Source: an optimization exercise on an open RTL-to-GDS flow (aim: small area, a short achievable clock period and few clock cycles). Production flows keep margins and buffers that such runs may drop.
RTL that was checked went through simulation tests only; none was proved equivalent to the original.
Some runs may be left out. An edit can pass the tests and still lose a function that they never use.
Function not checked in runs 6 and 8 to 12: the RTL went through the layout flow alone.
No activity file was given, so power comes from the tool's default toggle rates.

Fig. 1: run 1, metal 1
Drawn at 2 px/um. Supply wires on this layer in grey.
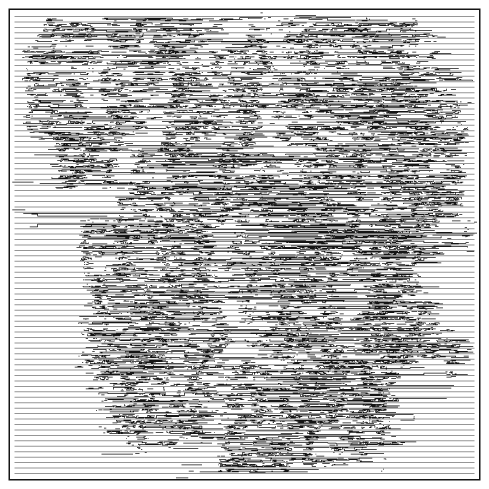
Fig. 2: run 1, wires at chosen ports, followed through buffers
Drawn at 2 px/um.
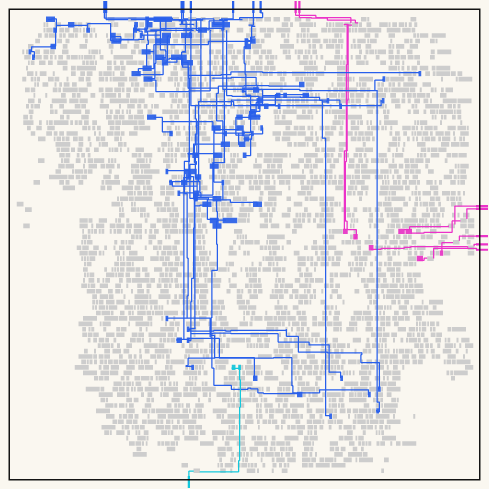
Fig. 3: run 1, clock wires, drivers and flops
Drawn at 1.5 px/um.
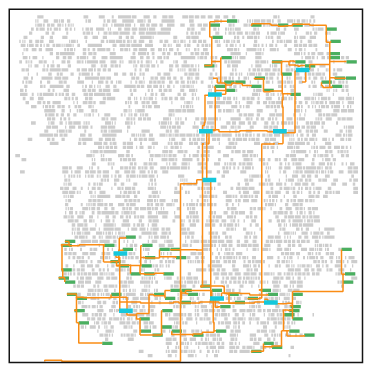
<file path="flow/run.sh">
#!/bin/bash
# synth_recipe.tcl (not shown) runs the flow's synth.tcl, then flattens the netlist and writes it again
# the make line also repeats each setting of config.mk as NAME=value (left out here)
make -C /OpenROAD-flow-scripts/flow DESIGN_CONFIG=/design/flow/config.mk WORK_HOME=/design/flow/orfs CLKGATE_MAP_FILE= SYNTH_SCRIPT=/design/flow/synth_recipe.tcl finish
</file>
<file path="flow/config.mk">
export PLATFORM = sky130hd
export DESIGN_NAME = reuleaux
export DESIGN_NICKNAME = reuleaux
export VERILOG_FILES = /design/flow/design.v
export SDC_FILE = /design/flow/constraint.sdc
export NUM_CORES = 4
export LEC_CHECK = 0
export CAP_MARGIN = 20
export CORE_MARGIN = 2
export CORE_UTILIZATION = 40
export SLEW_MARGIN = 20
</file>
<file path="flow/constraint.sdc">
create_clock -name core_clock -period 20.0 [get_ports {clk}]
set_input_delay 4.0000 -clock core_clock [delete_from_list [all_inputs] [get_ports {clk}]]
set_output_delay 4.0000 -clock core_clock [all_outputs]
set_load 0.01 [all_outputs]
</file>
<file path="flow/design.v">
module circle1(input logic clk, input logic rst_n, input logic [2:0] colour,
              input logic [7:0] centre_x, input logic [6:0] centre_y, input logic [7:0] radius,
              input logic start, 
              input logic [7:0] c_x2, input logic [7:0] c_x3,
              output logic done,
              output logic [7:0] vga_x, output logic [6:0] vga_y,
              output logic [2:0] vga_colour, output logic vga_plot);
logic [6:0] offset_y, next_offset_y;
logic [7:0] offset_x, next_offset_x;
logic signed [8:0] crit, next_crit;
logic [2:0] octant, next_octant;
logic [1:0] state;
logic [1:0] next_state;
logic [6:0] pixel_y;
logic [7:0] pixel_x;
logic signed [9:0] temp_x, temp_y;
logic onscreen;
always_ff @(posedge clk) begin
    if(!rst_n) begin
        state <= 2'b00;
    end
    else begin
        state <= next_state;
    end
end
always_ff @(posedge clk)begin
     if(!rst_n)begin
          offset_y <= 7'd0;
          offset_x <= 8'd0;
          crit <= 8'd0;
          octant <= 3'd0;
     end
     else begin
          offset_y <= next_offset_y;
          offset_x <= next_offset_x;
          crit <= next_crit;
          octant <= next_octant;
     end
end
always_comb begin
     next_state = state;
     vga_plot = 1'b0;
     done = 1'b0;
     next_offset_y = offset_y;
     next_offset_x = offset_x;
     next_crit = crit;
     vga_x = 8'd0;
     vga_y = 7'd0;
     vga_colour = 3'd0;
     next_octant = octant;
     temp_x = 10'd0;
     temp_y = 10'd0;
     onscreen = 1'b0;
     case(state)
     2'b00: begin
          if(start) begin
          next_offset_y = 7'd0;
          next_offset_x = radius;
          next_crit = 9'sd1 - radius;
          next_state = 2'b01;
          next_octant = 3'd0;
     end
     end
     2'b01: begin
          vga_colour = colour;
          case(octant)
          3'd0:  begin temp_x = centre_x + offset_x; temp_y = centre_y + offset_y;end
          3'd1:  begin temp_x = centre_x + offset_y; temp_y = centre_y + offset_x;end
          3'd2:  begin temp_x = centre_x - offset_x; temp_y = centre_y + offset_y;end
          3'd3:  begin temp_x = centre_x - offset_y; temp_y = centre_y + offset_x;end
          3'd4:  begin temp_x = centre_x - offset_x; temp_y = centre_y - offset_y;end
          3'd5:  begin temp_x = centre_x - offset_y; temp_y = centre_y - offset_x;end
          3'd6:  begin temp_x = centre_x + offset_x; temp_y = centre_y - offset_y;end
          3'd7:  begin temp_x = centre_x + offset_y; temp_y = centre_y - offset_x;end
          default: begin vga_x = 8'd0; vga_y = 7'd0; temp_x = 9'd0; temp_y = 9'd0; end
          endcase
          if ((temp_x >= 0) && (temp_x < 160) && (temp_y >= 0) && (temp_y < 120)) begin
               vga_x = temp_x[7:0];
               vga_y = temp_y[6:0];
               vga_plot  = 1'b1;
               onscreen = 1'b1;
             end
          else begin
               vga_plot  = 1'b0;
          end
          if(onscreen &&((c_x2<=vga_x)&&(c_x3>=vga_x)&&(vga_y<=centre_y)))begin
               vga_plot = 1'b1;
          end
          else begin 
               vga_plot = 1'b0;
          end
          if(octant == 3'd7)begin
               next_octant = 3'd0;
               next_state = 2'b10;
          end
          else begin
               next_octant = octant + 3'd1;
               next_state = 2'b01;
          end
     end
          2'b10: begin
               next_offset_y = offset_y + 7'd1;
               if(crit <= 9'sd0)begin
                    next_crit = crit + ((offset_y << 1) + 9'd1);
               end
               else begin
                    next_offset_x = offset_x - 9'd1;
                    next_crit = crit + ((offset_y - offset_x)<<1) + 9'd1;
               end
               if(next_offset_y >= next_offset_x)begin
                    next_state = 2'b11;
               end
               else begin
                    next_state = 2'b01;
               end
          end
          2'b11: begin
               done = 1'd1;
               vga_plot = 1'd0;
               if(!start)begin
                    next_state = 2'b00;
               end
          end
          default: next_state = 2'b00;
     endcase
end     
endmodule
module circle2(input logic clk, input logic rst_n, input logic [2:0] colour,
              input logic [7:0] centre_x, input logic [6:0] centre_y, input logic [7:0] radius,
              input logic start, 
              input logic [7:0] c_x1, input logic [7:0]c_x3,
              output logic done,
              output logic [7:0] vga_x, output logic [6:0] vga_y,
              output logic [2:0] vga_colour, output logic vga_plot);
logic [6:0] offset_y, next_offset_y;
logic [7:0] offset_x, next_offset_x;
logic signed [8:0] crit, next_crit;
logic [2:0] octant, next_octant;
logic [1:0] state;
logic [1:0] next_state;
logic [6:0] pixel_y;
logic [7:0] pixel_x;
logic signed [9:0] temp_x, temp_y;
logic onscreen;
always_ff @(posedge clk) begin
    if(!rst_n) begin
        state <= 2'b00;
    end
    else begin
        state <= next_state;
    end
end
always_ff @(posedge clk)begin
     if(!rst_n)begin
          offset_y <= 7'd0;
          offset_x <= 8'd0;
          crit <= 8'd0;
          octant <= 3'd0;
     end
     else begin
          offset_y <= next_offset_y;
          offset_x <= next_offset_x;
          crit <= next_crit;
          octant <= next_octant;
     end
end
always_comb begin
     next_state = state;
     vga_plot = 1'b0;
     done = 1'b0;
     next_offset_y = offset_y;
     next_offset_x = offset_x;
     next_crit = crit;
     vga_x = 8'd0;
     vga_y = 7'd0;
     vga_colour = 3'd0;
     next_octant = octant;
     temp_x = 10'd0;
     temp_y = 10'd0;
     onscreen = 1'b0;
     case(state)
     2'b00: begin
          if(start) begin
          next_offset_y = 7'd0;
          next_offset_x = radius;
          next_crit = 9'sd1 - radius;
          next_state = 2'b01;
          next_octant = 3'd0;
     end
     end
     2'b01: begin
          vga_colour = colour;
          case(octant)
          3'd0:  begin temp_x = centre_x + offset_x; temp_y = centre_y + offset_y;end
          3'd1:  begin temp_x = centre_x + offset_y; temp_y = centre_y + offset_x;end
          3'd2:  begin temp_x = centre_x - offset_x; temp_y = centre_y + offset_y;end
          3'd3:  begin temp_x = centre_x - offset_y; temp_y = centre_y + offset_x;end
          3'd4:  begin temp_x = centre_x - offset_x; temp_y = centre_y - offset_y;end
          3'd5:  begin temp_x = centre_x - offset_y; temp_y = centre_y - offset_x;end
          3'd6:  begin temp_x = centre_x + offset_x; temp_y = centre_y - offset_y;end
          3'd7:  begin temp_x = centre_x + offset_y; temp_y = centre_y - offset_x;end
          default: begin vga_x = 8'd0; vga_y = 7'd0; temp_x = 9'd0; temp_y = 9'd0; end
          endcase
          if ((temp_x >= 0) && (temp_x < 160) && (temp_y >= 0) && (temp_y < 120)) begin
               vga_x = temp_x[7:0];
               vga_y = temp_y[6:0];
               vga_plot  = 1'b1;
               onscreen = 1'b1;
             end
          else begin
               vga_plot  = 1'b0;
          end
          if(onscreen &&((c_x1>=vga_x)&&(c_x3<=vga_x)&&(vga_y<=centre_y)))begin
               vga_plot = 1'b1;
          end
          else begin 
               vga_plot = 1'b0;
          end
          if(octant == 3'd7)begin
               next_octant = 3'd0;
               next_state = 2'b10;
          end
          else begin
               next_octant = octant + 3'd1;
               next_state = 2'b01;
          end
     end
          2'b10: begin
               next_offset_y = offset_y + 7'd1;
               if(crit <= 9'sd0)begin
                    next_crit = crit + ((offset_y << 1) + 9'd1);
               end
               else begin
                    next_offset_x = offset_x - 9'd1;
                    next_crit = crit + ((offset_y - offset_x)<<1) + 9'd1;
               end
               if(next_offset_y >= next_offset_x)begin
                    next_state = 2'b11;
               end
               else begin
                    next_state = 2'b01;
               end
          end
          2'b11: begin
               done = 1'd1;
               vga_plot = 1'd0;
               if(!start)begin
                    next_state = 2'b00;
               end
          end
          default: next_state = 2'b00;
     endcase
end     
endmodule
module circle3(input logic clk, input logic rst_n, input logic [2:0] colour,
              input logic [7:0] centre_x, input logic [6:0] centre_y, input logic [7:0] radius,
              input logic start, 
              input logic [6:0] c_y1,
              input logic [7:0] c_x1, input logic [7:0] c_x2,
              output logic done,
              output logic [7:0] vga_x, output logic [6:0] vga_y,
              output logic [2:0] vga_colour, output logic vga_plot);
logic [6:0] offset_y, next_offset_y;
logic [7:0] offset_x, next_offset_x;
logic signed [8:0] crit, next_crit;
logic [2:0] octant, next_octant;
logic [1:0] state;
logic [1:0] next_state;
logic [6:0] pixel_y;
logic [7:0] pixel_x;
logic signed [9:0] temp_x, temp_y;
logic onscreen;
always_ff @(posedge clk) begin
    if(!rst_n) begin
        state <= 2'b00;
    end
    else begin
        state <= next_state;
    end
end
always_ff @(posedge clk)begin
     if(!rst_n)begin
          offset_y <= 7'd0;
          offset_x <= 8'd0;
          crit <= 8'd0;
          octant <= 3'd0;
     end
     else begin
          offset_y <= next_offset_y;
          offset_x <= next_offset_x;
          crit <= next_crit;
          octant <= next_octant;
     end
end
always_comb begin
     next_state = state;
     vga_plot = 1'b0;
     done = 1'b0;
     next_offset_y = offset_y;
     next_offset_x = offset_x;
     next_crit = crit;
     vga_x = 8'd0;
     vga_y = 7'd0;
     vga_colour = 3'd0;
     next_octant = octant;
     temp_x = 10'd0;
     temp_y = 10'd0;
     onscreen = 1'b0;
     case(state)
     2'b00: begin
          if(start) begin
          next_offset_y = 7'd0;
          next_offset_x = radius;
          next_crit = 9'sd1 - radius;
          next_state = 2'b01;
          next_octant = 3'd0;
     end
     end
     2'b01: begin
          vga_colour = colour;
          case(octant)
          3'd0:  begin temp_x = centre_x + offset_x; temp_y = centre_y + offset_y;end
          3'd1:  begin temp_x = centre_x + offset_y; temp_y = centre_y + offset_x;end
          3'd2:  begin temp_x = centre_x - offset_x; temp_y = centre_y + offset_y;end
          3'd3:  begin temp_x = centre_x - offset_y; temp_y = centre_y + offset_x;end
          3'd4:  begin temp_x = centre_x - offset_x; temp_y = centre_y - offset_y;end
          3'd5:  begin temp_x = centre_x - offset_y; temp_y = centre_y - offset_x;end
          3'd6:  begin temp_x = centre_x + offset_x; temp_y = centre_y - offset_y;end
          3'd7:  begin temp_x = centre_x + offset_y; temp_y = centre_y - offset_x;end
          default: begin vga_x = 8'd0; vga_y = 7'd0; temp_x = 9'd0; temp_y = 9'd0; end
          endcase
          if ((temp_x >= 0) && (temp_x < 160) && (temp_y >= 0) && (temp_y < 120)) begin
               vga_x = temp_x[7:0];
               vga_y = temp_y[6:0];
               vga_plot  = 1'b1;
               onscreen = 1'b1;
             end
          else begin
               vga_plot  = 1'b0;
          end
          if(onscreen &&((vga_y>=c_y1)&&(vga_x>=c_x2)&&(vga_x<=c_x1)))begin
               vga_plot = 1'b1;
          end
          else begin 
               vga_plot = 1'b0;
          end
          if(octant == 3'd7)begin
               next_octant = 3'd0;
               next_state = 2'b10;
          end
          else begin
               next_octant = octant + 3'd1;
               next_state = 2'b01;
          end
     end
          2'b10: begin
               next_offset_y = offset_y + 7'd1;
               if(crit <= 9'sd0)begin
                    next_crit = crit + ((offset_y << 1) + 9'd1);
               end
               else begin
                    next_offset_x = offset_x - 9'd1;
                    next_crit = crit + ((offset_y - offset_x)<<1) + 9'd1;
               end
               if(next_offset_y >= next_offset_x)begin
                    next_state = 2'b11;
               end
               else begin
                    next_state = 2'b01;
               end
          end
          2'b11: begin
               done = 1'd1;
               vga_plot = 1'd0;
               if(!start)begin
                    next_state = 2'b00;
               end
          end
          default: next_state = 2'b00;
     endcase
end     
endmodule
module reuleaux(input logic clk, input logic rst_n, input logic [2:0] colour,
                input logic [7:0] centre_x, input logic [6:0] centre_y, input logic [7:0] diameter,
                input logic start, output logic done,
                output logic [7:0] vga_x, output logic [6:0] vga_y,
                output logic [2:0] vga_colour, output logic vga_plot);
logic signed [7:0] c_x, c_x1, c_x2, c_x3;
logic signed [6:0] c_y, c_y1, c_y2, c_y3;
logic [7:0] c1_vga_x;
logic [6:0] c1_vga_y;
logic c1_vga_plot;
logic [7:0] c2_vga_x;
logic [6:0] c2_vga_y;
logic c2_vga_plot;
logic [7:0] c3_vga_x;
logic [6:0] c3_vga_y;
logic c3_vga_plot;
logic [15:0] temp_y1;
logic [15:0] temp_y2;
logic [15:0] temp_y3; 
logic[2:0] c1_vga_colour, c2_vga_colour, c3_vga_colour;
assign c_y1 = temp_y1[6:0];
assign c_y2 = temp_y2[6:0];
assign c_y3 = temp_y3[6:0];
always_comb begin
c_x = centre_x;
c_y = centre_y;
c_x1 = c_x + (diameter>>1);
temp_y1 = c_y + ((diameter * 10'd288)/ 10'd1000);
c_x2 = c_x - (diameter>>1);
temp_y2 = c_y + ((diameter * 10'd288)/ 10'd1000); 
c_x3 = c_x;
temp_y3 = c_y - ((diameter * 10'd577)/ 10'd1000); 
end
logic [1:0] state, next_state;
logic start1, start2, start3;
logic done1, done2, done3;
always_ff @(posedge clk) begin
    if(!rst_n) begin
        state <= 2'b00;
    end
    else begin
        state <= next_state;
    end
end
always_comb begin
     next_state = state;
     start1 = 1'b0;
     start2 = 1'b0;
     start3 = 1'b0;
     done = 1'b0;
case(state)
     2'b00: begin
          if(start)begin
               next_state = 2'b01; 
          end
     end
     2'b01: begin 
          start1 = 1'b1;
          if(done1)begin
               next_state = 2'b10;
               end
          end
     2'b10: begin
          start2 = 1'b1;
          if(done2)begin
               next_state = 2'b11;
          end
     end
     2'b11: begin
          start3 = 1'b1;
          if(done3) begin
               done = 1'b1;
               if(!start) begin
               next_state = 2'b00;
               end
          end     
     end
     default: next_state = 2'b00; 
endcase
end
assign vga_x = (state == 2'b01)? c1_vga_x: (state == 2'b10)? c2_vga_x: c3_vga_x;
assign vga_y = (state == 2'b01)? c1_vga_y: (state == 2'b10)? c2_vga_y: c3_vga_y;
assign vga_plot = (state == 2'b01)? c1_vga_plot: (state == 2'b10)? c2_vga_plot: c3_vga_plot;
assign vga_colour = (state == 2'b01) ? c1_vga_colour :(state == 2'b10) ? c2_vga_colour : c3_vga_colour;
circle1 cir1(
        .clk(clk), 
        .rst_n(rst_n), 
        .colour(colour),
        .centre_x(c_x1),
        .centre_y(c_y1), 
        .radius(diameter),
        .start(start1),
        .c_x2(c_x2),
        .c_x3(c_x3),
        .done(done1),
        .vga_x(c1_vga_x),
        .vga_y(c1_vga_y),
        .vga_colour(c1_vga_colour),
        .vga_plot(c1_vga_plot));
circle2 cir2(
        .clk(clk), 
        .rst_n(rst_n), 
        .colour(colour),
        .centre_x(c_x2),
        .centre_y(c_y2), 
        .radius(diameter),
        .start(start2),
        .c_x1(c_x1),
        .c_x3(c_x3),
        .done(done2),
        .vga_x(c2_vga_x),
        .vga_y(c2_vga_y),
        .vga_colour(c2_vga_colour),
        .vga_plot(c2_vga_plot));
circle3 cir3(
        .clk(clk), 
        .rst_n(rst_n), 
        .colour(colour),
        .centre_x(c_x3),
        .centre_y(c_y3), 
        .radius(diameter),
        .start(start3),
        .c_y1(c_y1),
        .c_x1(c_x1),
        .c_x2(c_x2),
        .done(done3),
        .vga_x(c3_vga_x),
        .vga_y(c3_vga_y),
        .vga_colour(c3_vga_colour),
        .vga_plot(c3_vga_plot));
endmodule
</file>
==> results.yml, run 1 <==
synthesis:
  synth_cells: 2846
  ys.flop_type: "dfxtp_1"
  ys_async_sr_fraction_pct: 0
  muxShareOfSynthArea_pct: 1.53
  synthTopCellsByArea: "ha_1 (23%), dfxtp_1 (8.4%), xnor2_1 (6.7%)"
  synth_most_common_cell: "ha_1"
  synth_top_family_by_area: "compound AO/OA/AOI/OAI gates"
  yosys.area.top_type_share_pct: 23.0
  synth-seq-cells: 89
  synthSimpleGateAreaFrac_pct: 18.6
final_layout:
  multi_input_cells: 2448
  layout-drive-gt1-share_pct: 12.6
  final_cell_mix: "ha_1 (379), nor2_1 (296), a21oi_1 (220)"
  fill_cells: 5201
  buffer_area_share_pct: 9.15
  multi_input_area_sq_um: 18800
  buffers: 276
  n_antenna_cell: 0
  seq_share_pct: 7.21
  n_all_inverters: 197
  clk_share_pct: 1.30
  mostFrequentLayoutCell: "ha_1"
die:
  core.rowCount: 84
grt:
  grt_pass1_wl_um: 119000
  busiest_layer: "met2"
  grt_pass1_vias: 20800
outcome:
  outcome: "finished clean"
power:
  swShare_pct: 52.6
  top_power_group: "combinational logic"
  p_comb_w: 0.00340
  p_int_w: 0.00183
  power_w: 0.00386
  pwr-share-seq_pct: 6.7
  net-switching-power_w: 0.00203
  p_seq_w: 0.000258
setup_path:
  cp_top_family: "compound AO/OA/AOI/OAI gates"
  reg2regPathDepth: 18
  crit_slowest_cell: "or4_1"
  crit_start: "diameter[6]"
  required_ns: 16.00
  slowest_delay_ns: 0.52
placement:
  dpl.cell_count: 3683
clock_network:
  cts_tree: "built"
  cts_buffer_depth: 2
  cts.clk_slew.worst_paths_ns: 0.07
min_path:
  min_to: "cir1.crit[8]$_SDFFE_PN0P_"
  hp-start: "cir1.crit[8]$_SDFFE_PN0P_"
route:
  dr_wl_met2_um: 34800
  detail-route-antenna-nets: 0
  drc: 0
sta:
  period_share_pct: 97.1
  hold_viol: 0
  worst_pin_slew_ns: 1.15
  fin_crit_ns: 19.41
run:
  cap_violations: 0
Testbench counts for the RTL of run 1, summed over its fixed seeds: cycles 190,336.
## Picture notes: Fig. 1
The wires run mostly horizontal. The layer carries 34.3 mm of wire.
drt total wl: 77700 um
via count: 21.9k
Global Route met1 Usage: 36.4%

## Picture notes: Fig. 2
Key: blue = diameter [bits 8, direction input, edge top, end cells 97, buffers 18, wire 3540 um]; cyan = start [bits 1, direction input, edge bottom, end cells 2, buffers 1, wire 83.1 um]; magenta = vga_y [bits 7, direction output, edge 5 right, 2 top, end cells 7, buffers 7, wire 486 um]
I/O Pins: 49
IO buf count: 48

## Picture notes: Fig. 3
Key: green = flip-flops [count 89]; orange = clock wires [length 2090 um]; cyan = cells driving clock nets [count 9]
Position of the flops: spread over the die. There are 10 routed clock nets.

Fig. 4: run 1, clock routing
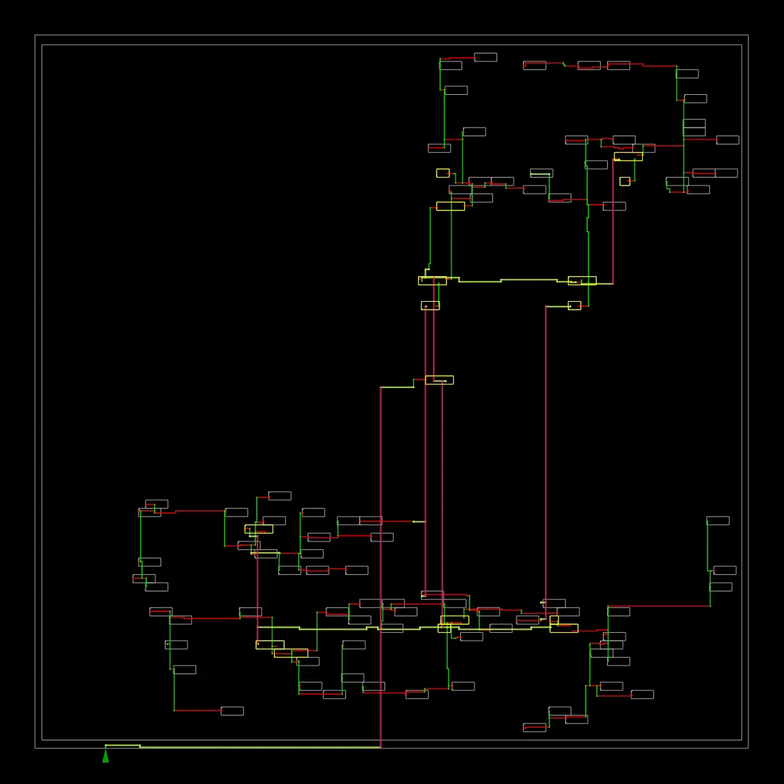

--- run 2 (changed files replaced; the others as in run 1) ---
==> flow/design.v <==
module reuleaux(input logic clk, input logic rst_n, input logic [2:0] colour,
                input logic [7:0] centre_x, input logic [6:0] centre_y, input logic [7:0] diameter,
                input logic start, output logic done,
                output logic [7:0] vga_x, output logic [6:0] vga_y,
                output logic [2:0] vga_colour, output logic vga_plot);
function automatic logic [6:0] q1f(input logic [7:0] d);
    q1f[0] = 256'hf1e3c70c78f1e3c78e1c3870e1c3870e1c78f1e3c78f1e3c70e1c3870e1c3870 >> d;
    q1f[1] = 256'hfe03f8007f01fc07f01fc07f01fc07f01f80fe03f80fe03f80fe03f80fe03f80 >> d;
    q1f[2] = 256'hfffc00007ffe0007ffe0007ffe0007ffe000fffc000fffc000fffc000fffc000 >> d;
    q1f[3] = 256'h000000007ffffff80000007ffffff8000000fffffff0000000fffffff0000000 >> d;
    q1f[4] = 256'h000000007fffffffffffff80000000000000ffffffffffffff00000000000000 >> d;
    q1f[5] = 256'h000000007fffffffffffffffffffffffffff0000000000000000000000000000 >> d;
    q1f[6] = 256'h0000000f80000000000000000000000000000000000000000000000000000000 >> d;
endfunction
function automatic logic [6:0] q3f(input logic [7:0] d);
    q3f[0] = 256'h4c9b3669b366cd93264c9b366cd93264c9b24c9b366cd93264c9b366cd93264c >> d;
    q3f[1] = 256'h70e3c781c3870e1c3870e3c78f1e3c78f1c070e3c78f1e3c78f1c3870e1c3870 >> d;
    q3f[2] = 256'h7f03f801fc07f01fc07f03f80fe03f80fe007f03f80fe03f80fe03f80fe03f80 >> d;
    q3f[3] = 256'h7ffc0001fff8001fff8003fff0003fff00007ffc000fffc000fffc000fffc000 >> d;
    q3f[4] = 256'h80000001ffffffe0000003ffffffc00000007ffffff0000000fffffff0000000 >> d;
    q3f[5] = 256'h00000001fffffffffffffc000000000000007fffffffffffff00000000000000 >> d;
    q3f[6] = 256'h0000000e00000000000000000000000000038000000000000000000000000000 >> d;
endfunction
function automatic logic [8:0] add8(input logic [7:0] a, input logic [7:0] b, input logic cin);
    logic c;
    logic [8:0] s;
    c = cin;
    for (int i = 0; i < 8; i++) begin
        s[i] = a[i] ^ b[i] ^ c;
        c    = (a[i] & b[i]) | (a[i] & c) | (b[i] & c);
    end
    s[8] = c;
    add8 = s;
endfunction
function automatic logic [8:0] sub8(input logic [7:0] a, input logic [7:0] b);
    sub8 = add8(a, ~b, 1'b1);
endfunction
function automatic logic ge8(input logic [7:0] a, input logic [7:0] b);
    logic c;
    c = 1'b1;
    for (int i = 0; i < 8; i++) c = (a[i] & ~b[i]) | (a[i] & c) | (~b[i] & c);
    ge8 = c;
endfunction
function automatic logic lt160(input logic [7:0] x);
    lt160 = !(x[7] && (x[6] || x[5]));
endfunction
localparam logic [1:0] S_IDLE = 2'd0, S_SETUP = 2'd1, S_RUN = 2'd2, S_DONE = 2'd3;
logic [1:0] st;
logic [7:0] cx_r, d_r;
logic [6:0] cy_r;
logic [7:0] x1r, x2r;             
logic       f1, f2;               
logic [6:0] y1r, y3r;             
logic [6:0] h;
logic [8:0] x1w, x2w;
assign h   = d_r[7:1];
assign x1w = add8(cx_r, {1'b0, h}, 1'b0);
assign x2w = sub8(cx_r, {1'b0, h});
logic f1_now;
assign f1_now = x2w[8];
always_ff @(posedge clk) begin
    cx_r       <= centre_x;
    cy_r       <= centre_y;
    d_r        <= diameter;
    vga_colour <= colour;
    x1r        <= x1w[7:0];
    x2r        <= x2w[7:0];
    f1         <= x2w[8];
    f2         <= !x1w[8];
    y1r        <= cy_r + q1f(d_r);
    y3r        <= cy_r - q3f(d_r);
end
logic [7:0] ox;
logic [6:0] oy;
logic [8:0] crit;
logic       ph;                   
logic       wfin;                 
logic       dec;                  
logic [6:0] noy;
logic [7:0] nox;
logic [8:0] ncrit;
logic       ndec, nstop;
always_comb begin
    noy  = oy + 7'd1;
    ndec = !(crit[8] || crit == 9'd0);
    nox  = ndec ? ox - 8'd1 : ox;
    ncrit = crit + {1'b0, oy, 1'b1} - (ndec ? {ox, 1'b0} : 9'd0);
    nstop = {1'b0, noy} >= nox;
end
logic [7:0] p, q;
assign p = ph ? {1'b0, oy} : ox;
assign q = ph ? ox : {1'b0, oy};
logic [5:0] ev;
logic       swp_need;             
always_comb begin
    logic [8:0] s, r;
    logic p_ge_h, p_le_h, p_le_2h, wa, wb, q_ge_h, q_le_h;
    logic a1, a2, a3p, a3m, u, tp, tm;
    r       = sub8(p, {1'b0, h});
    p_ge_h  = r[8];
    p_le_h  = !r[8] || r[7:0] == 8'd0;
    p_le_2h = ge8({h, 1'b0}, p);
    wa      = p_ge_h & p_le_2h;
    s       = add8(p, {h, 1'b0}, 1'b0);       
    r       = add8(p, {1'b0, h}, 1'b0);       
    wb      = s[8] & (!r[8] || r[7:0] == 8'd0);
    r       = sub8(q, {1'b0, h});
    q_ge_h  = r[8];
    q_le_h  = !r[8] || r[7:0] == 8'd0;
    s   = f2 ? sub8(x1r, p) : add8(x1r, p, 1'b0);
    a1  = f1 & (f2 ? wa : wb) & lt160(s[7:0]);
    s   = f1 ? add8(x2r, p, 1'b0) : sub8(x2r, p);
    a2  = f2 & (f1 ? wa : wb) & lt160(s[7:0]);
    s   = add8(cx_r, q, 1'b0); a3p = f1 & f2 & q_le_h & lt160(s[7:0]);
    s   = sub8(cx_r, q);       a3m = f1 & f2 & q_le_h & lt160(s[7:0]);
    s   = sub8({1'b0, y1r}, q); u = s[8] & (s[6:0] < 7'd120);
    s   = add8({1'b0, y3r}, p, 1'b0); tp = !s[8] & !s[7] & (s[6:0] < 7'd120) & ge8({1'b0, s[6:0]}, {1'b0, y1r});
    s   = sub8({1'b0, y3r}, p);       tm = s[8] & (s[6:0] < 7'd120) & ge8({1'b0, s[6:0]}, {1'b0, y1r});
    ev[0] = a1 & u;      
    ev[1] = a2 & u;      
    ev[2] = a3p & tp;    
    ev[3] = a3m & tp;    
    ev[4] = a3m & tm;    
    ev[5] = a3p & tm;    
    swp_need = q_ge_h | d_r[7] | p_le_h;
end
logic [5:0] mask, pick, rem;
logic       mph, madv;            
assign pick = mask & (~mask + 6'd1);
assign rem  = mask & ~pick;
logic [7:0] pox, pp, pq;
logic [6:0] poy;
assign pox = ox + {7'd0, madv & dec};
assign poy = oy - {6'd0, madv};
assign pp  = mph ? {1'b0, poy} : pox;
assign pq  = mph ? pox : {1'b0, poy};
logic a12, selx1, xsub, sely3, ysub;
assign a12   = |pick[1:0];
assign selx1 = pick[0];
assign xsub  = (pick[0] & f2) | (pick[1] & !f1) | pick[3] | pick[4];
assign sely3 = ~a12;
assign ysub  = a12 | pick[4] | pick[5];
logic [7:0] px_c, px_o, py_o;
logic [6:0] py_c;
logic [8:0] pxs, pys;
always_comb begin
    px_c = selx1 ? x1r : pick[1] ? x2r : cx_r;
    px_o = a12 ? pp : pq;
    py_c = sely3 ? y3r : y1r;
    py_o = a12 ? pq : pp;
    pxs  = xsub ? sub8(px_c, px_o) : add8(px_c, px_o, 1'b0);
    pys  = ysub ? sub8({1'b0, py_c}, py_o) : add8({1'b0, py_c}, py_o, 1'b0);
end
logic load, adv;
assign load = (rem == 6'd0) && !wfin;
assign adv  = ph || !swp_need;
always_ff @(posedge clk) begin
    vga_x <= pxs[7:0];
    vga_y <= pys[6:0];
    if (!rst_n) begin
        st       <= S_IDLE;
        done     <= 1'b0;
        vga_plot <= 1'b0;
        mask     <= 6'd0;
        wfin     <= 1'b1;
    end else begin
        case (st)
        S_IDLE: begin
            vga_plot <= 1'b0;
            mask     <= 6'd0;
            wfin     <= 1'b1;
            if (start) st <= S_SETUP;
        end
        S_SETUP: begin
            if (!f1_now && !d_r[7]) begin
                st   <= S_DONE;
                done <= 1'b1;
            end else begin
                st   <= S_RUN;
                wfin <= 1'b0;
            end
        end
        S_RUN: begin
            vga_plot <= |mask;
            if (load) begin
                mask <= ev;
                if (adv) wfin <= nstop;
            end else begin
                mask <= rem;
            end
            if (wfin && mask == 6'd0) begin
                st   <= S_DONE;
                done <= 1'b1;
            end
        end
        S_DONE: begin
            vga_plot <= 1'b0;
            if (!start) begin
                st   <= S_IDLE;
                done <= 1'b0;
            end
        end
        endcase
    end
end
always_ff @(posedge clk) begin
    if (st == S_SETUP) begin
        ox   <= d_r;
        oy   <= 7'd0;
        crit <= 9'd1 - {1'b0, d_r};
        ph   <= 1'b0;
    end else if (load) begin
        mph  <= ph;
        madv <= adv;
        if (adv) begin
            ox   <= nox;
            oy   <= noy;
            crit <= ncrit;
            dec  <= ndec;
            ph   <= 1'b0;
        end else begin
            ph   <= 1'b1;
        end
    end
end
endmodule
Fig. 5: run 2, clock routing
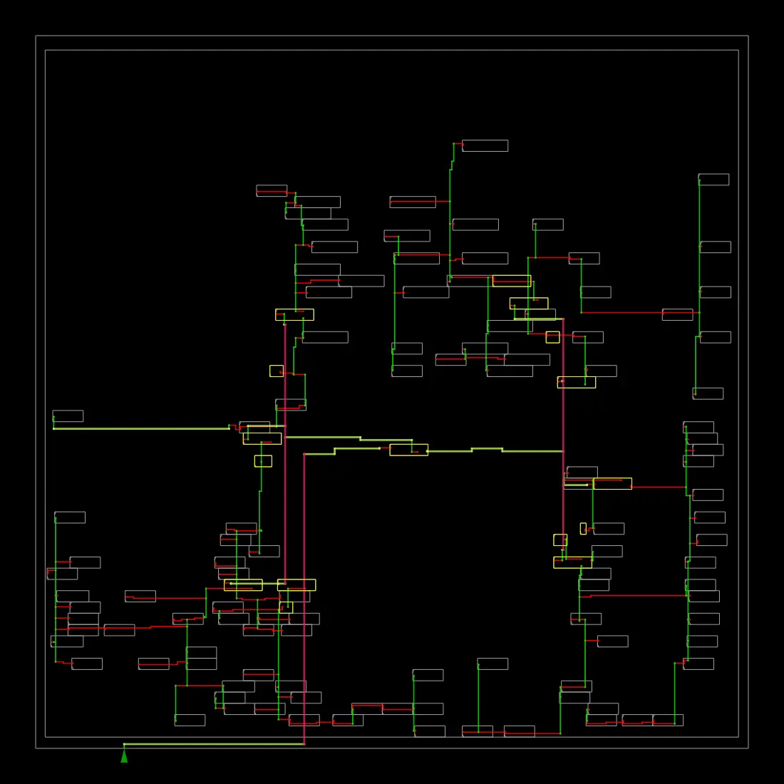
FFs & Latches: 111
clkbuf count: 11
worst skew pair latency: 0.37 ns
total CTS buffers: 9
clk_skew: 0.00815 ns

Fig. 6: run 2, clock wires, drivers and flops
Drawn at 2 px/um.
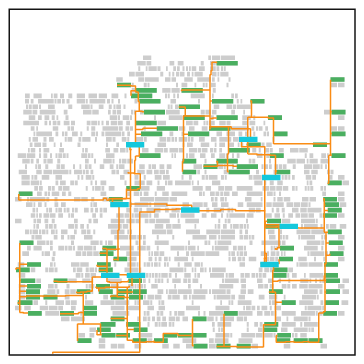
Key: orange = clock wires [length 1620 um]; cyan = cells driving clock nets [count 9]; green = flip-flops [count 111]
There are 10 routed clock nets.

Fig. 7: run 2, sequential cells coloured by netlist name
Drawn at 3 px/um. Other sequential cells in the stronger grey, the rest of the logic in the fainter grey.
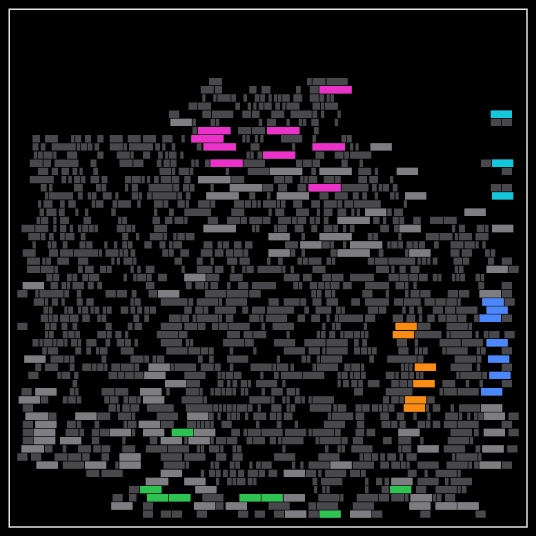
Key: cyan = vga_colour [placed flops 3]; green = cx_r [placed flops 8]; orange = mask [placed flops 6]; blue = vga_y [placed flops 7]; magenta = crit [placed flops 9, where top middle]
Another 78 sequential cells are not coloured.

==> run 2 against run 1 <==
- clock power fell by 8%
- worst setup slack improved by 13 ns
- area after synthesis shrank 47%
- register-to-register slack lost 1.8 ns
- hold slack got worse by 0.017 ns
- first-iteration DRC count down 61%
- global-route usage shrank 5.9 points
- non-clock buffer count decreased by 212
- largest cell class unchanged
- wire length fell by 59%
==> results.yml, run 2 <==
grt:
  grt_pass1_vias: 8859
  grt_util_met1_pct: 30.7
  busiest_layer: "met2"
  grt_pass1_wl_um: 49800
final_layout:
  fill_cells: 2779
  n_all_inverters: 143
  buffers: 64
  multi_input_cells: 957
  final_cell_mix: "inv_1 (136), nand2_1 (97), fa_1 (89)"
  layout-drive-gt1-share_pct: 6.04
  n_antenna_cell: 0
  seq_share_pct: 19.7
  buffer_area_share_pct: 4.87
  multi_input_area_sq_um: 7990
  clk_share_pct: 2.44
power:
  p_seq_w: 0.000390
  power_frac_comb_pct: 66.9
  top_power_group: "combinational logic"
  net-switching-power_w: 0.000827
  p_int_w: 0.000915
  swShare_pct: 47.5
clock_network:
  cts_tree: "built"
  cts.clk_slew.worst_paths_ns: 0.08
  cts_buffer_depth: 2
placement:
  dpl.cell_count: 1653
  io_buffers: 48
die:
  core.rowCount: 61
synthesis:
  ys_async_sr_fraction_pct: 0
  muxShareOfSynthArea_pct: 6.88
  synth_most_common_cell: "inv_1"
  ys.flop_type: "dfxtp_1"
  yosys.area.top_type_share_pct: 16.1
  synth_top_family_by_area: "adder cells"
  synthSimpleGateAreaFrac_pct: 14.4
  synthTopCellsByArea: "dfxtp_1 (16%), fa_1 (16%), ha_1 (9.2%)"
  synth-seq-cells: 111
  synth_cells: 1284
min_path:
  hp-start: "cy_r[0]$_DFF_P_"
route:
  detail-route-antenna-nets: 0
  num_vias: 9356
  drc: 0
  dr_wl_met2_um: 14200
  drt-total-wl_um: 31500
sta:
  hold_viol: 0
  fin_crit_ns: 6.00
  setup_viol_count_final: 0
  worst_pin_slew_ns: 0.919
  max_freq_mhz: 167
  period_share_pct: 30.0
setup_path:
  reg2regPathDepth: 10
  crit_start: "d_r[4]$_DFF_P_"
  r2r-start: "d_r[4]$_DFF_P_"
  required_ns: 19.94
  cp_cell_sequence: "buf_4 > clkinv_1 > fa_1 > fa_1 > fa_1 > fa_1 > or4_1 > o211a_1 > o221ai_2 > nand2_1"
  crit_slowest_cell: "clkinv_1"
  cp_top_family: "adder cells"
  slowest_delay_ns: 0.84
outcome:
  outcome: "finished clean"
run:
  cap_violations: 0
Testbench counts for the RTL of run 2, summed over its fixed seeds: cycles 15,574.
--- run 3 (diff from run 2) ---
--- a/flow/config.mk
+++ b/flow/config.mk
@@ -6,4 +6,5 @@
 export NUM_CORES = 4
 export LEC_CHECK = 0
+export ABC_CLOCK_PERIOD_IN_PS = 4000
 export CAP_MARGIN = 20
 export CORE_MARGIN = 2
Fig. 8: run 3, wires at chosen ports, followed through buffers
Drawn at 3 px/um.
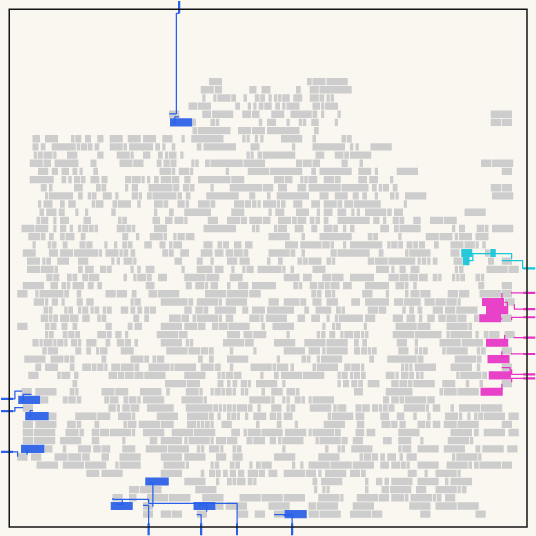

Fig. 9: run 3, metal 1
Drawn at 3 px/um. Supply wires on this layer in grey.
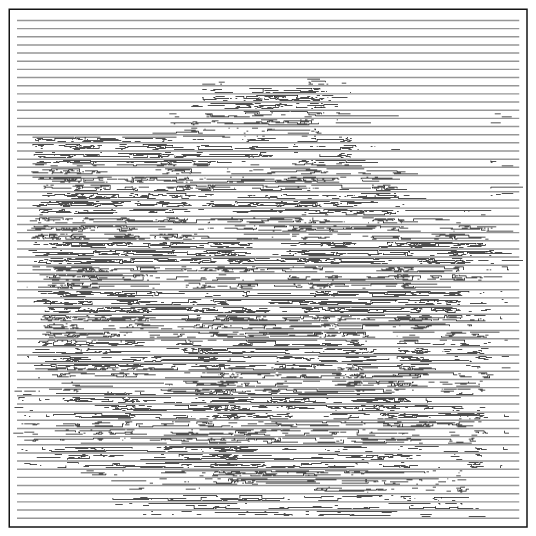
drt total wl: 31500 um
Global Route met1 Usage: 30.7%
via count: 9356

==> run 3 against run 2 <==
- still clean
- largest power group unchanged
- register-to-register slack is essentially flat
- critical path type unchanged
- critical path depth is the same
- non-clock buffer count is the same
- clock power is essentially flat
==> results.yml, run 3 <==
outcome:
  outcome: "finished clean"
setup_path:
  reg2regPathDepth: 10
  cp_top_family: "adder cells"
  crit_start: "d_r[4]$_DFF_P_"
  slowest_delay_ns: 0.84
  cp_cell_sequence: "buf_4 > clkinv_1 > fa_1 > fa_1 > fa_1 > fa_1 > or4_1 > o211a_1 > o221ai_2 > nand2_1"
  r2r-start: "d_r[4]$_DFF_P_"
clock_network:
  cts_buffer_depth: 2
  numCtsBuffers: 9
  cts.clk_slew.worst_paths_ns: 0.08
  clock_latency_ns: 0.37
grt:
  grt_pass1_vias: 8859
  grt_pass1_wl_um: 49800
  busiest_layer: "met2"
power:
  net-switching-power_w: 0.000827
  power_frac_comb_pct: 66.9
  power_w: 0.00174
  swShare_pct: 47.5
  p_comb_w: 0.00116
  pwr-share-seq_pct: 22.4
  top_power_group: "combinational logic"
final_layout:
  buffers: 64
  seq_share_pct: 19.7
  final_cell_mix: "inv_1 (136), nand2_1 (97), fa_1 (89)"
  n_antenna_cell: 0
  multi_input_cells: 957
  multi_input_area_sq_um: 7990
  flops_and_latches: 111
  mostFrequentLayoutCell: "inv_1"
  clk_share_pct: 2.44
  fill_cells: 2779
  layout-drive-gt1-share_pct: 6.04
min_path:
  min_to: "y1r[0]$_DFF_P_"
  hp-start: "cy_r[0]$_DFF_P_"
synthesis:
  ys.flop_type: "dfxtp_1"
  muxShareOfSynthArea_pct: 6.88
  synth_most_common_cell: "inv_1"
  synth_top_family_by_area: "adder cells"
  ys_async_sr_fraction_pct: 0
  yosys.area.top_type_share_pct: 16.1
placement:
  io_buffers: 48
  dpl.cell_count: 1653
die:
  ios: 49
  core.rowCount: 61
sta:
  setup_viol_count_final: 0
  period_share_pct: 30.0
  worst_pin_slew_ns: 0.919
  max_freq_mhz: 167
  finalClockSkew_ns: 0.00815
  hold_viol: 0
route:
  dr_wl_met2_um: 14200
--- run 4 (diff from run 3) ---
--- a/flow/config.mk
+++ b/flow/config.mk
@@ -6,5 +6,5 @@
 export NUM_CORES = 4
 export LEC_CHECK = 0
-export ABC_CLOCK_PERIOD_IN_PS = 4000
+export ABC_AREA = 1
 export CAP_MARGIN = 20
 export CORE_MARGIN = 2
Fig. 10: run 4, sequential cells coloured by netlist name
Drawn at 3 px/um. Other sequential cells in the stronger grey, the rest of the logic in the fainter grey.
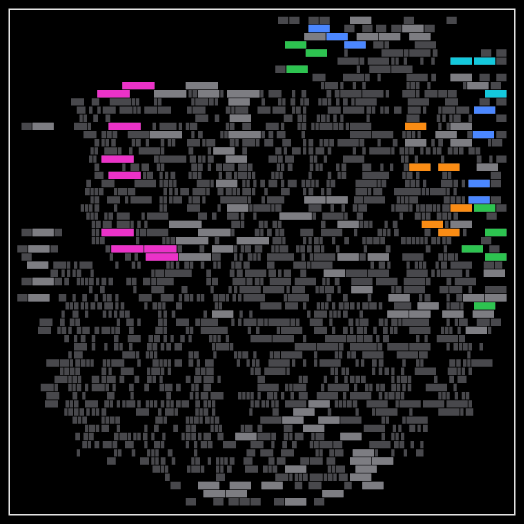
Seq power: 0.000392 W
Seq area share: 20.5%
Core Util, Final: 44.4%

Fig. 11: run 4, metal 1
Drawn at 3 px/um. Supply wires on this layer in grey.
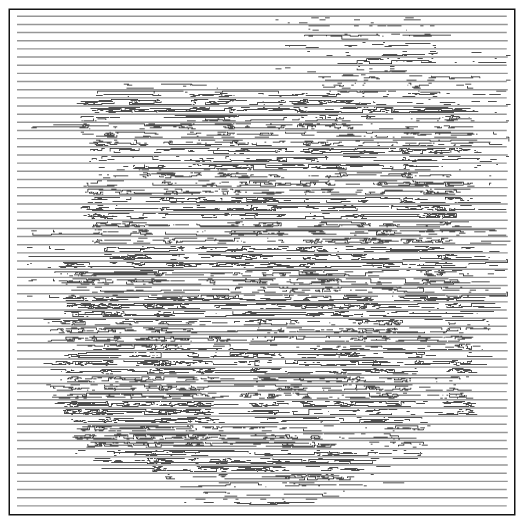
via count: 9664
drt total wl: 31500 um
Global Route met1 Usage: 30.0%

Fig. 12: run 4, wires at chosen ports, followed through buffers
Drawn at 3 px/um.
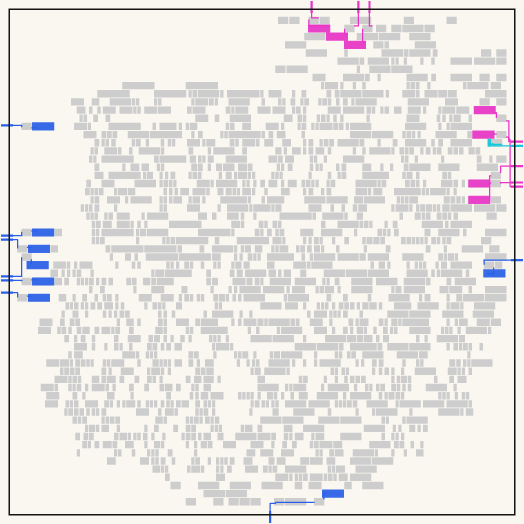
Key: cyan = start [bits 1, direction input, edge right, end cells 1, buffers 1, wire 12.4 um]; blue = diameter [bits 8, direction input, edge 6 left, 1 bottom, 1 right, end cells 8, buffers 8, wire 76.5 um]; magenta = vga_y [bits 7, direction output, edge 4 right, 3 top, end cells 7, buffers 7, wire 85.9 um]

==> run 4 against run 3 <==
- largest power group unchanged
- sequential cell count stayed put
- hold slack worse by 0.048 ns
- sequential share of layout area is 0.80 points higher
- die area is 4.7% lower
- count of clock-buffer cells in the layout is 2 lower
- via count is 3.3% higher
- highest routed layer unchanged
==> results.yml, run 4 <==
grt:
  grt_pass1_wl_um: 50200
  grt_pass1_vias: 9405
setup_path:
  r2r-start: "ph$_SDFFE_PP0P_"
  slowest_delay_ns: 0.54
  cp_top_family: "buffers and inverters"
  reg2regPathDepth: 18
  crit_slowest_cell: "clkdlybuf4s50_1"
synthesis:
  synth-seq-cells: 111
  synth_cells: 1450
  synthTopCellsByArea: "dfxtp_1 (17%), fa_1 (17%), nand2_1 (11%)"
  synth_most_common_cell: "nand2_1"
  ys_async_sr_fraction_pct: 0
  muxShareOfSynthArea_pct: 0.105
  ys.flop_type: "dfxtp_1"
final_layout:
  flops_and_latches: 111
  clkbuf_count: 9
  clk_share_pct: 2.70
  multi_input_cells: 1056
  n_antenna_cell: 0
  buffer_area_share_pct: 4.70
sta:
  fin_crit_ns: 5.25
  max_freq_mhz: 190
  finalClockSkew_ns: 0.0186
  setup_viol_count_final: 0
  hold_viol: 0
route:
  detail-route-antenna-nets: 0
  dr_wl_met2_um: 15200
min_path:
  min_to: "done$_SDFFE_PN0P_"
outcome:
  outcome: "finished clean"
power:
  net-switching-power_w: 0.00104
  swShare_pct: 52.2
  p_int_w: 0.000952
  power_w: 0.00199
die:
  core.rowCount: 60
  ios: 49
clock_network:
  cts_buffer_depth: 2
placement:
  io_buffers: 48
run:
  cap_violations: 0
Fig. 13: run 4, clock wires, drivers and flops
Drawn at 2 px/um.
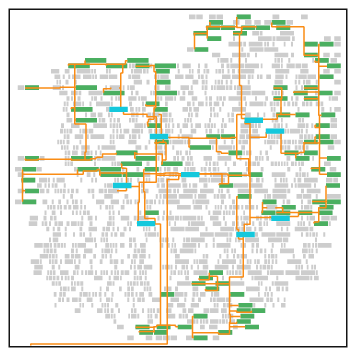

--- run 5 (diff from run 4) ---
--- a/flow/config.mk
+++ b/flow/config.mk
@@ -6,7 +6,6 @@
 export NUM_CORES = 4
 export LEC_CHECK = 0
-export ABC_AREA = 1
-export CAP_MARGIN = 20
+export CAP_MARGIN = 50
 export CORE_MARGIN = 2
 export CORE_UTILIZATION = 40
-export SLEW_MARGIN = 20
+export SLEW_MARGIN = 70
Fig. 14: run 5, clock wires, drivers and flops
Drawn at 2 px/um.
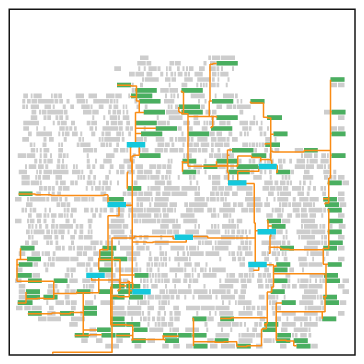
Key: cyan = cells driving clock nets [count 9]; orange = clock wires [length 1560 um]; green = flip-flops [count 111]
Position of the flops: spread over the die. There are 10 routed clock nets.

Fig. 15: run 5, wires at chosen ports, followed through buffers
Drawn at 3 px/um.
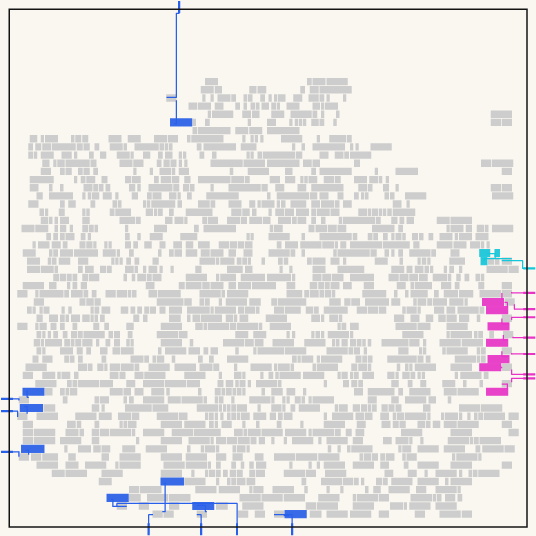
Key: cyan = start [bits 1, direction input, edge right, end cells 3, buffers 1, wire 24.2 um]; blue = diameter [bits 8, direction input, edge 4 bottom, 3 left, 1 top, end cells 8, buffers 8, wire 153 um]; magenta = vga_y [bits 7, direction output, edge right, end cells 7, buffers 7, wire 55.7 um]

Fig. 16: run 5, metal 1
Drawn at 3 px/um. Supply wires on this layer in grey.
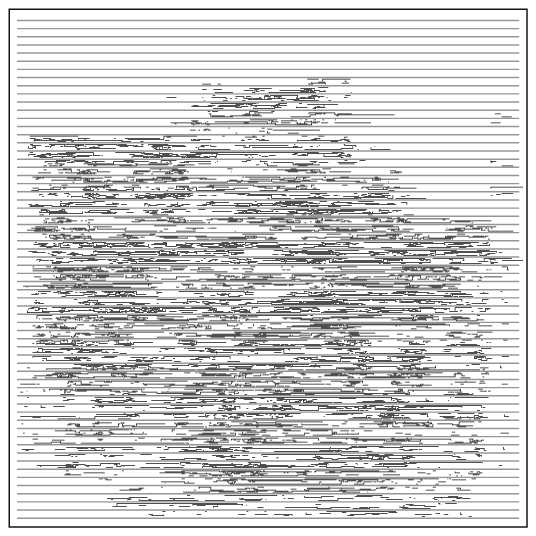
The longest straight run is 50.6 um. 1366 nets have wire on it. The layer holds 46% of the routed length.
drt total wl: 31500 um
via count: 9420
Global Route met1 Usage: 30.6%

==> run 5 against run 4 <==
- largest power group unchanged
- sequential power shrank 2%
- register-to-register slack gained 0.23 ns
- clock power shrank 8%
- first-iteration DRC count shrank 33%
- highest routed layer unchanged
- combinational power shrank 13%
- critical path depth is the same
- fmax grew 0.44%
- via count shrank 2.5%
==> results.yml, run 5 <==
clock_network:
  cts_tree: "built"
  cts.clk_slew.worst_paths_ns: 0.08
  clock_latency_ns: 0.36
  cts_buffer_depth: 2
power:
  p_comb_w: 0.00122
  net-switching-power_w: 0.000849
  power_w: 0.00178
  top_power_group: "combinational logic"
  pwr-share-seq_pct: 21.5
route:
  drc: 0
  dr_wl_met2_um: 14500
final_layout:
  buffer_area_share_pct: 5.80
  flops_and_latches: 111
  mostFrequentLayoutCell: "inv_1"
  clkbuf_count: 10
  final_cell_mix: "inv_1 (133), nand2_1 (96), fa_1 (89)"
  multi_input_area_sq_um: 8180
  n_all_inverters: 143
  n_antenna_cell: 0
  clk_share_pct: 2.24
  multi_input_cells: 957
die:
  ios: 49
synthesis:
  muxShareOfSynthArea_pct: 6.88
  ys_async_sr_fraction_pct: 0
  yosys.area.top_type_share_pct: 16.1
  synth_most_common_cell: "inv_1"
  synth-seq-cells: 111
  ys.flop_type: "dfxtp_1"
setup_path:
  crit_start: "vga_plot$_SDFFE_PN0P_"
  cp_top_family: "buffers and inverters"
  r2r-start: "ph$_SDFFE_PP0P_"
  cp_cell_sequence: "clkdlybuf4s50_1"
  crit_slowest_cell: "clkdlybuf4s50_1"
sta:
  hold_viol: 0
  period_share_pct: 26.1
  setup_viol_count_final: 0
  max_freq_mhz: 191
min_path:
  min_to: "y1r[0]$_DFF_P_"
grt:
  busiest_layer: "met2"
placement:
  io_buffers: 48
outcome:
  outcome: "finished clean"
Fig. 17: run 5, sequential cells coloured by netlist name
Drawn at 3 px/um. Other sequential cells in the stronger grey, the rest of the logic in the fainter grey.
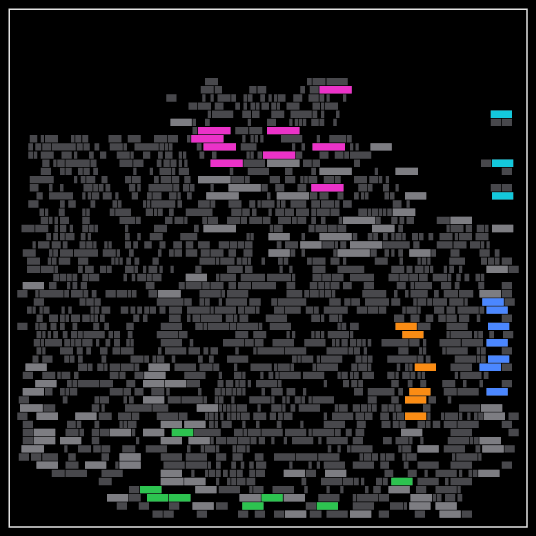

--- run 6 (diff from run 5) ---
--- a/flow/design.v
+++ b/flow/design.v
@@ -41,4 +41,14 @@
     for (int i = 0; i < 8; i++) c = (a[i] & ~b[i]) | (a[i] & c) | (~b[i] & c);
     ge8 = c;
+endfunction
+function automatic logic ge_sum(input logic [8:0] a, input logic [8:0] b, input logic [8:0] c,
+                                input logic cin);
+    logic [8:0] t, k;
+    logic cy;
+    t  = a ^ b ^ c;
+    k  = (a & b) | (a & c) | (b & c);
+    cy = (t[0] & cin);
+    for (int i = 1; i < 9; i++) cy = (t[i] & k[i-1]) | (t[i] & cy) | (k[i-1] & cy);
+    ge_sum = k[8] | cy;
 endfunction
 function automatic logic lt160(input logic [7:0] x);
@@ -75,4 +85,5 @@
 logic [8:0] crit;
 logic       ph;                   
+logic       swp;                  
 logic       wfin;                 
 logic       dec;                  
@@ -80,11 +91,19 @@
 logic [7:0] nox;
 logic [8:0] ncrit;
-logic       ndec, nstop;
+logic       ndec, nstop, nswp;
 always_comb begin
+    logic [8:0] ca, cb;
+    logic sa, sb;
     noy  = oy + 7'd1;
     ndec = !(crit[8] || crit == 9'd0);
     nox  = ndec ? ox - 8'd1 : ox;
-    ncrit = crit + {1'b0, oy, 1'b1} - (ndec ? {ox, 1'b0} : 9'd0);
-    nstop = {1'b0, noy} >= nox;
+    ca   = crit + {1'b0, oy, 1'b1};
+    cb   = crit + {1'b0, oy, 1'b1} - {ox, 1'b0};
+    ncrit = ndec ? cb : ca;
+    sa   = ge8({1'b0, noy}, ox);
+    sb   = (ox != 8'd0) && ge_sum({2'b0, noy}, 9'd1, {1'b1, ~ox}, 1'b1);    
+    nstop = ndec ? sb : sa;
+    nswp = swp | d_r[7] | ge_sum({2'b0, oy}, 9'd1, {2'b11, ~h}, 1'b1)     
+               | ge_sum({2'b0, h}, 9'd1, {1'b1, ~ox}, 1'b1);               
 end
 logic [7:0] p, q;
@@ -92,12 +111,10 @@
 assign q = ph ? ox : {1'b0, oy};
 logic [5:0] ev;
-logic       swp_need;             
 always_comb begin
     logic [8:0] s, r;
-    logic p_ge_h, p_le_h, p_le_2h, wa, wb, q_ge_h, q_le_h;
+    logic p_ge_h, p_le_2h, wa, wb, q_le_h;
     logic a1, a2, a3p, a3m, u, tp, tm;
     r       = sub8(p, {1'b0, h});
     p_ge_h  = r[8];
-    p_le_h  = !r[8] || r[7:0] == 8'd0;
     p_le_2h = ge8({h, 1'b0}, p);
     wa      = p_ge_h & p_le_2h;
@@ -106,5 +123,4 @@
     wb      = s[8] & (!r[8] || r[7:0] == 8'd0);
     r       = sub8(q, {1'b0, h});
-    q_ge_h  = r[8];
     q_le_h  = !r[8] || r[7:0] == 8'd0;
     s   = f2 ? sub8(x1r, p) : add8(x1r, p, 1'b0);
@@ -123,5 +139,4 @@
     ev[4] = a3m & tm;    
     ev[5] = a3p & tm;    
-    swp_need = q_ge_h | d_r[7] | p_le_h;
 end
 logic [5:0] mask, pick, rem;
@@ -149,10 +164,10 @@
     py_c = sely3 ? y3r : y1r;
     py_o = a12 ? pq : pp;
-    pxs  = xsub ? sub8(px_c, px_o) : add8(px_c, px_o, 1'b0);
-    pys  = ysub ? sub8({1'b0, py_c}, py_o) : add8({1'b0, py_c}, py_o, 1'b0);
+    pxs  = {1'b0, px_c} + {1'b0, px_o ^ {8{xsub}}} + {8'd0, xsub};
+    pys  = {2'b0, py_c} + {1'b0, py_o ^ {8{ysub}}} + {8'd0, ysub};
 end
 logic load, adv;
 assign load = (rem == 6'd0) && !wfin;
-assign adv  = ph || !swp_need;
+assign adv  = ph || !swp;
 always_ff @(posedge clk) begin
     vga_x <= pxs[7:0];
@@ -210,4 +225,5 @@
         crit <= 9'd1 - {1'b0, d_r};
         ph   <= 1'b0;
+        swp  <= d_r[7] || d_r[7:1] == 7'd0;
     end else if (load) begin
         mph  <= ph;
@@ -218,4 +234,5 @@
             crit <= ncrit;
             dec  <= ndec;
+            swp  <= nswp;
             ph   <= 1'b0;
         end else begin
==> flow/flow/run.sh (new file) <==
#!/bin/bash
# The standard layout (standard.sh: standard synthesis, then ORFS to
# finish), with one change: the buffers that ORFS puts on every input and
# output port are sky130_fd_sc_hd__buf_2 instead of the resizer's default pick.
set -euo pipefail
export BUFFER_PORTS_ARGS="-buffer_cell sky130_fd_sc_hd__buf_2"
bash standard.sh > standard.log 2>&1
==> flow/standard.sh (new file) <==
#!/bin/bash
# synth_recipe.tcl (not shown) runs the flow's synth.tcl, then flattens the netlist and writes it again
# the make line also repeats each setting of config.mk as NAME=value (left out here)
make -C /OpenROAD-flow-scripts/flow DESIGN_CONFIG=/design/flow/config.mk WORK_HOME=/design/flow/orfs CLKGATE_MAP_FILE= SYNTH_SCRIPT=/design/flow/synth_recipe.tcl "${@:-finish}"
--- a/flow/config.mk
+++ b/flow/config.mk
@@ -6,6 +6,7 @@
 export NUM_CORES = 4
 export LEC_CHECK = 0
-export CAP_MARGIN = 50
+export ABC_AREA = 1
+export CAP_MARGIN = 20
 export CORE_MARGIN = 2
 export CORE_UTILIZATION = 40
-export SLEW_MARGIN = 70
+export SLEW_MARGIN = 20
removed: flow/run.sh
Fig. 18: run 6, sequential cells coloured by netlist name
Drawn at 3 px/um. Other sequential cells in the stronger grey, the rest of the logic in the fainter grey.
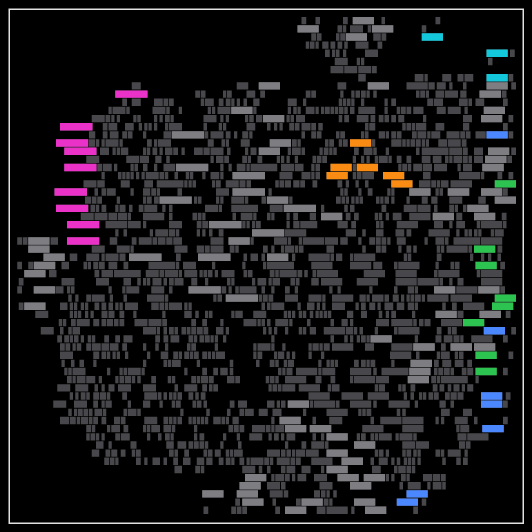
Key: orange = mask [placed flops 6]; green = cx_r [placed flops 8, where right middle]; cyan = vga_colour [placed flops 3]; blue = vga_y [placed flops 7]; magenta = crit [placed flops 9]
Another 79 sequential cells are not coloured.
Seq area share: 20.3%
FF+latch area: 2450 sq um

Fig. 19: run 6, clock wires, drivers and flops
Drawn at 2 px/um.
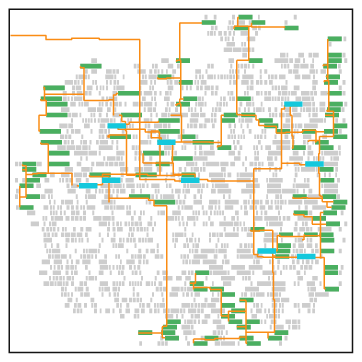
Key: cyan = cells driving clock nets [count 9]; orange = clock wires [length 1670 um]; green = flip-flops [count 112]
Position of the flops: spread over the die.

Fig. 20: run 6, metal 1
Drawn at 3 px/um. Supply wires on this layer in grey.
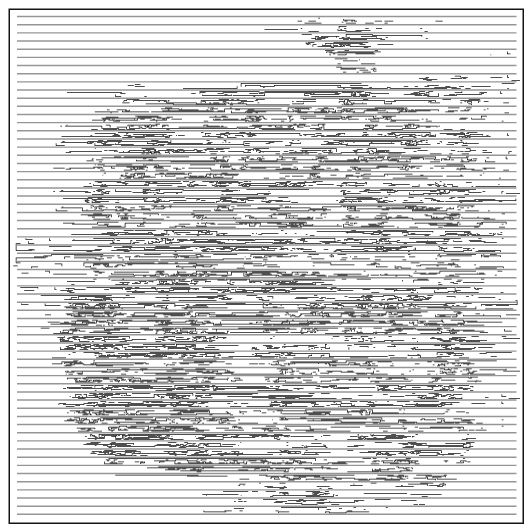
The layer carries 15100 um of wire. The layer holds 45% of the routed length.
via count: 10.3k
drt total wl: 33600 um
Global Route met1 Usage: 31.4%

==> run 6 against run 5 <==
- still clean
- critical path depth did not move
- fmax rose by 7.8%
- worst setup slack better by 0.38 ns
- clock skew rose by 0.00089 ns
- wire length increased by 6.7%
- global-route usage up 1.7 points
- sequential share of layout area grew 1.1 points
- final area shrank 4.6%
- largest cell class unchanged
==> results.yml, run 6 <==
outcome:
  outcome: "finished clean"
power:
  top_power_group: "combinational logic"
  p_comb_w: 0.00110
  power_frac_comb_pct: 66.1
  swShare_pct: 51.0
synthesis:
  synth_top_family_by_area: "adder cells"
  ys_async_sr_fraction_pct: 0
  ys.flop_type: "dfxtp_1"
  synth_most_common_cell: "nand2_1"
  yosys.area.top_type_share_pct: 16.4
  synthTopCellsByArea: "dfxtp_1 (16%), ha_1 (13%), fa_1 (10%)"
clock_network:
  cts_buffer_depth: 2
  numCtsBuffers: 9
die:
  core.rowCount: 61
  ios: 49
route:
  detail-route-antenna-nets: 0
  drc: 0
final_layout:
  clk_share_pct: 2.57
  flops_and_latches: 112
  n_antenna_cell: 0
  fill_cells: 2857
  n_all_inverters: 228
  buffers: 62
  buffer_area_share_pct: 2.86
  final_cell_mix: "nand2_1 (300), inv_1 (210), o21ai_0 (116)"
  mostFrequentLayoutCell: "nand2_1"
run:
  cap_violations: 0
setup_path:
  r2r-start: "d_r[3]$_DFF_P_"
  reg2regPathDepth: 17
  crit_start: "vga_plot$_SDFFE_PN0P_"
  crit_slowest_cell: "dfxtp_1"
  cp_cell_sequence: "buf_2"
  slowest_delay_ns: 0.33
  cp_top_family: "flip-flops"
sta:
  worst_pin_slew_ns: 1.02
  period_share_pct: 24.2
  finalClockSkew_ns: 0.0128
  setup_viol_count_final: 0
  fin_crit_ns: 4.85
placement:
  dpl.cell_count: 1910
  io_buffers: 48
grt:
  grt_pass1_wl_um: 52800
min_path:
  min_to: "done$_SDFFE_PN0P_"
Fig. 21: run 6, clock routing
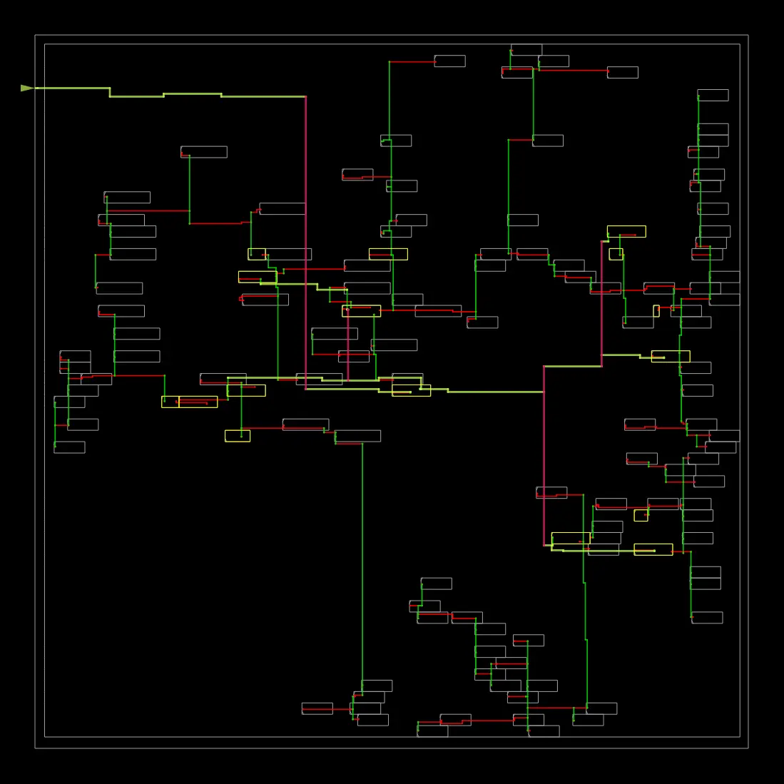

--- run 7 (diff from run 6) ---
--- a/flow/design.v
+++ b/flow/design.v
@@ -85,4 +85,6 @@
 logic [8:0] crit;
 logic       ph;                   
+logic       swa;                  
+logic       swc;                  
 logic       swp;                  
 logic       wfin;                 
@@ -91,5 +93,8 @@
 logic [7:0] nox;
 logic [8:0] ncrit;
-logic       ndec, nstop, nswp;
+logic       ndec, nstop, nswa, nswc;
+logic [7:0] oyx;
+assign oyx = {1'b0, oy};
+assign swp = (swa & ge8({1'b0, y1r}, ox)) | swc;
 always_comb begin
     logic [8:0] ca, cb;
@@ -104,6 +109,7 @@
     sb   = (ox != 8'd0) && ge_sum({2'b0, noy}, 9'd1, {1'b1, ~ox}, 1'b1);    
     nstop = ndec ? sb : sa;
-    nswp = swp | d_r[7] | ge_sum({2'b0, oy}, 9'd1, {2'b11, ~h}, 1'b1)     
-               | ge_sum({2'b0, h}, 9'd1, {1'b1, ~ox}, 1'b1);               
+    if (!d_r[7] && h != 7'd0 && ge8(oyx, {1'b0, y1r}) && ge8(oyx, {1'b0, h})) nstop = 1'b1;
+    nswa = swa | d_r[7] | ge_sum({2'b0, oy}, 9'd1, {2'b11, ~h}, 1'b1);    
+    nswc = swc | ge_sum({2'b0, h}, 9'd1, {1'b1, ~ox}, 1'b1);             
 end
 logic [7:0] p, q;
@@ -225,5 +231,6 @@
         crit <= 9'd1 - {1'b0, d_r};
         ph   <= 1'b0;
-        swp  <= d_r[7] || d_r[7:1] == 7'd0;
+        swa  <= d_r[7] || d_r[7:1] == 7'd0;
+        swc  <= d_r[7:1] == 7'd0;
     end else if (load) begin
         mph  <= ph;
@@ -234,5 +241,6 @@
             crit <= ncrit;
             dec  <= ndec;
-            swp  <= nswp;
+            swa  <= nswa;
+            swc  <= nswc;
             ph   <= 1'b0;
         end else begin
Fig. 22: run 7, clock routing
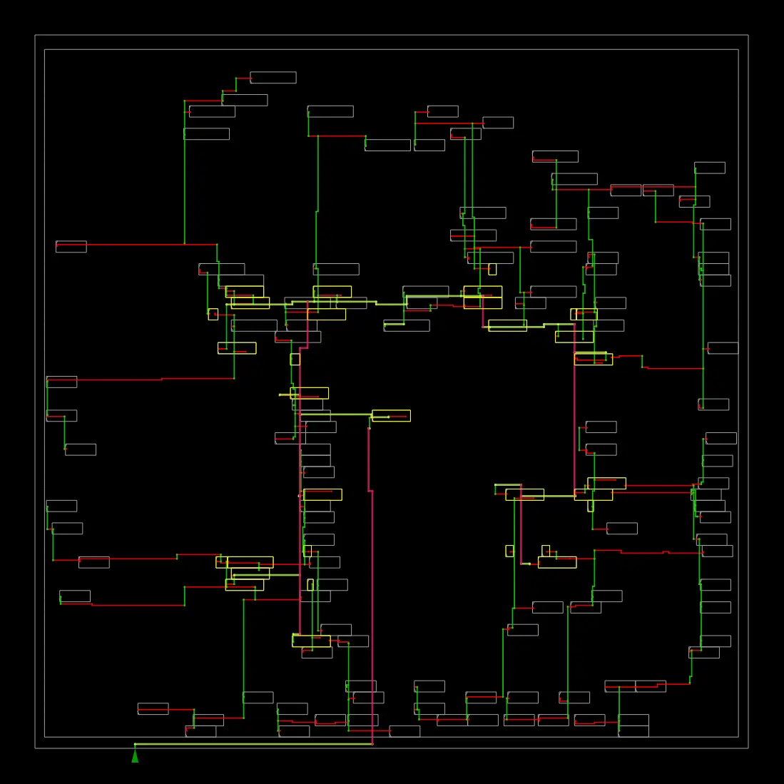
worst skew pair latency: 0.43 ns
clock sink count: 113
clk_skew: 0.0167 ns
total CTS buffers: 17

Fig. 23: run 7, wires at chosen ports, followed through buffers
Drawn at 3 px/um.
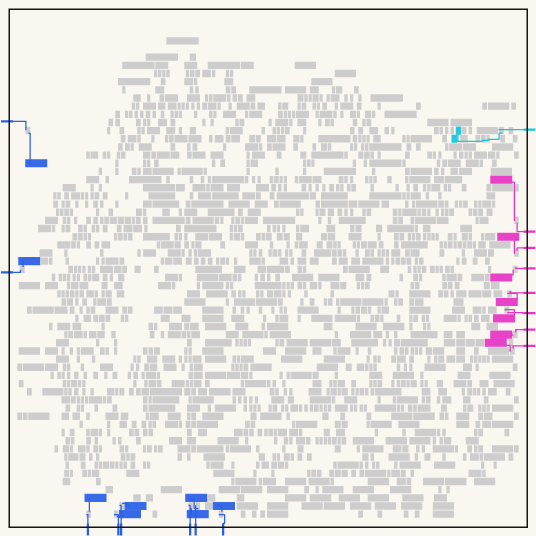

==> run 7 against run 6 <==
- highest routed layer is now met5
- count of clock-buffer cells in the layout grew 13
- die area grew 1.5%
- largest cell class unchanged
- global-route usage grew 1.1 points
- critical path type unchanged
- sequential share of layout area shrank 0.48 points
- critical endpoint is now done
==> results.yml, run 7 <==
outcome:
  outcome: "finished clean"
setup_path:
  cp_top_family: "flip-flops"
  crit_start: "done$_SDFFE_PN0P_"
  required_ns: 16.00
  slowest_delay_ns: 0.33
  r2r-start: "ph$_SDFFE_PP0P_"
  reg2regPathDepth: 19
  crit_slowest_cell: "dfxtp_1"
sta:
  max_freq_mhz: 204
  hold_viol: 0
  worst_pin_slew_ns: 0.992
  period_share_pct: 24.5
  fin_crit_ns: 4.90
final_layout:
  buffers: 61
  layout-drive-gt1-share_pct: 8.35
  mostFrequentLayoutCell: "nand2_1"
  clk_share_pct: 4.76
  n_antenna_cell: 0
  flops_and_latches: 113
  fill_cells: 2866
  clkbuf_count: 24
  seq_share_pct: 19.9
  ff_latch_area_sq_um: 2480
  n_all_inverters: 237
route:
  detail-route-antenna-nets: 0
  dr_wl_met2_um: 16100
  drc: 0
clock_network:
  cts_tree: "built"
  cts.clk_slew.worst_paths_ns: 0.06
power:
  pwr-share-seq_pct: 20.6
  top_power_group: "combinational logic"
  p_seq_w: 0.000389
  p_comb_w: 0.00119
  net-switching-power_w: 0.000933
  power_w: 0.00189
synthesis:
  muxShareOfSynthArea_pct: 0.266
  ys_async_sr_fraction_pct: 0
  synthTopCellsByArea: "dfxtp_1 (16%), ha_1 (13%), nand2_1 (11%)"
  synth_most_common_cell: "nand2_1"
  yosys.area.top_type_share_pct: 16.1
  synth_cells: 1557
  synthSimpleGateAreaFrac_pct: 20.3
  synth_top_family_by_area: "adder cells"
  synth-seq-cells: 113
min_path:
  min_to: "vga_plot$_SDFFE_PN0P_"
run:
  cap_violations: 0
grt:
  busiest_layer: "met2"
  grt_pass1_wl_um: 56100
die:
  ios: 49
Testbench counts for the RTL of run 7, summed over its fixed seeds: cycles 14,429.
Fig. 24: run 7, metal 1
Drawn at 3 px/um. Supply wires on this layer in grey.
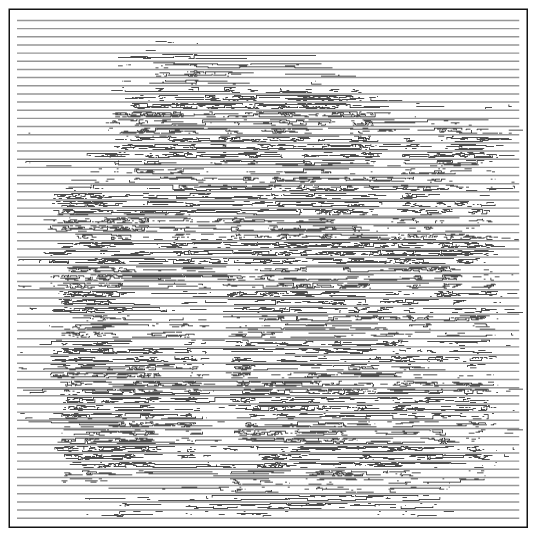
1662 nets have wire on it. The wires run mostly horizontal.
drt total wl: 35500 um
Global Route met1 Usage: 32.6%
via count: 10.9k

Fig. 25: run 7, clock wires, drivers and flops
Drawn at 2 px/um.
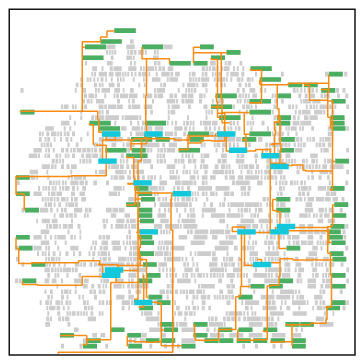

--- run 8 (diff from run 7) ---
--- a/flow/design.v
+++ b/flow/design.v
@@ -85,6 +85,4 @@
 logic [8:0] crit;
 logic       ph;                   
-logic       swa;                  
-logic       swc;                  
 logic       swp;                  
 logic       wfin;                 
@@ -93,8 +91,5 @@
 logic [7:0] nox;
 logic [8:0] ncrit;
-logic       ndec, nstop, nswa, nswc;
-logic [7:0] oyx;
-assign oyx = {1'b0, oy};
-assign swp = (swa & ge8({1'b0, y1r}, ox)) | swc;
+logic       ndec, nstop, nswp;
 always_comb begin
     logic [8:0] ca, cb;
@@ -109,7 +104,6 @@
     sb   = (ox != 8'd0) && ge_sum({2'b0, noy}, 9'd1, {1'b1, ~ox}, 1'b1);    
     nstop = ndec ? sb : sa;
-    if (!d_r[7] && h != 7'd0 && ge8(oyx, {1'b0, y1r}) && ge8(oyx, {1'b0, h})) nstop = 1'b1;
-    nswa = swa | d_r[7] | ge_sum({2'b0, oy}, 9'd1, {2'b11, ~h}, 1'b1);    
-    nswc = swc | ge_sum({2'b0, h}, 9'd1, {1'b1, ~ox}, 1'b1);             
+    nswp = swp | d_r[7] | ge_sum({2'b0, oy}, 9'd1, {2'b11, ~h}, 1'b1)     
+               | ge_sum({2'b0, h}, 9'd1, {1'b1, ~ox}, 1'b1);               
 end
 logic [7:0] p, q;
@@ -118,25 +112,27 @@
 logic [5:0] ev;
 always_comb begin
-    logic [8:0] s, r;
-    logic p_ge_h, p_le_2h, wa, wb, q_le_h;
+    logic [8:0] p9, q9, x1s, x2s, cxn, y1n, y3n;
+    logic wa, wb, win, q_le_h;
     logic a1, a2, a3p, a3m, u, tp, tm;
-    r       = sub8(p, {1'b0, h});
-    p_ge_h  = r[8];
-    p_le_2h = ge8({h, 1'b0}, p);
-    wa      = p_ge_h & p_le_2h;
-    s       = add8(p, {h, 1'b0}, 1'b0);       
-    r       = add8(p, {1'b0, h}, 1'b0);       
-    wb      = s[8] & (!r[8] || r[7:0] == 8'd0);
-    r       = sub8(q, {1'b0, h});
-    q_le_h  = !r[8] || r[7:0] == 8'd0;
-    s   = f2 ? sub8(x1r, p) : add8(x1r, p, 1'b0);
-    a1  = f1 & (f2 ? wa : wb) & lt160(s[7:0]);
-    s   = f1 ? add8(x2r, p, 1'b0) : sub8(x2r, p);
-    a2  = f2 & (f1 ? wa : wb) & lt160(s[7:0]);
-    s   = add8(cx_r, q, 1'b0); a3p = f1 & f2 & q_le_h & lt160(s[7:0]);
-    s   = sub8(cx_r, q);       a3m = f1 & f2 & q_le_h & lt160(s[7:0]);
-    s   = sub8({1'b0, y1r}, q); u = s[8] & (s[6:0] < 7'd120);
-    s   = add8({1'b0, y3r}, p, 1'b0); tp = !s[8] & !s[7] & (s[6:0] < 7'd120) & ge8({1'b0, s[6:0]}, {1'b0, y1r});
-    s   = sub8({1'b0, y3r}, p);       tm = s[8] & (s[6:0] < 7'd120) & ge8({1'b0, s[6:0]}, {1'b0, y1r});
+    p9  = {1'b0, p};
+    q9  = {1'b0, q};
+    wa  = ge8(p, {1'b0, h}) & ge8({h, 1'b0}, p);
+    wb  = ge_sum(p9, {1'b0, h, 1'b0}, 9'd256, 1'b0)                     
+        & !ge_sum(p9, {2'b0, h}, 9'd255, 1'b0);                         
+    q_le_h = ge8({1'b0, h}, q);
+    x1s = {f2, x1r ^ {8{f2}}};
+    a1  = f1 & (f2 ? wa : wb) & (f2 ^ !ge_sum(p9, x1s, f2 ? 9'd160 : 9'd352, 1'b0));
+    x2s = {!f1, x2r ^ {8{!f1}}};
+    a2  = f2 & (f1 ? wa : wb) & (!f1 ^ !ge_sum(p9, x2s, f1 ? 9'd352 : 9'd160, 1'b0));
+    cxn = {1'b1, ~cx_r};
+    a3p = f1 & f2 & q_le_h & !ge_sum(q9, {1'b0, cx_r}, 9'd352, 1'b0);
+    a3m = f1 & f2 & q_le_h &  ge_sum(q9, cxn, 9'd160, 1'b0);
+    y1n = {2'b11, ~y1r};
+    y3n = {2'b11, ~y3r};
+    u   = ge8({1'b0, y1r}, q) & ge_sum(q9, y1n, 9'd120, 1'b0);         
+    tp  = ge_sum(p9, {2'b0, y3r}, y1n, 1'b1)                            
+        & !ge_sum(p9, {2'b0, y3r}, 9'd392, 1'b0);                       
+    tm  = !ge_sum(p9, {2'b0, y1r}, y3n, 1'b0)                           
+        & ge_sum(p9, y3n, 9'd120, 1'b0);                                
     ev[0] = a1 & u;      
     ev[1] = a2 & u;      
@@ -170,6 +166,6 @@
     py_c = sely3 ? y3r : y1r;
     py_o = a12 ? pq : pp;
-    pxs  = {1'b0, px_c} + {1'b0, px_o ^ {8{xsub}}} + {8'd0, xsub};
-    pys  = {2'b0, py_c} + {1'b0, py_o ^ {8{ysub}}} + {8'd0, ysub};
+    pxs  = xsub ? sub8(px_c, px_o) : add8(px_c, px_o, 1'b0);
+    pys  = ysub ? sub8({1'b0, py_c}, py_o) : add8({1'b0, py_c}, py_o, 1'b0);
 end
 logic load, adv;
@@ -231,6 +227,5 @@
         crit <= 9'd1 - {1'b0, d_r};
         ph   <= 1'b0;
-        swa  <= d_r[7] || d_r[7:1] == 7'd0;
-        swc  <= d_r[7:1] == 7'd0;
+        swp  <= d_r[7] || d_r[7:1] == 7'd0;
     end else if (load) begin
         mph  <= ph;
@@ -241,6 +236,5 @@
             crit <= ncrit;
             dec  <= ndec;
-            swa  <= nswa;
-            swc  <= nswc;
+            swp  <= nswp;
             ph   <= 1'b0;
         end else begin
==> flow/run.sh (new file) <==
#!/bin/bash
# synth_recipe.tcl (not shown) runs the flow's synth.tcl, then flattens the netlist and writes it again
# the make line also repeats each setting of config.mk as NAME=value (left out here)
make -C /OpenROAD-flow-scripts/flow DESIGN_CONFIG=/design/flow/config.mk WORK_HOME=/design/flow/orfs CLKGATE_MAP_FILE= SYNTH_SCRIPT=/design/flow/synth_recipe.tcl finish
--- a/flow/config.mk
+++ b/flow/config.mk
@@ -6,5 +6,4 @@
 export NUM_CORES = 4
 export LEC_CHECK = 0
-export ABC_AREA = 1
 export CAP_MARGIN = 20
 export CORE_MARGIN = 2
removed: flow/flow/run.sh
removed: flow/standard.sh
Fig. 26: run 8, clock wires, drivers and flops
Drawn at 2 px/um.
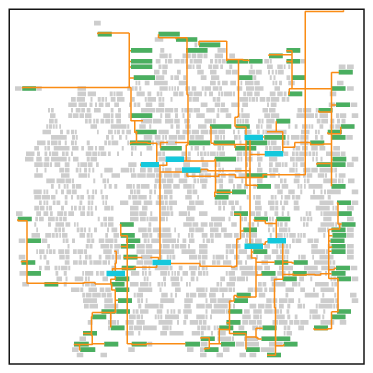
Key: orange = clock wires [length 1790 um]; cyan = cells driving clock nets [count 9]; green = flip-flops [count 112]
Position of the flops: spread over the die.

Fig. 27: run 8, clock routing
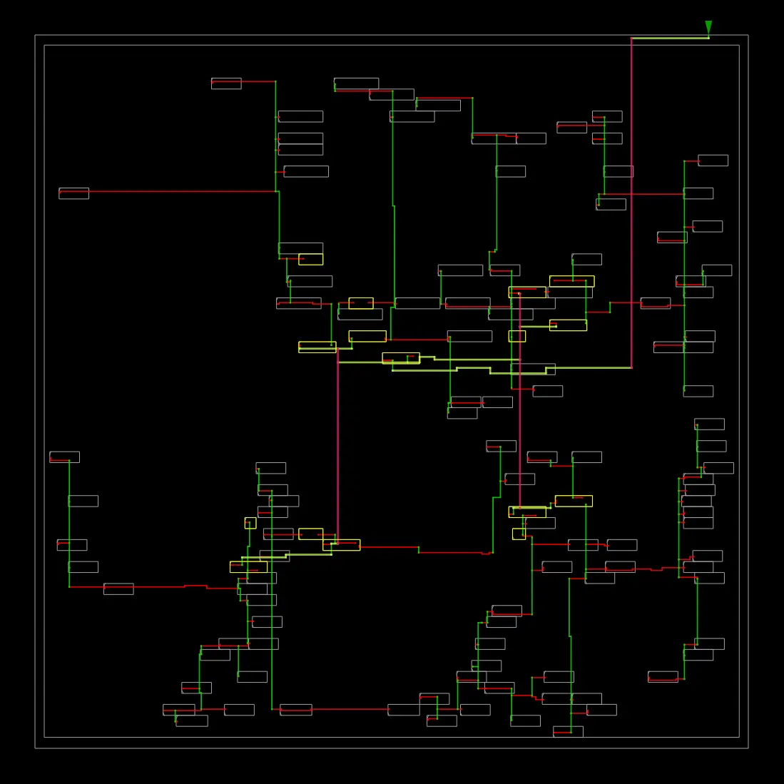
clock sink count: 112
clk_skew: 0.0123 ns
clkbuf count: 9
FFs & Latches: 112

==> run 8 against run 7 <==
- still clean on timing, DRC and antenna
- clock skew decreased by 0.0044 ns
- sequential power decreased by 2%
- utilization decreased by 0.54 points
- clock power decreased by 34%
- synthesized cell count decreased by 9.2%
- first-iteration DRC count decreased by 33%
- hold slack improved by 0.077 ns
- critical path depth increased by 7
==> results.yml, run 8 <==
route:
  num_vias: 10300
  detail-route-antenna-nets: 0
  drt-total-wl_um: 33500
  drc: 0
power:
  top_power_group: "combinational logic"
  power_frac_comb_pct: 64.7
  power_w: 0.00167
  pwr-share-seq_pct: 22.9
  p_comb_w: 0.00108
  p_int_w: 0.000878
  swShare_pct: 47.4
placement:
  io_buffers: 48
  dpl.cell_count: 1801
grt:
  grt_util_met1_pct: 29.5
  grt_max_degree: 82
  busiest_layer: "met2"
  grt_pass1_wl_um: 53600
synthesis:
  muxShareOfSynthArea_pct: 5.08
  yosys.area.top_type_share_pct: 17.7
  synth_most_common_cell: "ha_1"
  synth_cells: 1414
  synth-seq-cells: 112
  ys_async_sr_fraction_pct: 0
  synthTopCellsByArea: "ha_1 (18%), dfxtp_1 (15%), fa_1 (8.7%)"
  synth_top_family_by_area: "adder cells"
  ys.flop_type: "dfxtp_1"
  synthSimpleGateAreaFrac_pct: 12.5
  synth_largest_area_cell: "ha_1"
setup_path:
  required_ns: 20.31
  reg2regPathDepth: 14
  crit_slowest_cell: "clkdlybuf4s50_1"
  crit_start: "rst_n"
  r2r-start: "mask[0]$_SDFFE_PN0P_"
  slowest_delay_ns: 0.66
  cp_top_family: "compound AO/OA/AOI/OAI gates"
die:
  ios: 49
  core.rowCount: 63
sta:
  period_share_pct: 27.5
  hold_viol: 0
  setup_viol_count_final: 0
  fin_crit_ns: 5.49
  worst_pin_slew_ns: 0.977
final_layout:
  final_cell_mix: "ha_1 (169), nand2_1 (124), inv_1 (118)"
  buffers: 70
  multi_input_area_sq_um: 8720
  mostFrequentLayoutCell: "ha_1"
  n_all_inverters: 122
  fill_cells: 2941
  multi_input_cells: 1107
  fin_cells: 1817
  buffer_area_share_pct: 4.93
  clk_share_pct: 2.53
outcome:
  outcome: "finished clean"
clock_network:
  numCtsBuffers: 9
  cts.clk_slew.worst_paths_ns: 0.09
  clock_latency_ns: 0.37
run:
  cap_violations: 0
min_path:
  min_to: "y1r[0]$_DFF_P_"
  hp-start: "cy_r[0]$_DFF_P_"
Fig. 28: run 8, sequential cells coloured by netlist name
Drawn at 3 px/um. Other sequential cells in the stronger grey, the rest of the logic in the fainter grey.
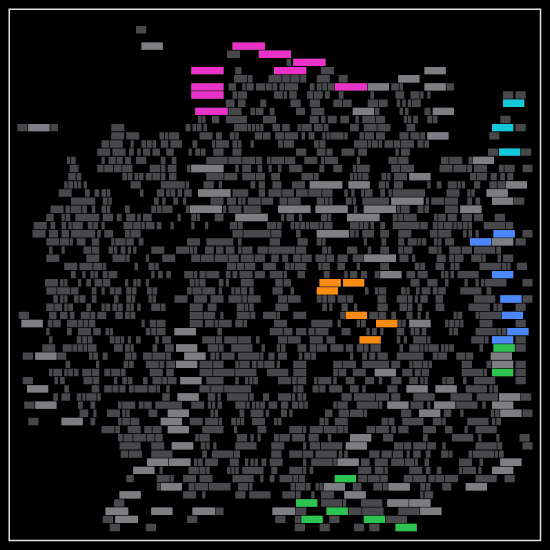
Key: green = cx_r [placed flops 8]; cyan = vga_colour [placed flops 3]; magenta = crit [placed flops 9, where top middle]; blue = vga_y [placed flops 7, where right middle]; orange = mask [placed flops 6]
Seq area share: 18.8%
Core Util, Final: 44.5%
FF+latch area: 2460 sq um
Seq power: 0.000382 W

Fig. 29: run 8, metal 1
Drawn at 3 px/um. Supply wires on this layer in grey.
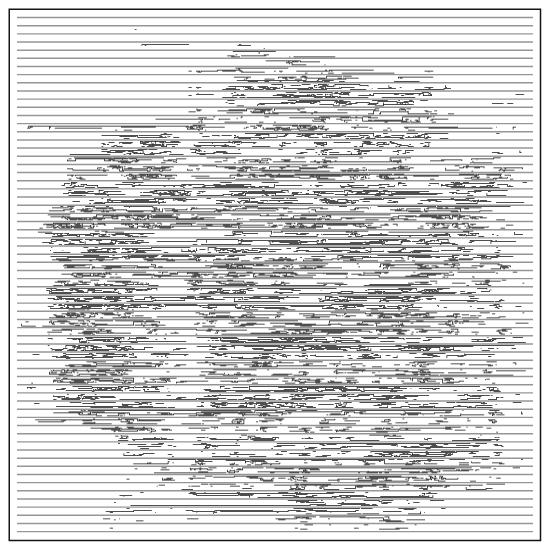

--- run 9 (diff from run 8) ---
--- a/flow/config.mk
+++ b/flow/config.mk
@@ -6,4 +6,5 @@
 export NUM_CORES = 4
 export LEC_CHECK = 0
+export ABC_AREA = 1
 export CAP_MARGIN = 20
 export CORE_MARGIN = 2
Fig. 30: run 9, metal 1
Drawn at 3 px/um. Supply wires on this layer in grey.
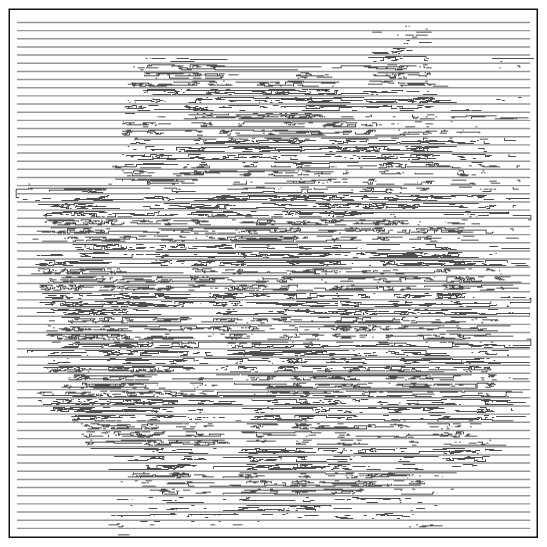
via count: 11.0k
Global Route met1 Usage: 30.6%

Fig. 31: run 9, clock wires, drivers and flops
Drawn at 2 px/um.
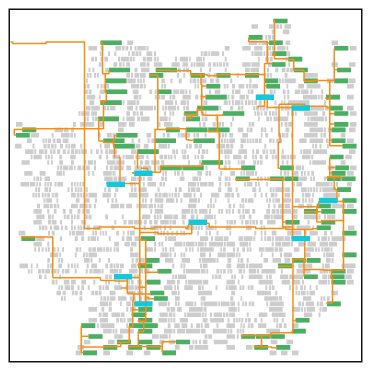
Key: cyan = cells driving clock nets [count 9]; green = flip-flops [count 112]; orange = clock wires [length 1790 um]
There are 10 routed clock nets.
Clk pwr share: 11.5%
Clk. pwr: 0.000199 W
clk_skew: 0.0154 ns

==> run 9 against run 8 <==
- still clean on timing, DRC and antenna
- hold slack got worse by 0.087 ns
- via count increased by 6.7%
- utilization is 0.50 points higher
- die area down 1.2%
- combinational power increased by 6%
- sequential power about the same
==> results.yml, run 9 <==
power:
  p_seq_w: 0.000384
  pwr-share-seq_pct: 22.1
  p_comb_w: 0.00115
final_layout:
  layout-drive-gt1-share_pct: 3.90
  seq_share_pct: 18.9
  multi_input_cells: 1207
  flops_and_latches: 112
  buffers: 65
  n_all_inverters: 240
synthesis:
  ys.flop_type: "dfxtp_1"
  synth_top_family_by_area: "adder cells"
  synth_most_common_cell: "nand2_1"
  synthTopCellsByArea: "ha_1 (18%), dfxtp_1 (15%), nand2_1 (11%)"
  synth-seq-cells: 112
sta:
  worst_pin_slew_ns: 1.00
  hold_viol: 0
die:
  core.rowCount: 62
  ios: 49
route:
  drt-total-wl_um: 35900
clock_network:
  numClockSinks: 112
setup_path:
  reg2regPathDepth: 15
  slowest_delay_ns: 0.69
  crit_start: "mask[0]$_SDFFE_PN0P_"
outcome:
  outcome: "finished clean"
placement:
  io_buffers: 48
  dpl.cell_count: 2007
grt:
  grt_pass1_wl_um: 57800
  grt_max_degree: 38
Fig. 32: run 9, clock routing
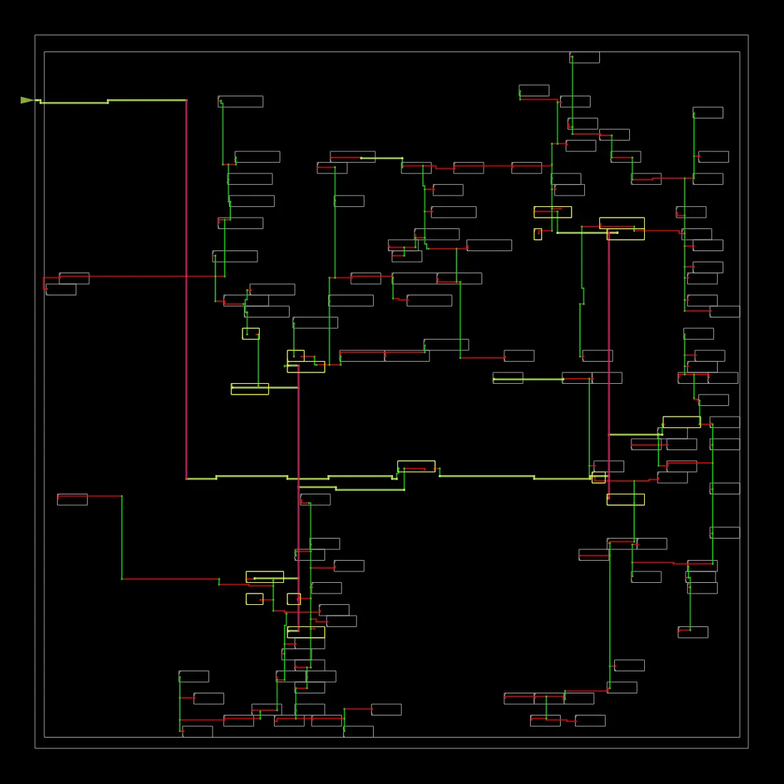
worst skew pair latency: 0.38 ns
total CTS buffers: 9

Fig. 33: run 9, sequential cells coloured by netlist name
Drawn at 3 px/um. Other sequential cells in the stronger grey, the rest of the logic in the fainter grey.
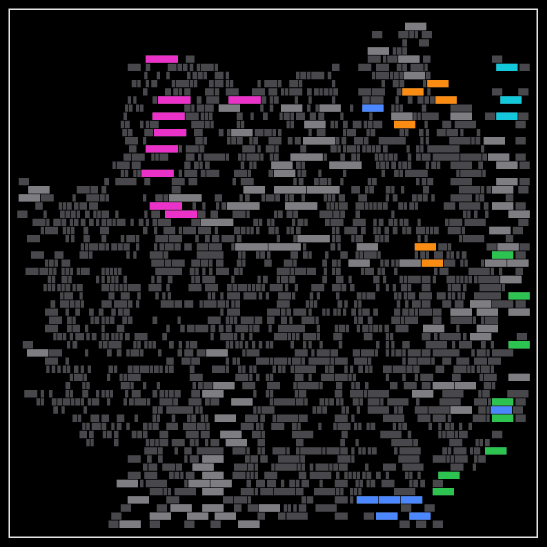

--- run 10 (diff from run 9) ---
==> flow/flow/run.sh (new file) <==
#!/bin/bash
# The standard layout (standard.sh: standard synthesis, then ORFS to
# finish), with one change: the buffers that ORFS puts on every input and
# output port are sky130_fd_sc_hd__buf_2 instead of the resizer's default pick.
set -euo pipefail
export BUFFER_PORTS_ARGS="-buffer_cell sky130_fd_sc_hd__buf_2"
bash standard.sh > standard.log 2>&1
==> flow/standard.sh (new file) <==
#!/bin/bash
# synth_recipe.tcl (not shown) runs the flow's synth.tcl, then flattens the netlist and writes it again
# the make line also repeats each setting of config.mk as NAME=value (left out here)
make -C /OpenROAD-flow-scripts/flow DESIGN_CONFIG=/design/flow/config.mk WORK_HOME=/design/flow/orfs CLKGATE_MAP_FILE= SYNTH_SCRIPT=/design/flow/synth_recipe.tcl "${@:-finish}"
removed: flow/run.sh
Fig. 34: run 10, sequential cells coloured by netlist name
Drawn at 3 px/um. Other sequential cells in the stronger grey, the rest of the logic in the fainter grey.
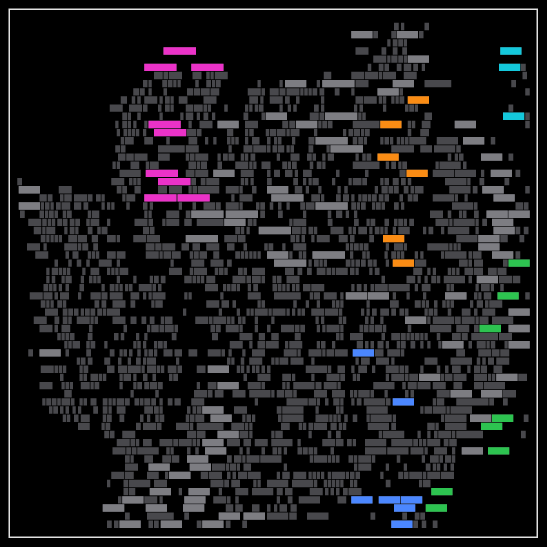
Key: orange = mask [placed flops 6]; blue = vga_y [placed flops 7, where bottom right]; magenta = crit [placed flops 9]; cyan = vga_colour [placed flops 3]; green = cx_r [placed flops 8]

Fig. 35: run 10, wires at chosen ports, followed through buffers
Drawn at 3 px/um.
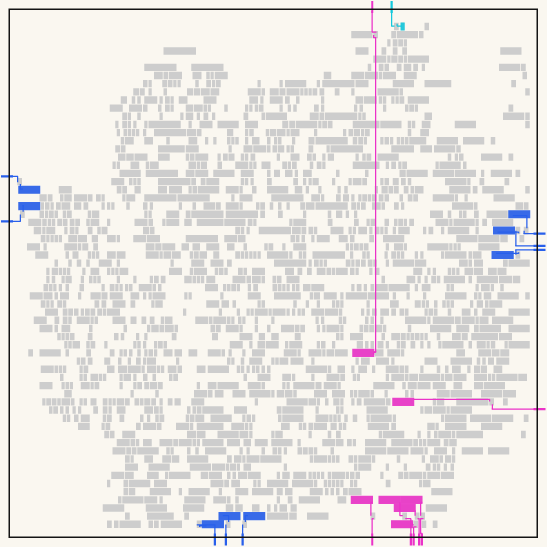
Key: blue = diameter [bits 8, direction input, edge 3 bottom, 3 right, 2 left, end cells 8, buffers 8, wire 88.0 um]; magenta = vga_y [bits 7, direction output, edge 5 bottom, 1 right, 1 top, end cells 7, buffers 7, wire 207 um]; cyan = start [bits 1, direction input, edge top, end cells 1, buffers 1, wire 8.10 um]

==> run 10 against run 9 <==
- worst setup slack improved by 0.064 ns
- sequential cell count did not move
- cell count fell by 0.20%
- wire length barely moved
- sequential power barely moved
- critical path depth did not move
- synthesized cell count did not move
- register-to-register slack improved by 0.06 ns
- combinational power barely moved
- sequential share of layout area rose by 0.38 points
- total power fell by 0.88%
- critical path type unchanged
==> results.yml, run 10 <==
clock_network:
  numClockSinks: 112
  numCtsBuffers: 9
  cts_tree: "built"
  cts.clk_slew.worst_paths_ns: 0.09
  cts_buffer_depth: 2
grt:
  grt_util_met1_pct: 29.9
  grt_pass1_vias: 10500
  grt_max_degree: 38
final_layout:
  clkbuf_count: 10
  multi_input_area_sq_um: 8210
  final_cell_mix: "nand2_1 (357), inv_1 (226), ha_1 (169)"
  n_all_inverters: 240
  seq_share_pct: 19.3
  n_antenna_cell: 0
  flops_and_latches: 112
  fill_cells: 2994
  multi_input_cells: 1207
  fin_cells: 2020
  ff_latch_area_sq_um: 2450
setup_path:
  r2r-start: "mask[0]$_SDFFE_PN0P_"
  crit_start: "mask[0]$_SDFFE_PN0P_"
  cp_cell_sequence: "clkinv_4 > nand2_4 > clkinv_1 > o21ai_0 > ha_1 > inv_1 > fa_1 > fa_1 > fa_1 > fa_1 > fa_1 > fa_1 > mux2_2 > xor2_1 > xnor2_1"
  crit_slowest_cell: "clkinv_1"
  reg2regPathDepth: 15
  cp_top_family: "adder cells"
  slowest_delay_ns: 0.67
sta:
  period_share_pct: 26.4
  fin_crit_ns: 5.28
  worst_pin_slew_ns: 1.12
  setup_viol_count_final: 0
  max_freq_mhz: 189
synthesis:
  synth_top_family_by_area: "adder cells"
  synth_most_common_cell: "nand2_1"
  synth_largest_area_cell: "ha_1"
  synthTopCellsByArea: "ha_1 (18%), dfxtp_1 (15%), nand2_1 (11%)"
  ys_async_sr_fraction_pct: 0
  synth_cells: 1603
route:
  dr_wl_met2_um: 16800
  num_vias: 10900
  drc: 0
run:
  cap_violations: 0
power:
  clockPowerShare_pct: 12.1
  top_power_group: "combinational logic"
  net-switching-power_w: 0.000874
  power_frac_comb_pct: 65.7
  swShare_pct: 50.8
  p_int_w: 0.000847
  power_w: 0.00172
outcome:
  outcome: "finished clean"
die:
  ios: 49
  core.rowCount: 62
min_path:
  hp-start: "done$_SDFFE_PN0P_"
  min_to: "done$_SDFFE_PN0P_"
placement:
  io_buffers: 48
Fig. 36: run 10, clock routing
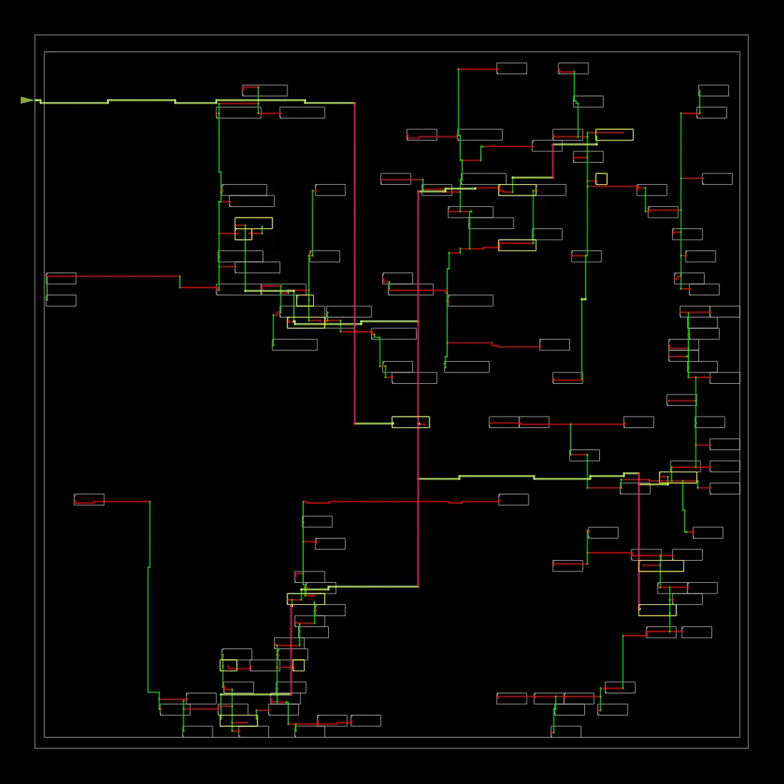
clk_skew: 0.0177 ns
Clk. pwr: 0.000208 W
worst skew pair latency: 0.40 ns

Fig. 37: run 10, metal 1
Drawn at 3 px/um. Supply wires on this layer in grey.
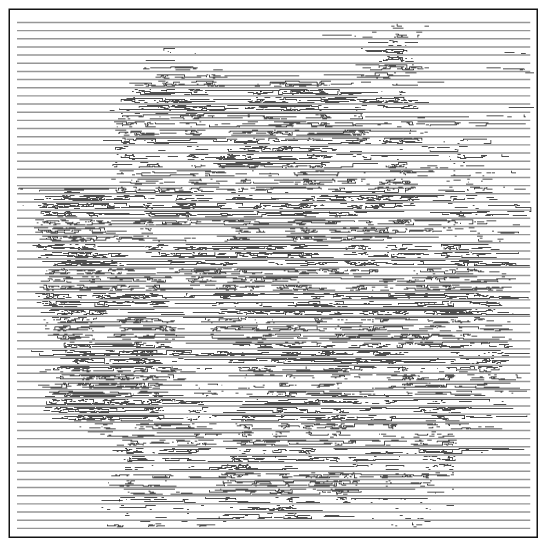

## Run 11: files that changed since run 10, shown whole
==> flow/design.v <==
module reuleaux(input logic clk, input logic rst_n, input logic [2:0] colour,
                input logic [7:0] centre_x, input logic [6:0] centre_y, input logic [7:0] diameter,
                input logic start, output logic done,
                output logic [7:0] vga_x, output logic [6:0] vga_y,
                output logic [2:0] vga_colour, output logic vga_plot);
function automatic logic [6:0] e1f(input logic [7:0] d);
    e1f[0] = 256'h011337fc880113377eecc880113377feec880113377feecc80113377feecc880 >> d;
    e1f[1] = 256'h011337f0000113377fffffffeecc880000000113377fffffffeecc8800000000 >> d;
    e1f[2] = 256'h011337f0000113377ffffffffffffffffffffeecc88000000000000000000000 >> d;
    e1f[3] = 256'hfeecc80ffffeecc8800000000000000000000000000000000000000000000000 >> d;
    e1f[4] = 256'h0000000000000000000000000000000000000000000000000000000000000000 >> d;
    e1f[5] = 256'h0000000000000000000000000000000000000000000000000000000000000000 >> d;
    e1f[6] = 256'hfffffff000000000000000000000000000000000000000000000000000000000 >> d;
endfunction
function automatic logic [6:0] e3f(input logic [7:0] d);
    e3f[0] = 256'h7fa8faa58055015f157f57fa5feafea8fa818057055f15fe57fa7faafea0ea80 >> d;
    e3f[1] = 256'h8000000affaafea0ea80a800a00000000002ffa8faa0ea00a800800000000000 >> d;
    e3f[2] = 256'h0000000000000000000000000000000000000000000000000000000000000000 >> d;
    e3f[3] = 256'h0000000000000000000000000000000000000000000000000000000000000000 >> d;
    e3f[4] = 256'h0000000000000000000000000000000000000000000000000000000000000000 >> d;
    e3f[5] = 256'h0000000000000000000000000000000000000000000000000000000000000000 >> d;
    e3f[6] = 256'h0000000ffffffffffffffffffffffffffffc0000000000000000000000000000 >> d;
endfunction
function automatic logic [8:0] add8(input logic [7:0] a, input logic [7:0] b, input logic cin);
    logic c;
    logic [8:0] s;
    c = cin;
    for (int i = 0; i < 8; i++) begin
        s[i] = a[i] ^ b[i] ^ c;
        c    = (a[i] & b[i]) | (a[i] & c) | (b[i] & c);
    end
    s[8] = c;
    add8 = s;
endfunction
function automatic logic [8:0] sub8(input logic [7:0] a, input logic [7:0] b);
    sub8 = add8(a, ~b, 1'b1);
endfunction
function automatic logic ge8(input logic [7:0] a, input logic [7:0] b);
    logic c;
    c = 1'b1;
    for (int i = 0; i < 8; i++) c = (a[i] & ~b[i]) | (a[i] & c) | (~b[i] & c);
    ge8 = c;
endfunction
function automatic logic ge_sum(input logic [8:0] a, input logic [8:0] b, input logic [8:0] c,
                                input logic cin);
    logic [8:0] t, k;
    logic cy;
    t  = a ^ b ^ c;
    k  = (a & b) | (a & c) | (b & c);
    cy = (t[0] & cin);
    for (int i = 1; i < 9; i++) cy = (t[i] & k[i-1]) | (t[i] & cy) | (k[i-1] & cy);
    ge_sum = k[8] | cy;
endfunction
function automatic logic lt160(input logic [7:0] x);
    lt160 = !(x[7] && (x[6] || x[5]));
endfunction
localparam logic [1:0] S_IDLE = 2'd0, S_SETUP = 2'd1, S_RUN = 2'd2, S_DONE = 2'd3;
logic [1:0] st;
logic [7:0] cx_r, d_r;
logic [6:0] cy_r;
logic [7:0] x1r, x2r;             
logic       f1, f2;               
logic [6:0] y1r, y3r;             
logic [6:0] h;
logic [8:0] x1w, x2w;
assign h   = d_r[7:1];
assign x1w = add8(cx_r, {1'b0, h}, 1'b0);
assign x2w = sub8(cx_r, {1'b0, h});
logic f1_now;
assign f1_now = x2w[8];
always_ff @(posedge clk) begin
    cx_r       <= centre_x;
    cy_r       <= centre_y;
    d_r        <= diameter;
    vga_colour <= colour;
    x1r        <= x1w[7:0];
    x2r        <= x2w[7:0];
    f1         <= x2w[8];
    f2         <= !x1w[8];
    y1r        <= cy_r + {1'b0, d_r[7:2]} + e1f(d_r);
    y3r        <= cy_r - d_r[7:1] - {3'b0, d_r[7:4]} - e3f(d_r);
end
logic [7:0] ox;
logic [6:0] oy;
logic [8:0] crit;
logic       ph;                   
logic       swa;                  
logic       swc;                  
logic       swp;                  
logic       wfin;                 
logic       dec;                  
logic [6:0] noy;
logic [7:0] nox;
logic [8:0] ncrit;
logic       ndec, nstop, nswa, nswc;
logic [7:0] oyx;
assign oyx = {1'b0, oy};
assign swp = (swa & ge8({1'b0, y1r}, ox)) | swc;
always_comb begin
    logic [8:0] ca, cb;
    logic sa, sb;
    noy  = oy + 7'd1;
    ndec = !(crit[8] || crit == 9'd0);
    nox  = ndec ? ox - 8'd1 : ox;
    ca   = crit + {1'b0, oy, 1'b1};
    cb   = crit + {1'b0, oy, 1'b1} - {ox, 1'b0};
    ncrit = ndec ? cb : ca;
    sa   = ge8({1'b0, noy}, ox);
    sb   = (ox != 8'd0) && ge_sum({2'b0, noy}, 9'd1, {1'b1, ~ox}, 1'b1);    
    nstop = ndec ? sb : sa;
    if (!d_r[7] && h != 7'd0 && ge8(oyx, {1'b0, y1r}) && ge8(oyx, {1'b0, h})) nstop = 1'b1;
    nswa = swa | d_r[7] | ge_sum({2'b0, oy}, 9'd1, {2'b11, ~h}, 1'b1);    
    nswc = swc | ge_sum({2'b0, h}, 9'd1, {1'b1, ~ox}, 1'b1);             
end
logic [7:0] p, q;
assign p = ph ? {1'b0, oy} : ox;
assign q = ph ? ox : {1'b0, oy};
logic [5:0] ev;
always_comb begin
    logic [8:0] s, r;
    logic p_ge_h, p_le_2h, wa, wb, q_le_h;
    logic a1, a2, a3p, a3m, u, tp, tm;
    r       = sub8(p, {1'b0, h});
    p_ge_h  = r[8];
    p_le_2h = ge8({h, 1'b0}, p);
    wa      = p_ge_h & p_le_2h;
    s       = add8(p, {h, 1'b0}, 1'b0);       
    r       = add8(p, {1'b0, h}, 1'b0);       
    wb      = s[8] & (!r[8] || r[7:0] == 8'd0);
    r       = sub8(q, {1'b0, h});
    q_le_h  = !r[8] || r[7:0] == 8'd0;
    s   = f2 ? sub8(x1r, p) : add8(x1r, p, 1'b0);
    a1  = f1 & (f2 ? wa : wb) & lt160(s[7:0]);
    s   = f1 ? add8(x2r, p, 1'b0) : sub8(x2r, p);
    a2  = f2 & (f1 ? wa : wb) & lt160(s[7:0]);
    s   = add8(cx_r, q, 1'b0); a3p = f1 & f2 & q_le_h & lt160(s[7:0]);
    s   = sub8(cx_r, q);       a3m = f1 & f2 & q_le_h & lt160(s[7:0]);
    s   = sub8({1'b0, y1r}, q); u = s[8] & (s[6:0] < 7'd120);
    s   = add8({1'b0, y3r}, p, 1'b0); tp = !s[8] & !s[7] & (s[6:0] < 7'd120) & ge8({1'b0, s[6:0]}, {1'b0, y1r});
    s   = sub8({1'b0, y3r}, p);       tm = s[8] & (s[6:0] < 7'd120) & ge8({1'b0, s[6:0]}, {1'b0, y1r});
    ev[0] = a1 & u;      
    ev[1] = a2 & u;      
    ev[2] = a3p & tp;    
    ev[3] = a3m & tp;    
    ev[4] = a3m & tm;    
    ev[5] = a3p & tm;    
end
logic [5:0] mask, pick, rem;
logic       mph, madv;            
assign pick = mask & (~mask + 6'd1);
assign rem  = mask & ~pick;
logic [7:0] pox, pp, pq;
logic [6:0] poy;
assign pox = ox + {7'd0, madv & dec};
assign poy = oy - {6'd0, madv};
assign pp  = mph ? {1'b0, poy} : pox;
assign pq  = mph ? pox : {1'b0, poy};
logic a12, selx1, xsub, sely3, ysub;
assign a12   = |pick[1:0];
assign selx1 = pick[0];
assign xsub  = (pick[0] & f2) | (pick[1] & !f1) | pick[3] | pick[4];
assign sely3 = ~a12;
assign ysub  = a12 | pick[4] | pick[5];
logic [7:0] px_c, px_o, py_o;
logic [6:0] py_c;
logic [8:0] pxs, pys;
always_comb begin
    px_c = selx1 ? x1r : pick[1] ? x2r : cx_r;
    px_o = a12 ? pp : pq;
    py_c = sely3 ? y3r : y1r;
    py_o = a12 ? pq : pp;
    pxs  = {1'b0, px_c} + {1'b0, px_o ^ {8{xsub}}} + {8'd0, xsub};
    pys  = {2'b0, py_c} + {1'b0, py_o ^ {8{ysub}}} + {8'd0, ysub};
end
logic load, adv;
assign load = (rem == 6'd0) && !wfin;
assign adv  = ph || !swp;
always_ff @(posedge clk) begin
    vga_x <= pxs[7:0];
    vga_y <= pys[6:0];
    if (!rst_n) begin
        st       <= S_IDLE;
        done     <= 1'b0;
        vga_plot <= 1'b0;
        mask     <= 6'd0;
        wfin     <= 1'b1;
    end else begin
        case (st)
        S_IDLE: begin
            vga_plot <= 1'b0;
            mask     <= 6'd0;
            wfin     <= 1'b1;
            if (start) st <= S_SETUP;
        end
        S_SETUP: begin
            if (!f1_now && !d_r[7]) begin
                st   <= S_DONE;
                done <= 1'b1;
            end else begin
                st   <= S_RUN;
                wfin <= 1'b0;
            end
        end
        S_RUN: begin
            vga_plot <= |mask;
            if (load) begin
                mask <= ev;
                if (adv) wfin <= nstop;
            end else begin
                mask <= rem;
            end
            if (wfin && mask == 6'd0) begin
                st   <= S_DONE;
                done <= 1'b1;
            end
        end
        S_DONE: begin
            vga_plot <= 1'b0;
            if (!start) begin
                st   <= S_IDLE;
                done <= 1'b0;
            end
        end
        endcase
    end
end
always_ff @(posedge clk) begin
    if (st == S_SETUP) begin
        ox   <= d_r;
        oy   <= 7'd0;
        crit <= 9'd1 - {1'b0, d_r};
        ph   <= 1'b0;
        swa  <= d_r[7] || d_r[7:1] == 7'd0;
        swc  <= d_r[7:1] == 7'd0;
    end else if (load) begin
        mph  <= ph;
        madv <= adv;
        if (adv) begin
            ox   <= nox;
            oy   <= noy;
            crit <= ncrit;
            dec  <= ndec;
            swa  <= nswa;
            swc  <= nswc;
            ph   <= 1'b0;
        end else begin
            ph   <= 1'b1;
        end
    end
end
endmodule
Fig. 38: run 11, metal 1
Drawn at 3 px/um. Supply wires on this layer in grey.
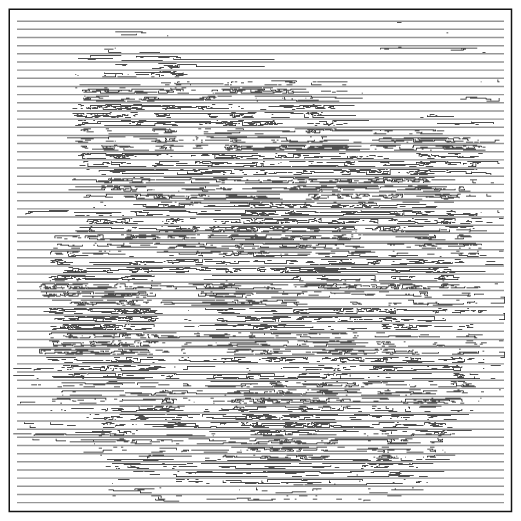
The wires run mostly horizontal. The layer holds 44% of the routed length. The layer carries 14500 um of wire. The longest straight run is 70.4 um. 1539 nets have wire on it.
via count: 9854
drt total wl: 32800 um
Global Route met1 Usage: 31.9%

Fig. 39: run 11, clock routing
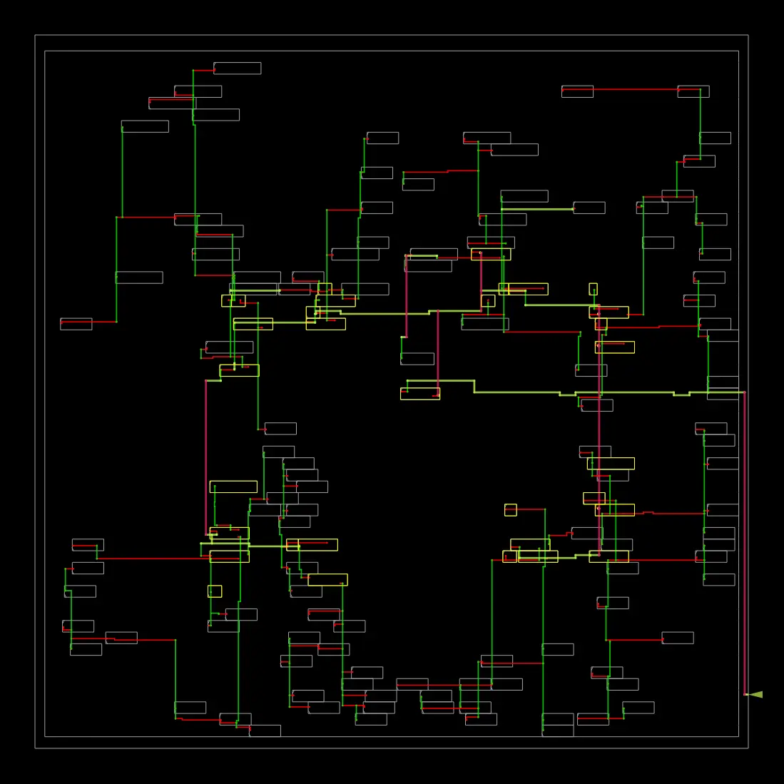
worst skew pair latency: 0.43 ns
FFs & Latches: 113

Fig. 40: run 11, clock wires, drivers and flops
Drawn at 2 px/um.
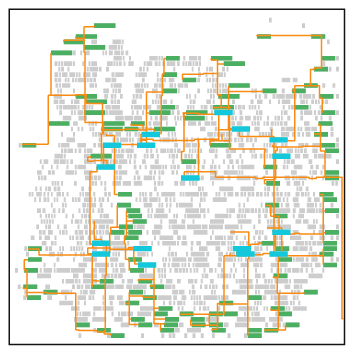
Key: cyan = cells driving clock nets [count 17]; orange = clock wires [length 2100 um]; green = flip-flops [count 113]
Position of the flops: spread over the die. There are 18 routed clock nets.

==> run 11 against run 10 <==
- non-clock buffer count decreased by 3
- critical path depth is 14 lower
- clock power is 52% higher
- cell count fell by 11%
- critical path type is now reg2out
==> results.yml, run 11 <==
clock_network:
  cts.clk_slew.worst_paths_ns: 0.06
  cts_tree: "built"
  numCtsBuffers: 17
placement:
  io_buffers: 48
final_layout:
  mostFrequentLayoutCell: "nand2_1"
  ff_latch_area_sq_um: 2480
  multi_input_cells: 1048
  n_antenna_cell: 0
  seq_share_pct: 21.1
  clkbuf_count: 18
  multi_input_area_sq_um: 7180
  buffer_area_share_pct: 2.65
  n_all_inverters: 213
  fin_util_pct: 45.2
  buffers: 58
outcome:
  outcome: "finished clean"
synthesis:
  synth_cells: 1410
  synthTopCellsByArea: "dfxtp_1 (17%), fa_1 (13%), ha_1 (12%)"
  synth_top_family_by_area: "adder cells"
  yosys.area.top_type_share_pct: 17.2
  ys.flop_type: "dfxtp_1"
  muxShareOfSynthArea_pct: 0.189
  synth-seq-cells: 113
grt:
  busiest_layer: "met2"
  grt_pass1_vias: 9584
route:
  drc: 0
power:
  clockPowerShare_pct: 16.4
  p_comb_w: 0.00120
  top_power_group: "combinational logic"
  p_int_w: 0.000967
  net-switching-power_w: 0.000963
  pwr-share-seq_pct: 21.6
setup_path:
  crit_start: "vga_plot$_SDFFE_PN0P_"
  required_ns: 16.00
  r2r-start: "oy[0]$_SDFFE_PP0P_"
  cp_top_family: "flip-flops"
  slowest_delay_ns: 0.33
  reg2regPathDepth: 23
  cp_cell_sequence: "buf_2"
sta:
  max_freq_mhz: 205
  fin_crit_ns: 4.88
  finalClockSkew_ns: 0.0134
run:
  cap_violations: 0
Fig. 41: run 11, wires at chosen ports, followed through buffers
Drawn at 3 px/um.
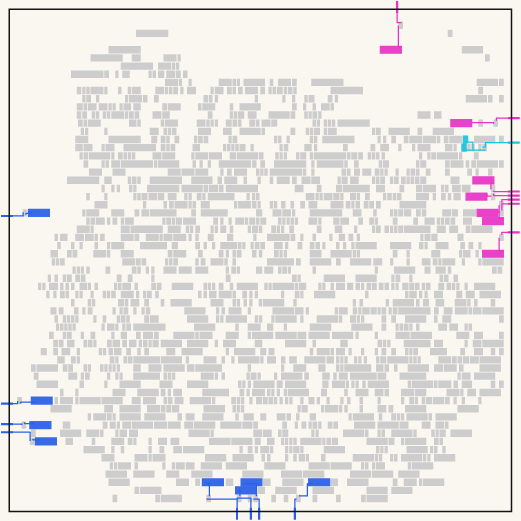

--- run 12 (diff from run 11) ---
--- a/flow/design.v
+++ b/flow/design.v
@@ -118,19 +118,15 @@
 logic [5:0] ev;
 always_comb begin
-    logic [8:0] s, r;
-    logic p_ge_h, p_le_2h, wa, wb, q_le_h;
+    logic [8:0] s;
+    logic wa, wb, q_le_h;
     logic a1, a2, a3p, a3m, u, tp, tm;
-    r       = sub8(p, {1'b0, h});
-    p_ge_h  = r[8];
-    p_le_2h = ge8({h, 1'b0}, p);
-    wa      = p_ge_h & p_le_2h;
-    s       = add8(p, {h, 1'b0}, 1'b0);       
-    r       = add8(p, {1'b0, h}, 1'b0);       
-    wb      = s[8] & (!r[8] || r[7:0] == 8'd0);
-    r       = sub8(q, {1'b0, h});
-    q_le_h  = !r[8] || r[7:0] == 8'd0;
-    s   = f2 ? sub8(x1r, p) : add8(x1r, p, 1'b0);
+    logic [7:0] nh;
+    nh      = ~{1'b0, h} + 8'd1;                  
+    wa      = ge8(p, {1'b0, h}) & ge8({h, 1'b0}, p);
+    wb      = ge8(p, {nh[6:0], 1'b0}) & ge8(nh, p);
+    q_le_h  = ge8({1'b0, h}, q);
+    s   = add8(x1r, p ^ {8{f2}}, f2);
     a1  = f1 & (f2 ? wa : wb) & lt160(s[7:0]);
-    s   = f1 ? add8(x2r, p, 1'b0) : sub8(x2r, p);
+    s   = add8(x2r, p ^ {8{!f1}}, !f1);
     a2  = f2 & (f1 ? wa : wb) & lt160(s[7:0]);
     s   = add8(cx_r, q, 1'b0); a3p = f1 & f2 & q_le_h & lt160(s[7:0]);
Fig. 42: run 12, wires at chosen ports, followed through buffers
Drawn at 3 px/um.
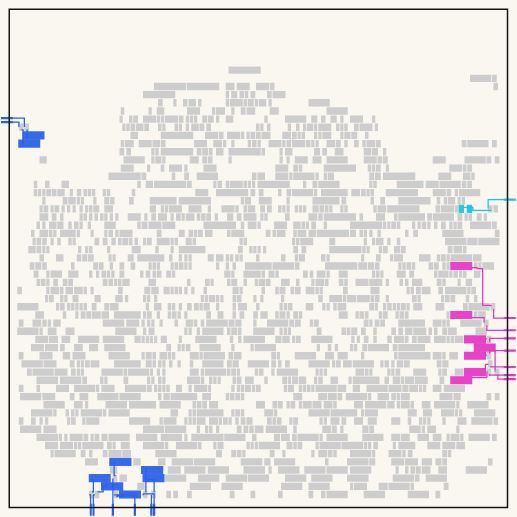
Key: cyan = start [bits 1, direction input, edge right, end cells 2, buffers 1, wire 20.6 um]; blue = diameter [bits 8, direction input, edge 6 bottom, 2 left, end cells 8, buffers 8, wire 88.4 um]; magenta = vga_y [bits 7, direction output, edge right, end cells 7, buffers 7, wire 86.4 um]

Fig. 43: run 12, clock wires, drivers and flops
Drawn at 2 px/um.
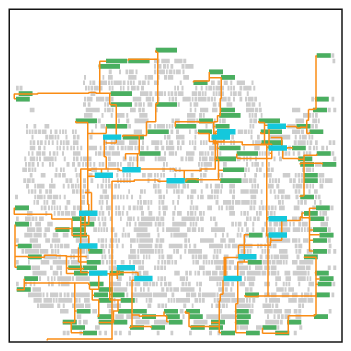
Clk. pwr: 0.000314 W
clk_skew: 0.0120 ns
Clk pwr share: 16.4%

==> run 12 against run 11 <==
- global-route usage fell by 0.25 points
- sequential cell count did not move
- still clean
- fmax barely moved
- utilization fell by 0.56 points
- via count fell by 1.4%
- die area fell by 1.6%
- largest power group unchanged
- sequential power barely moved
- register-to-register slack got worse by 0.09 ns
- critical path depth did not move
- first-iteration DRC count rose by 21%
- area after synthesis fell by 1.6%
==> results.yml, run 12 <==
synthesis:
  synthSimpleGateAreaFrac_pct: 19.8
  synth_largest_area_cell: "dfxtp_1"
  ys.flop_type: "dfxtp_1"
  ys_async_sr_fraction_pct: 0
  yosys.area.top_type_share_pct: 17.4
power:
  power_frac_comb_pct: 61.6
  pwr-share-seq_pct: 21.9
  p_int_w: 0.000969
  net-switching-power_w: 0.000941
  p_comb_w: 0.00118
  top_power_group: "combinational logic"
setup_path:
  slowest_delay_ns: 0.33
  reg2regPathDepth: 18
  cp_cell_sequence: "buf_2"
  crit_start: "vga_plot$_SDFFE_PN0P_"
outcome:
  outcome: "finished clean"
final_layout:
  final_cell_mix: "nand2_1 (318), inv_1 (188), o21ai_0 (104)"
  multi_input_area_sq_um: 6940
  layout-drive-gt1-share_pct: 10.1
  ff_latch_area_sq_um: 2480
  buffer_area_share_pct: 2.67
  multi_input_cells: 1047
  fill_cells: 2609
  fin_util_pct: 44.7
sta:
  setup_viol_count_final: 0
  period_share_pct: 24.4
  hold_viol: 0
  max_freq_mhz: 205
run:
  cap_violations: 0
die:
  core.rowCount: 59
grt:
  grt_pass1_wl_um: 49500
  grt_pass1_vias: 9165
  busiest_layer: "met2"
  grt_max_degree: 40
route:
  dr_wl_met2_um: 14100
clock_network:
  cts.clk_slew.worst_paths_ns: 0.06
  cts_tree: "built"
  clock_latency_ns: 0.43
  numCtsBuffers: 17
Fig. 44: run 12, metal 1
Drawn at 3 px/um. Supply wires on this layer in grey.
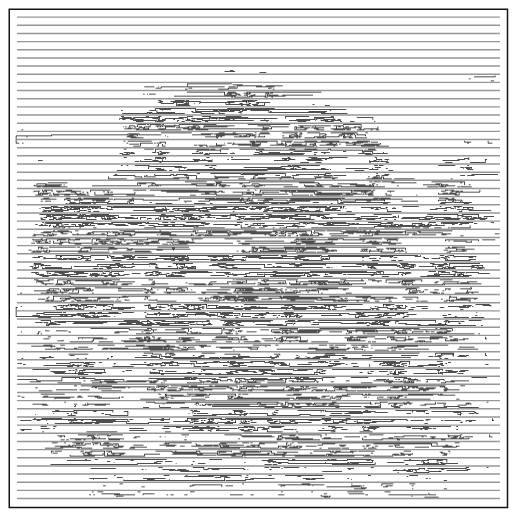
The longest straight run is 61.6 um. 1507 nets have wire on it. The layer holds 45% of the routed length.
via count: 9712
drt total wl: 31300 um
Global Route met1 Usage: 32.5%


==> notes/layouts.md <==
Pictures saved along the way, in no particular order.

Wires at chosen ports, followed through buffers.
Drawn at 3 px/um.
picture 1
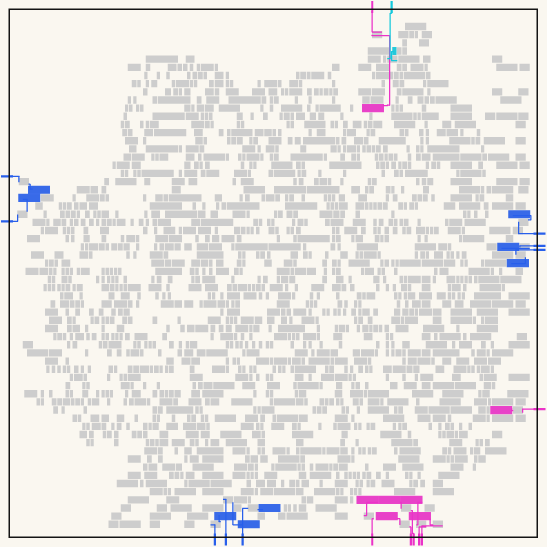
picture 2
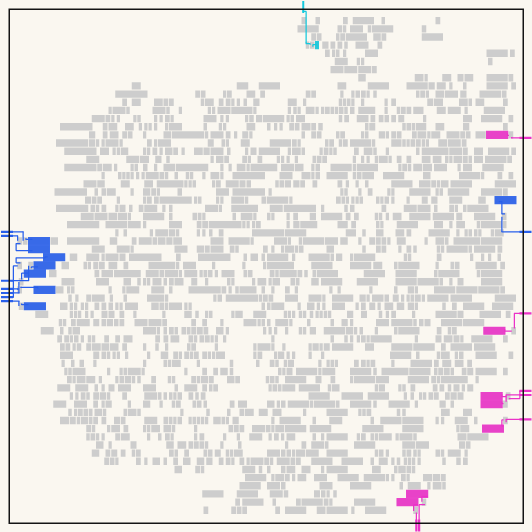
picture 3
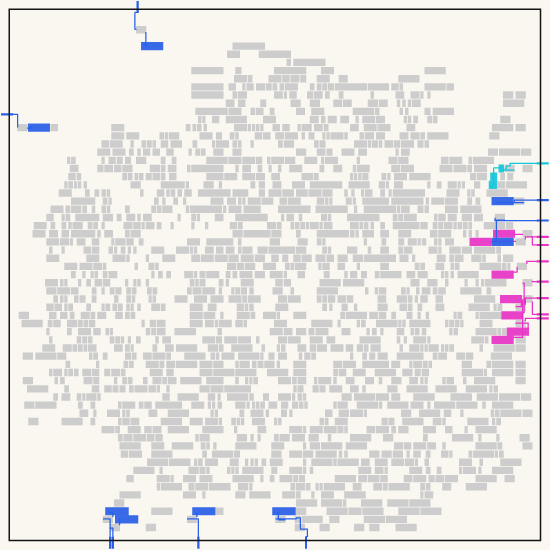
picture 2: run 6
picture 3: run 8
picture 1: run 9

Key to picture 3:
Key: cyan = start [bits 1, direction input, edge right, end cells 3, buffers 1, wire 28.2 um]; magenta = vga_y [bits 7, direction output, edge right, end cells 7, buffers 7, wire 87.1 um]; blue = diameter [bits 8, direction input, edge 4 bottom, 2 right, 1 top, 1 left, end cells 8, buffers 8, wire 116 um]


==> screenshots <==
Sequential cells coloured by netlist name.
(a)
Drawn at 3 px/um. Other sequential cells in the stronger grey, the rest of the logic in the fainter grey.
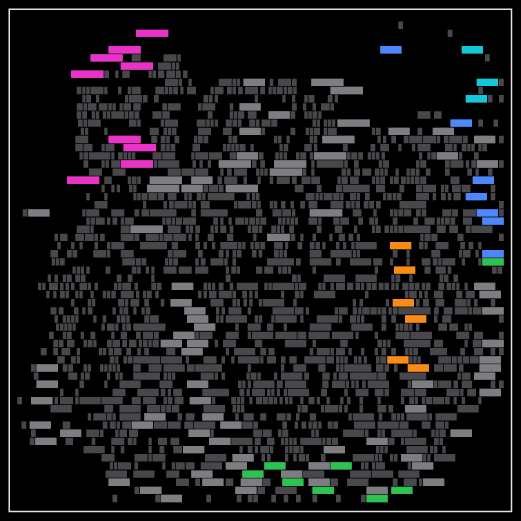
(b)
Drawn at 2 px/um. Other sequential cells in the stronger grey, the rest of the logic in the fainter grey.
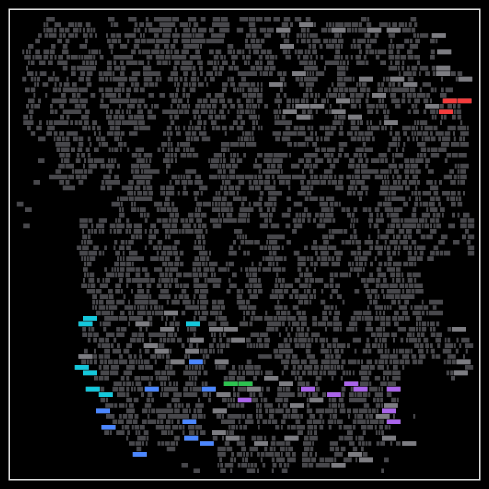
(c)
Drawn at 3 px/um. Other sequential cells in the stronger grey, the rest of the logic in the fainter grey.
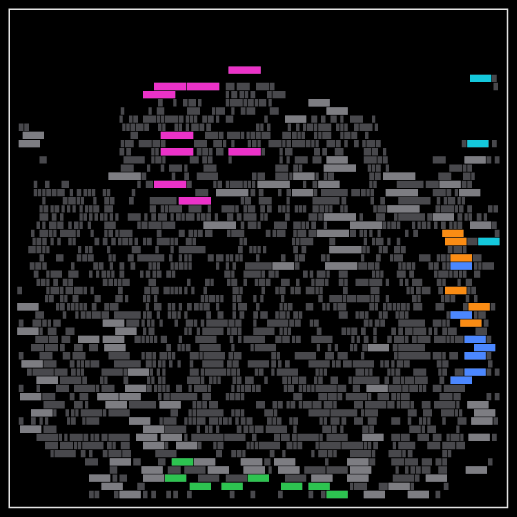
- (a) = run 11
- (b) = run 1
- (c) = run 12

Key to (a):
Key: green = cx_r [placed flops 8]; cyan = vga_colour [placed flops 3]; blue = vga_y [placed flops 7]; orange = mask [placed flops 6, where right middle]; magenta = crit [placed flops 9, where top left]

afterwards: timing with drivers on the ports:
How much do the figures lean on ideal ports? The routed layouts below were timed once more, with nothing changed but the port constraints.
Step 1, drivers: a clkbuf_16 drives clk and a buf_2 each remaining input, both assumed.
Step 2, shift: input delay + t, output delay - t, t = (earliest + latest rising clock arrival at the registers) / 2. This alone moves slack from input paths to output paths.
a / b / c = ideal / step 1 / step 2; a / b = the first two.
run | t, ns | setup slack, ns | worst setup path after step 2
run 1 | 0.444 | 0.589 / 0.540 / 0.540 | input to output
run 2 | 0.405 | 13.998 / 13.998 / 13.998 | register to register
run 3 | 0.405 | 13.998 / 13.998 / 13.998 | register to register
run 4 | 0.407 | 14.750 / 14.705 / 14.814 | input to register
run 5 | 0.399 | 14.773 / 14.731 / 14.517 | input to register
run 6 | 0.416 | 15.153 / 15.103 / 15.096 | input to register
run 7 | 0.466 | 15.097 / 15.054 / 15.141 | register to register
run 8 | 0.416 | 14.507 / 14.530 / 14.114 | input to register
run 9 | 0.423 | 14.651 / 14.651 / 14.651 | register to register
run 10 | 0.435 | 14.716 / 14.716 / 14.716 | register to register
run 11 | 0.469 | 15.120 / 15.073 / 15.140 | input to register
run 12 | 0.472 | 15.120 / 15.073 / 15.121 | register to register
After both steps setup and hold are still met in every run listed. The setup slack of run 8, which loses most, moves by +0.023 ns with the drivers and by -0.393 ns with both steps.
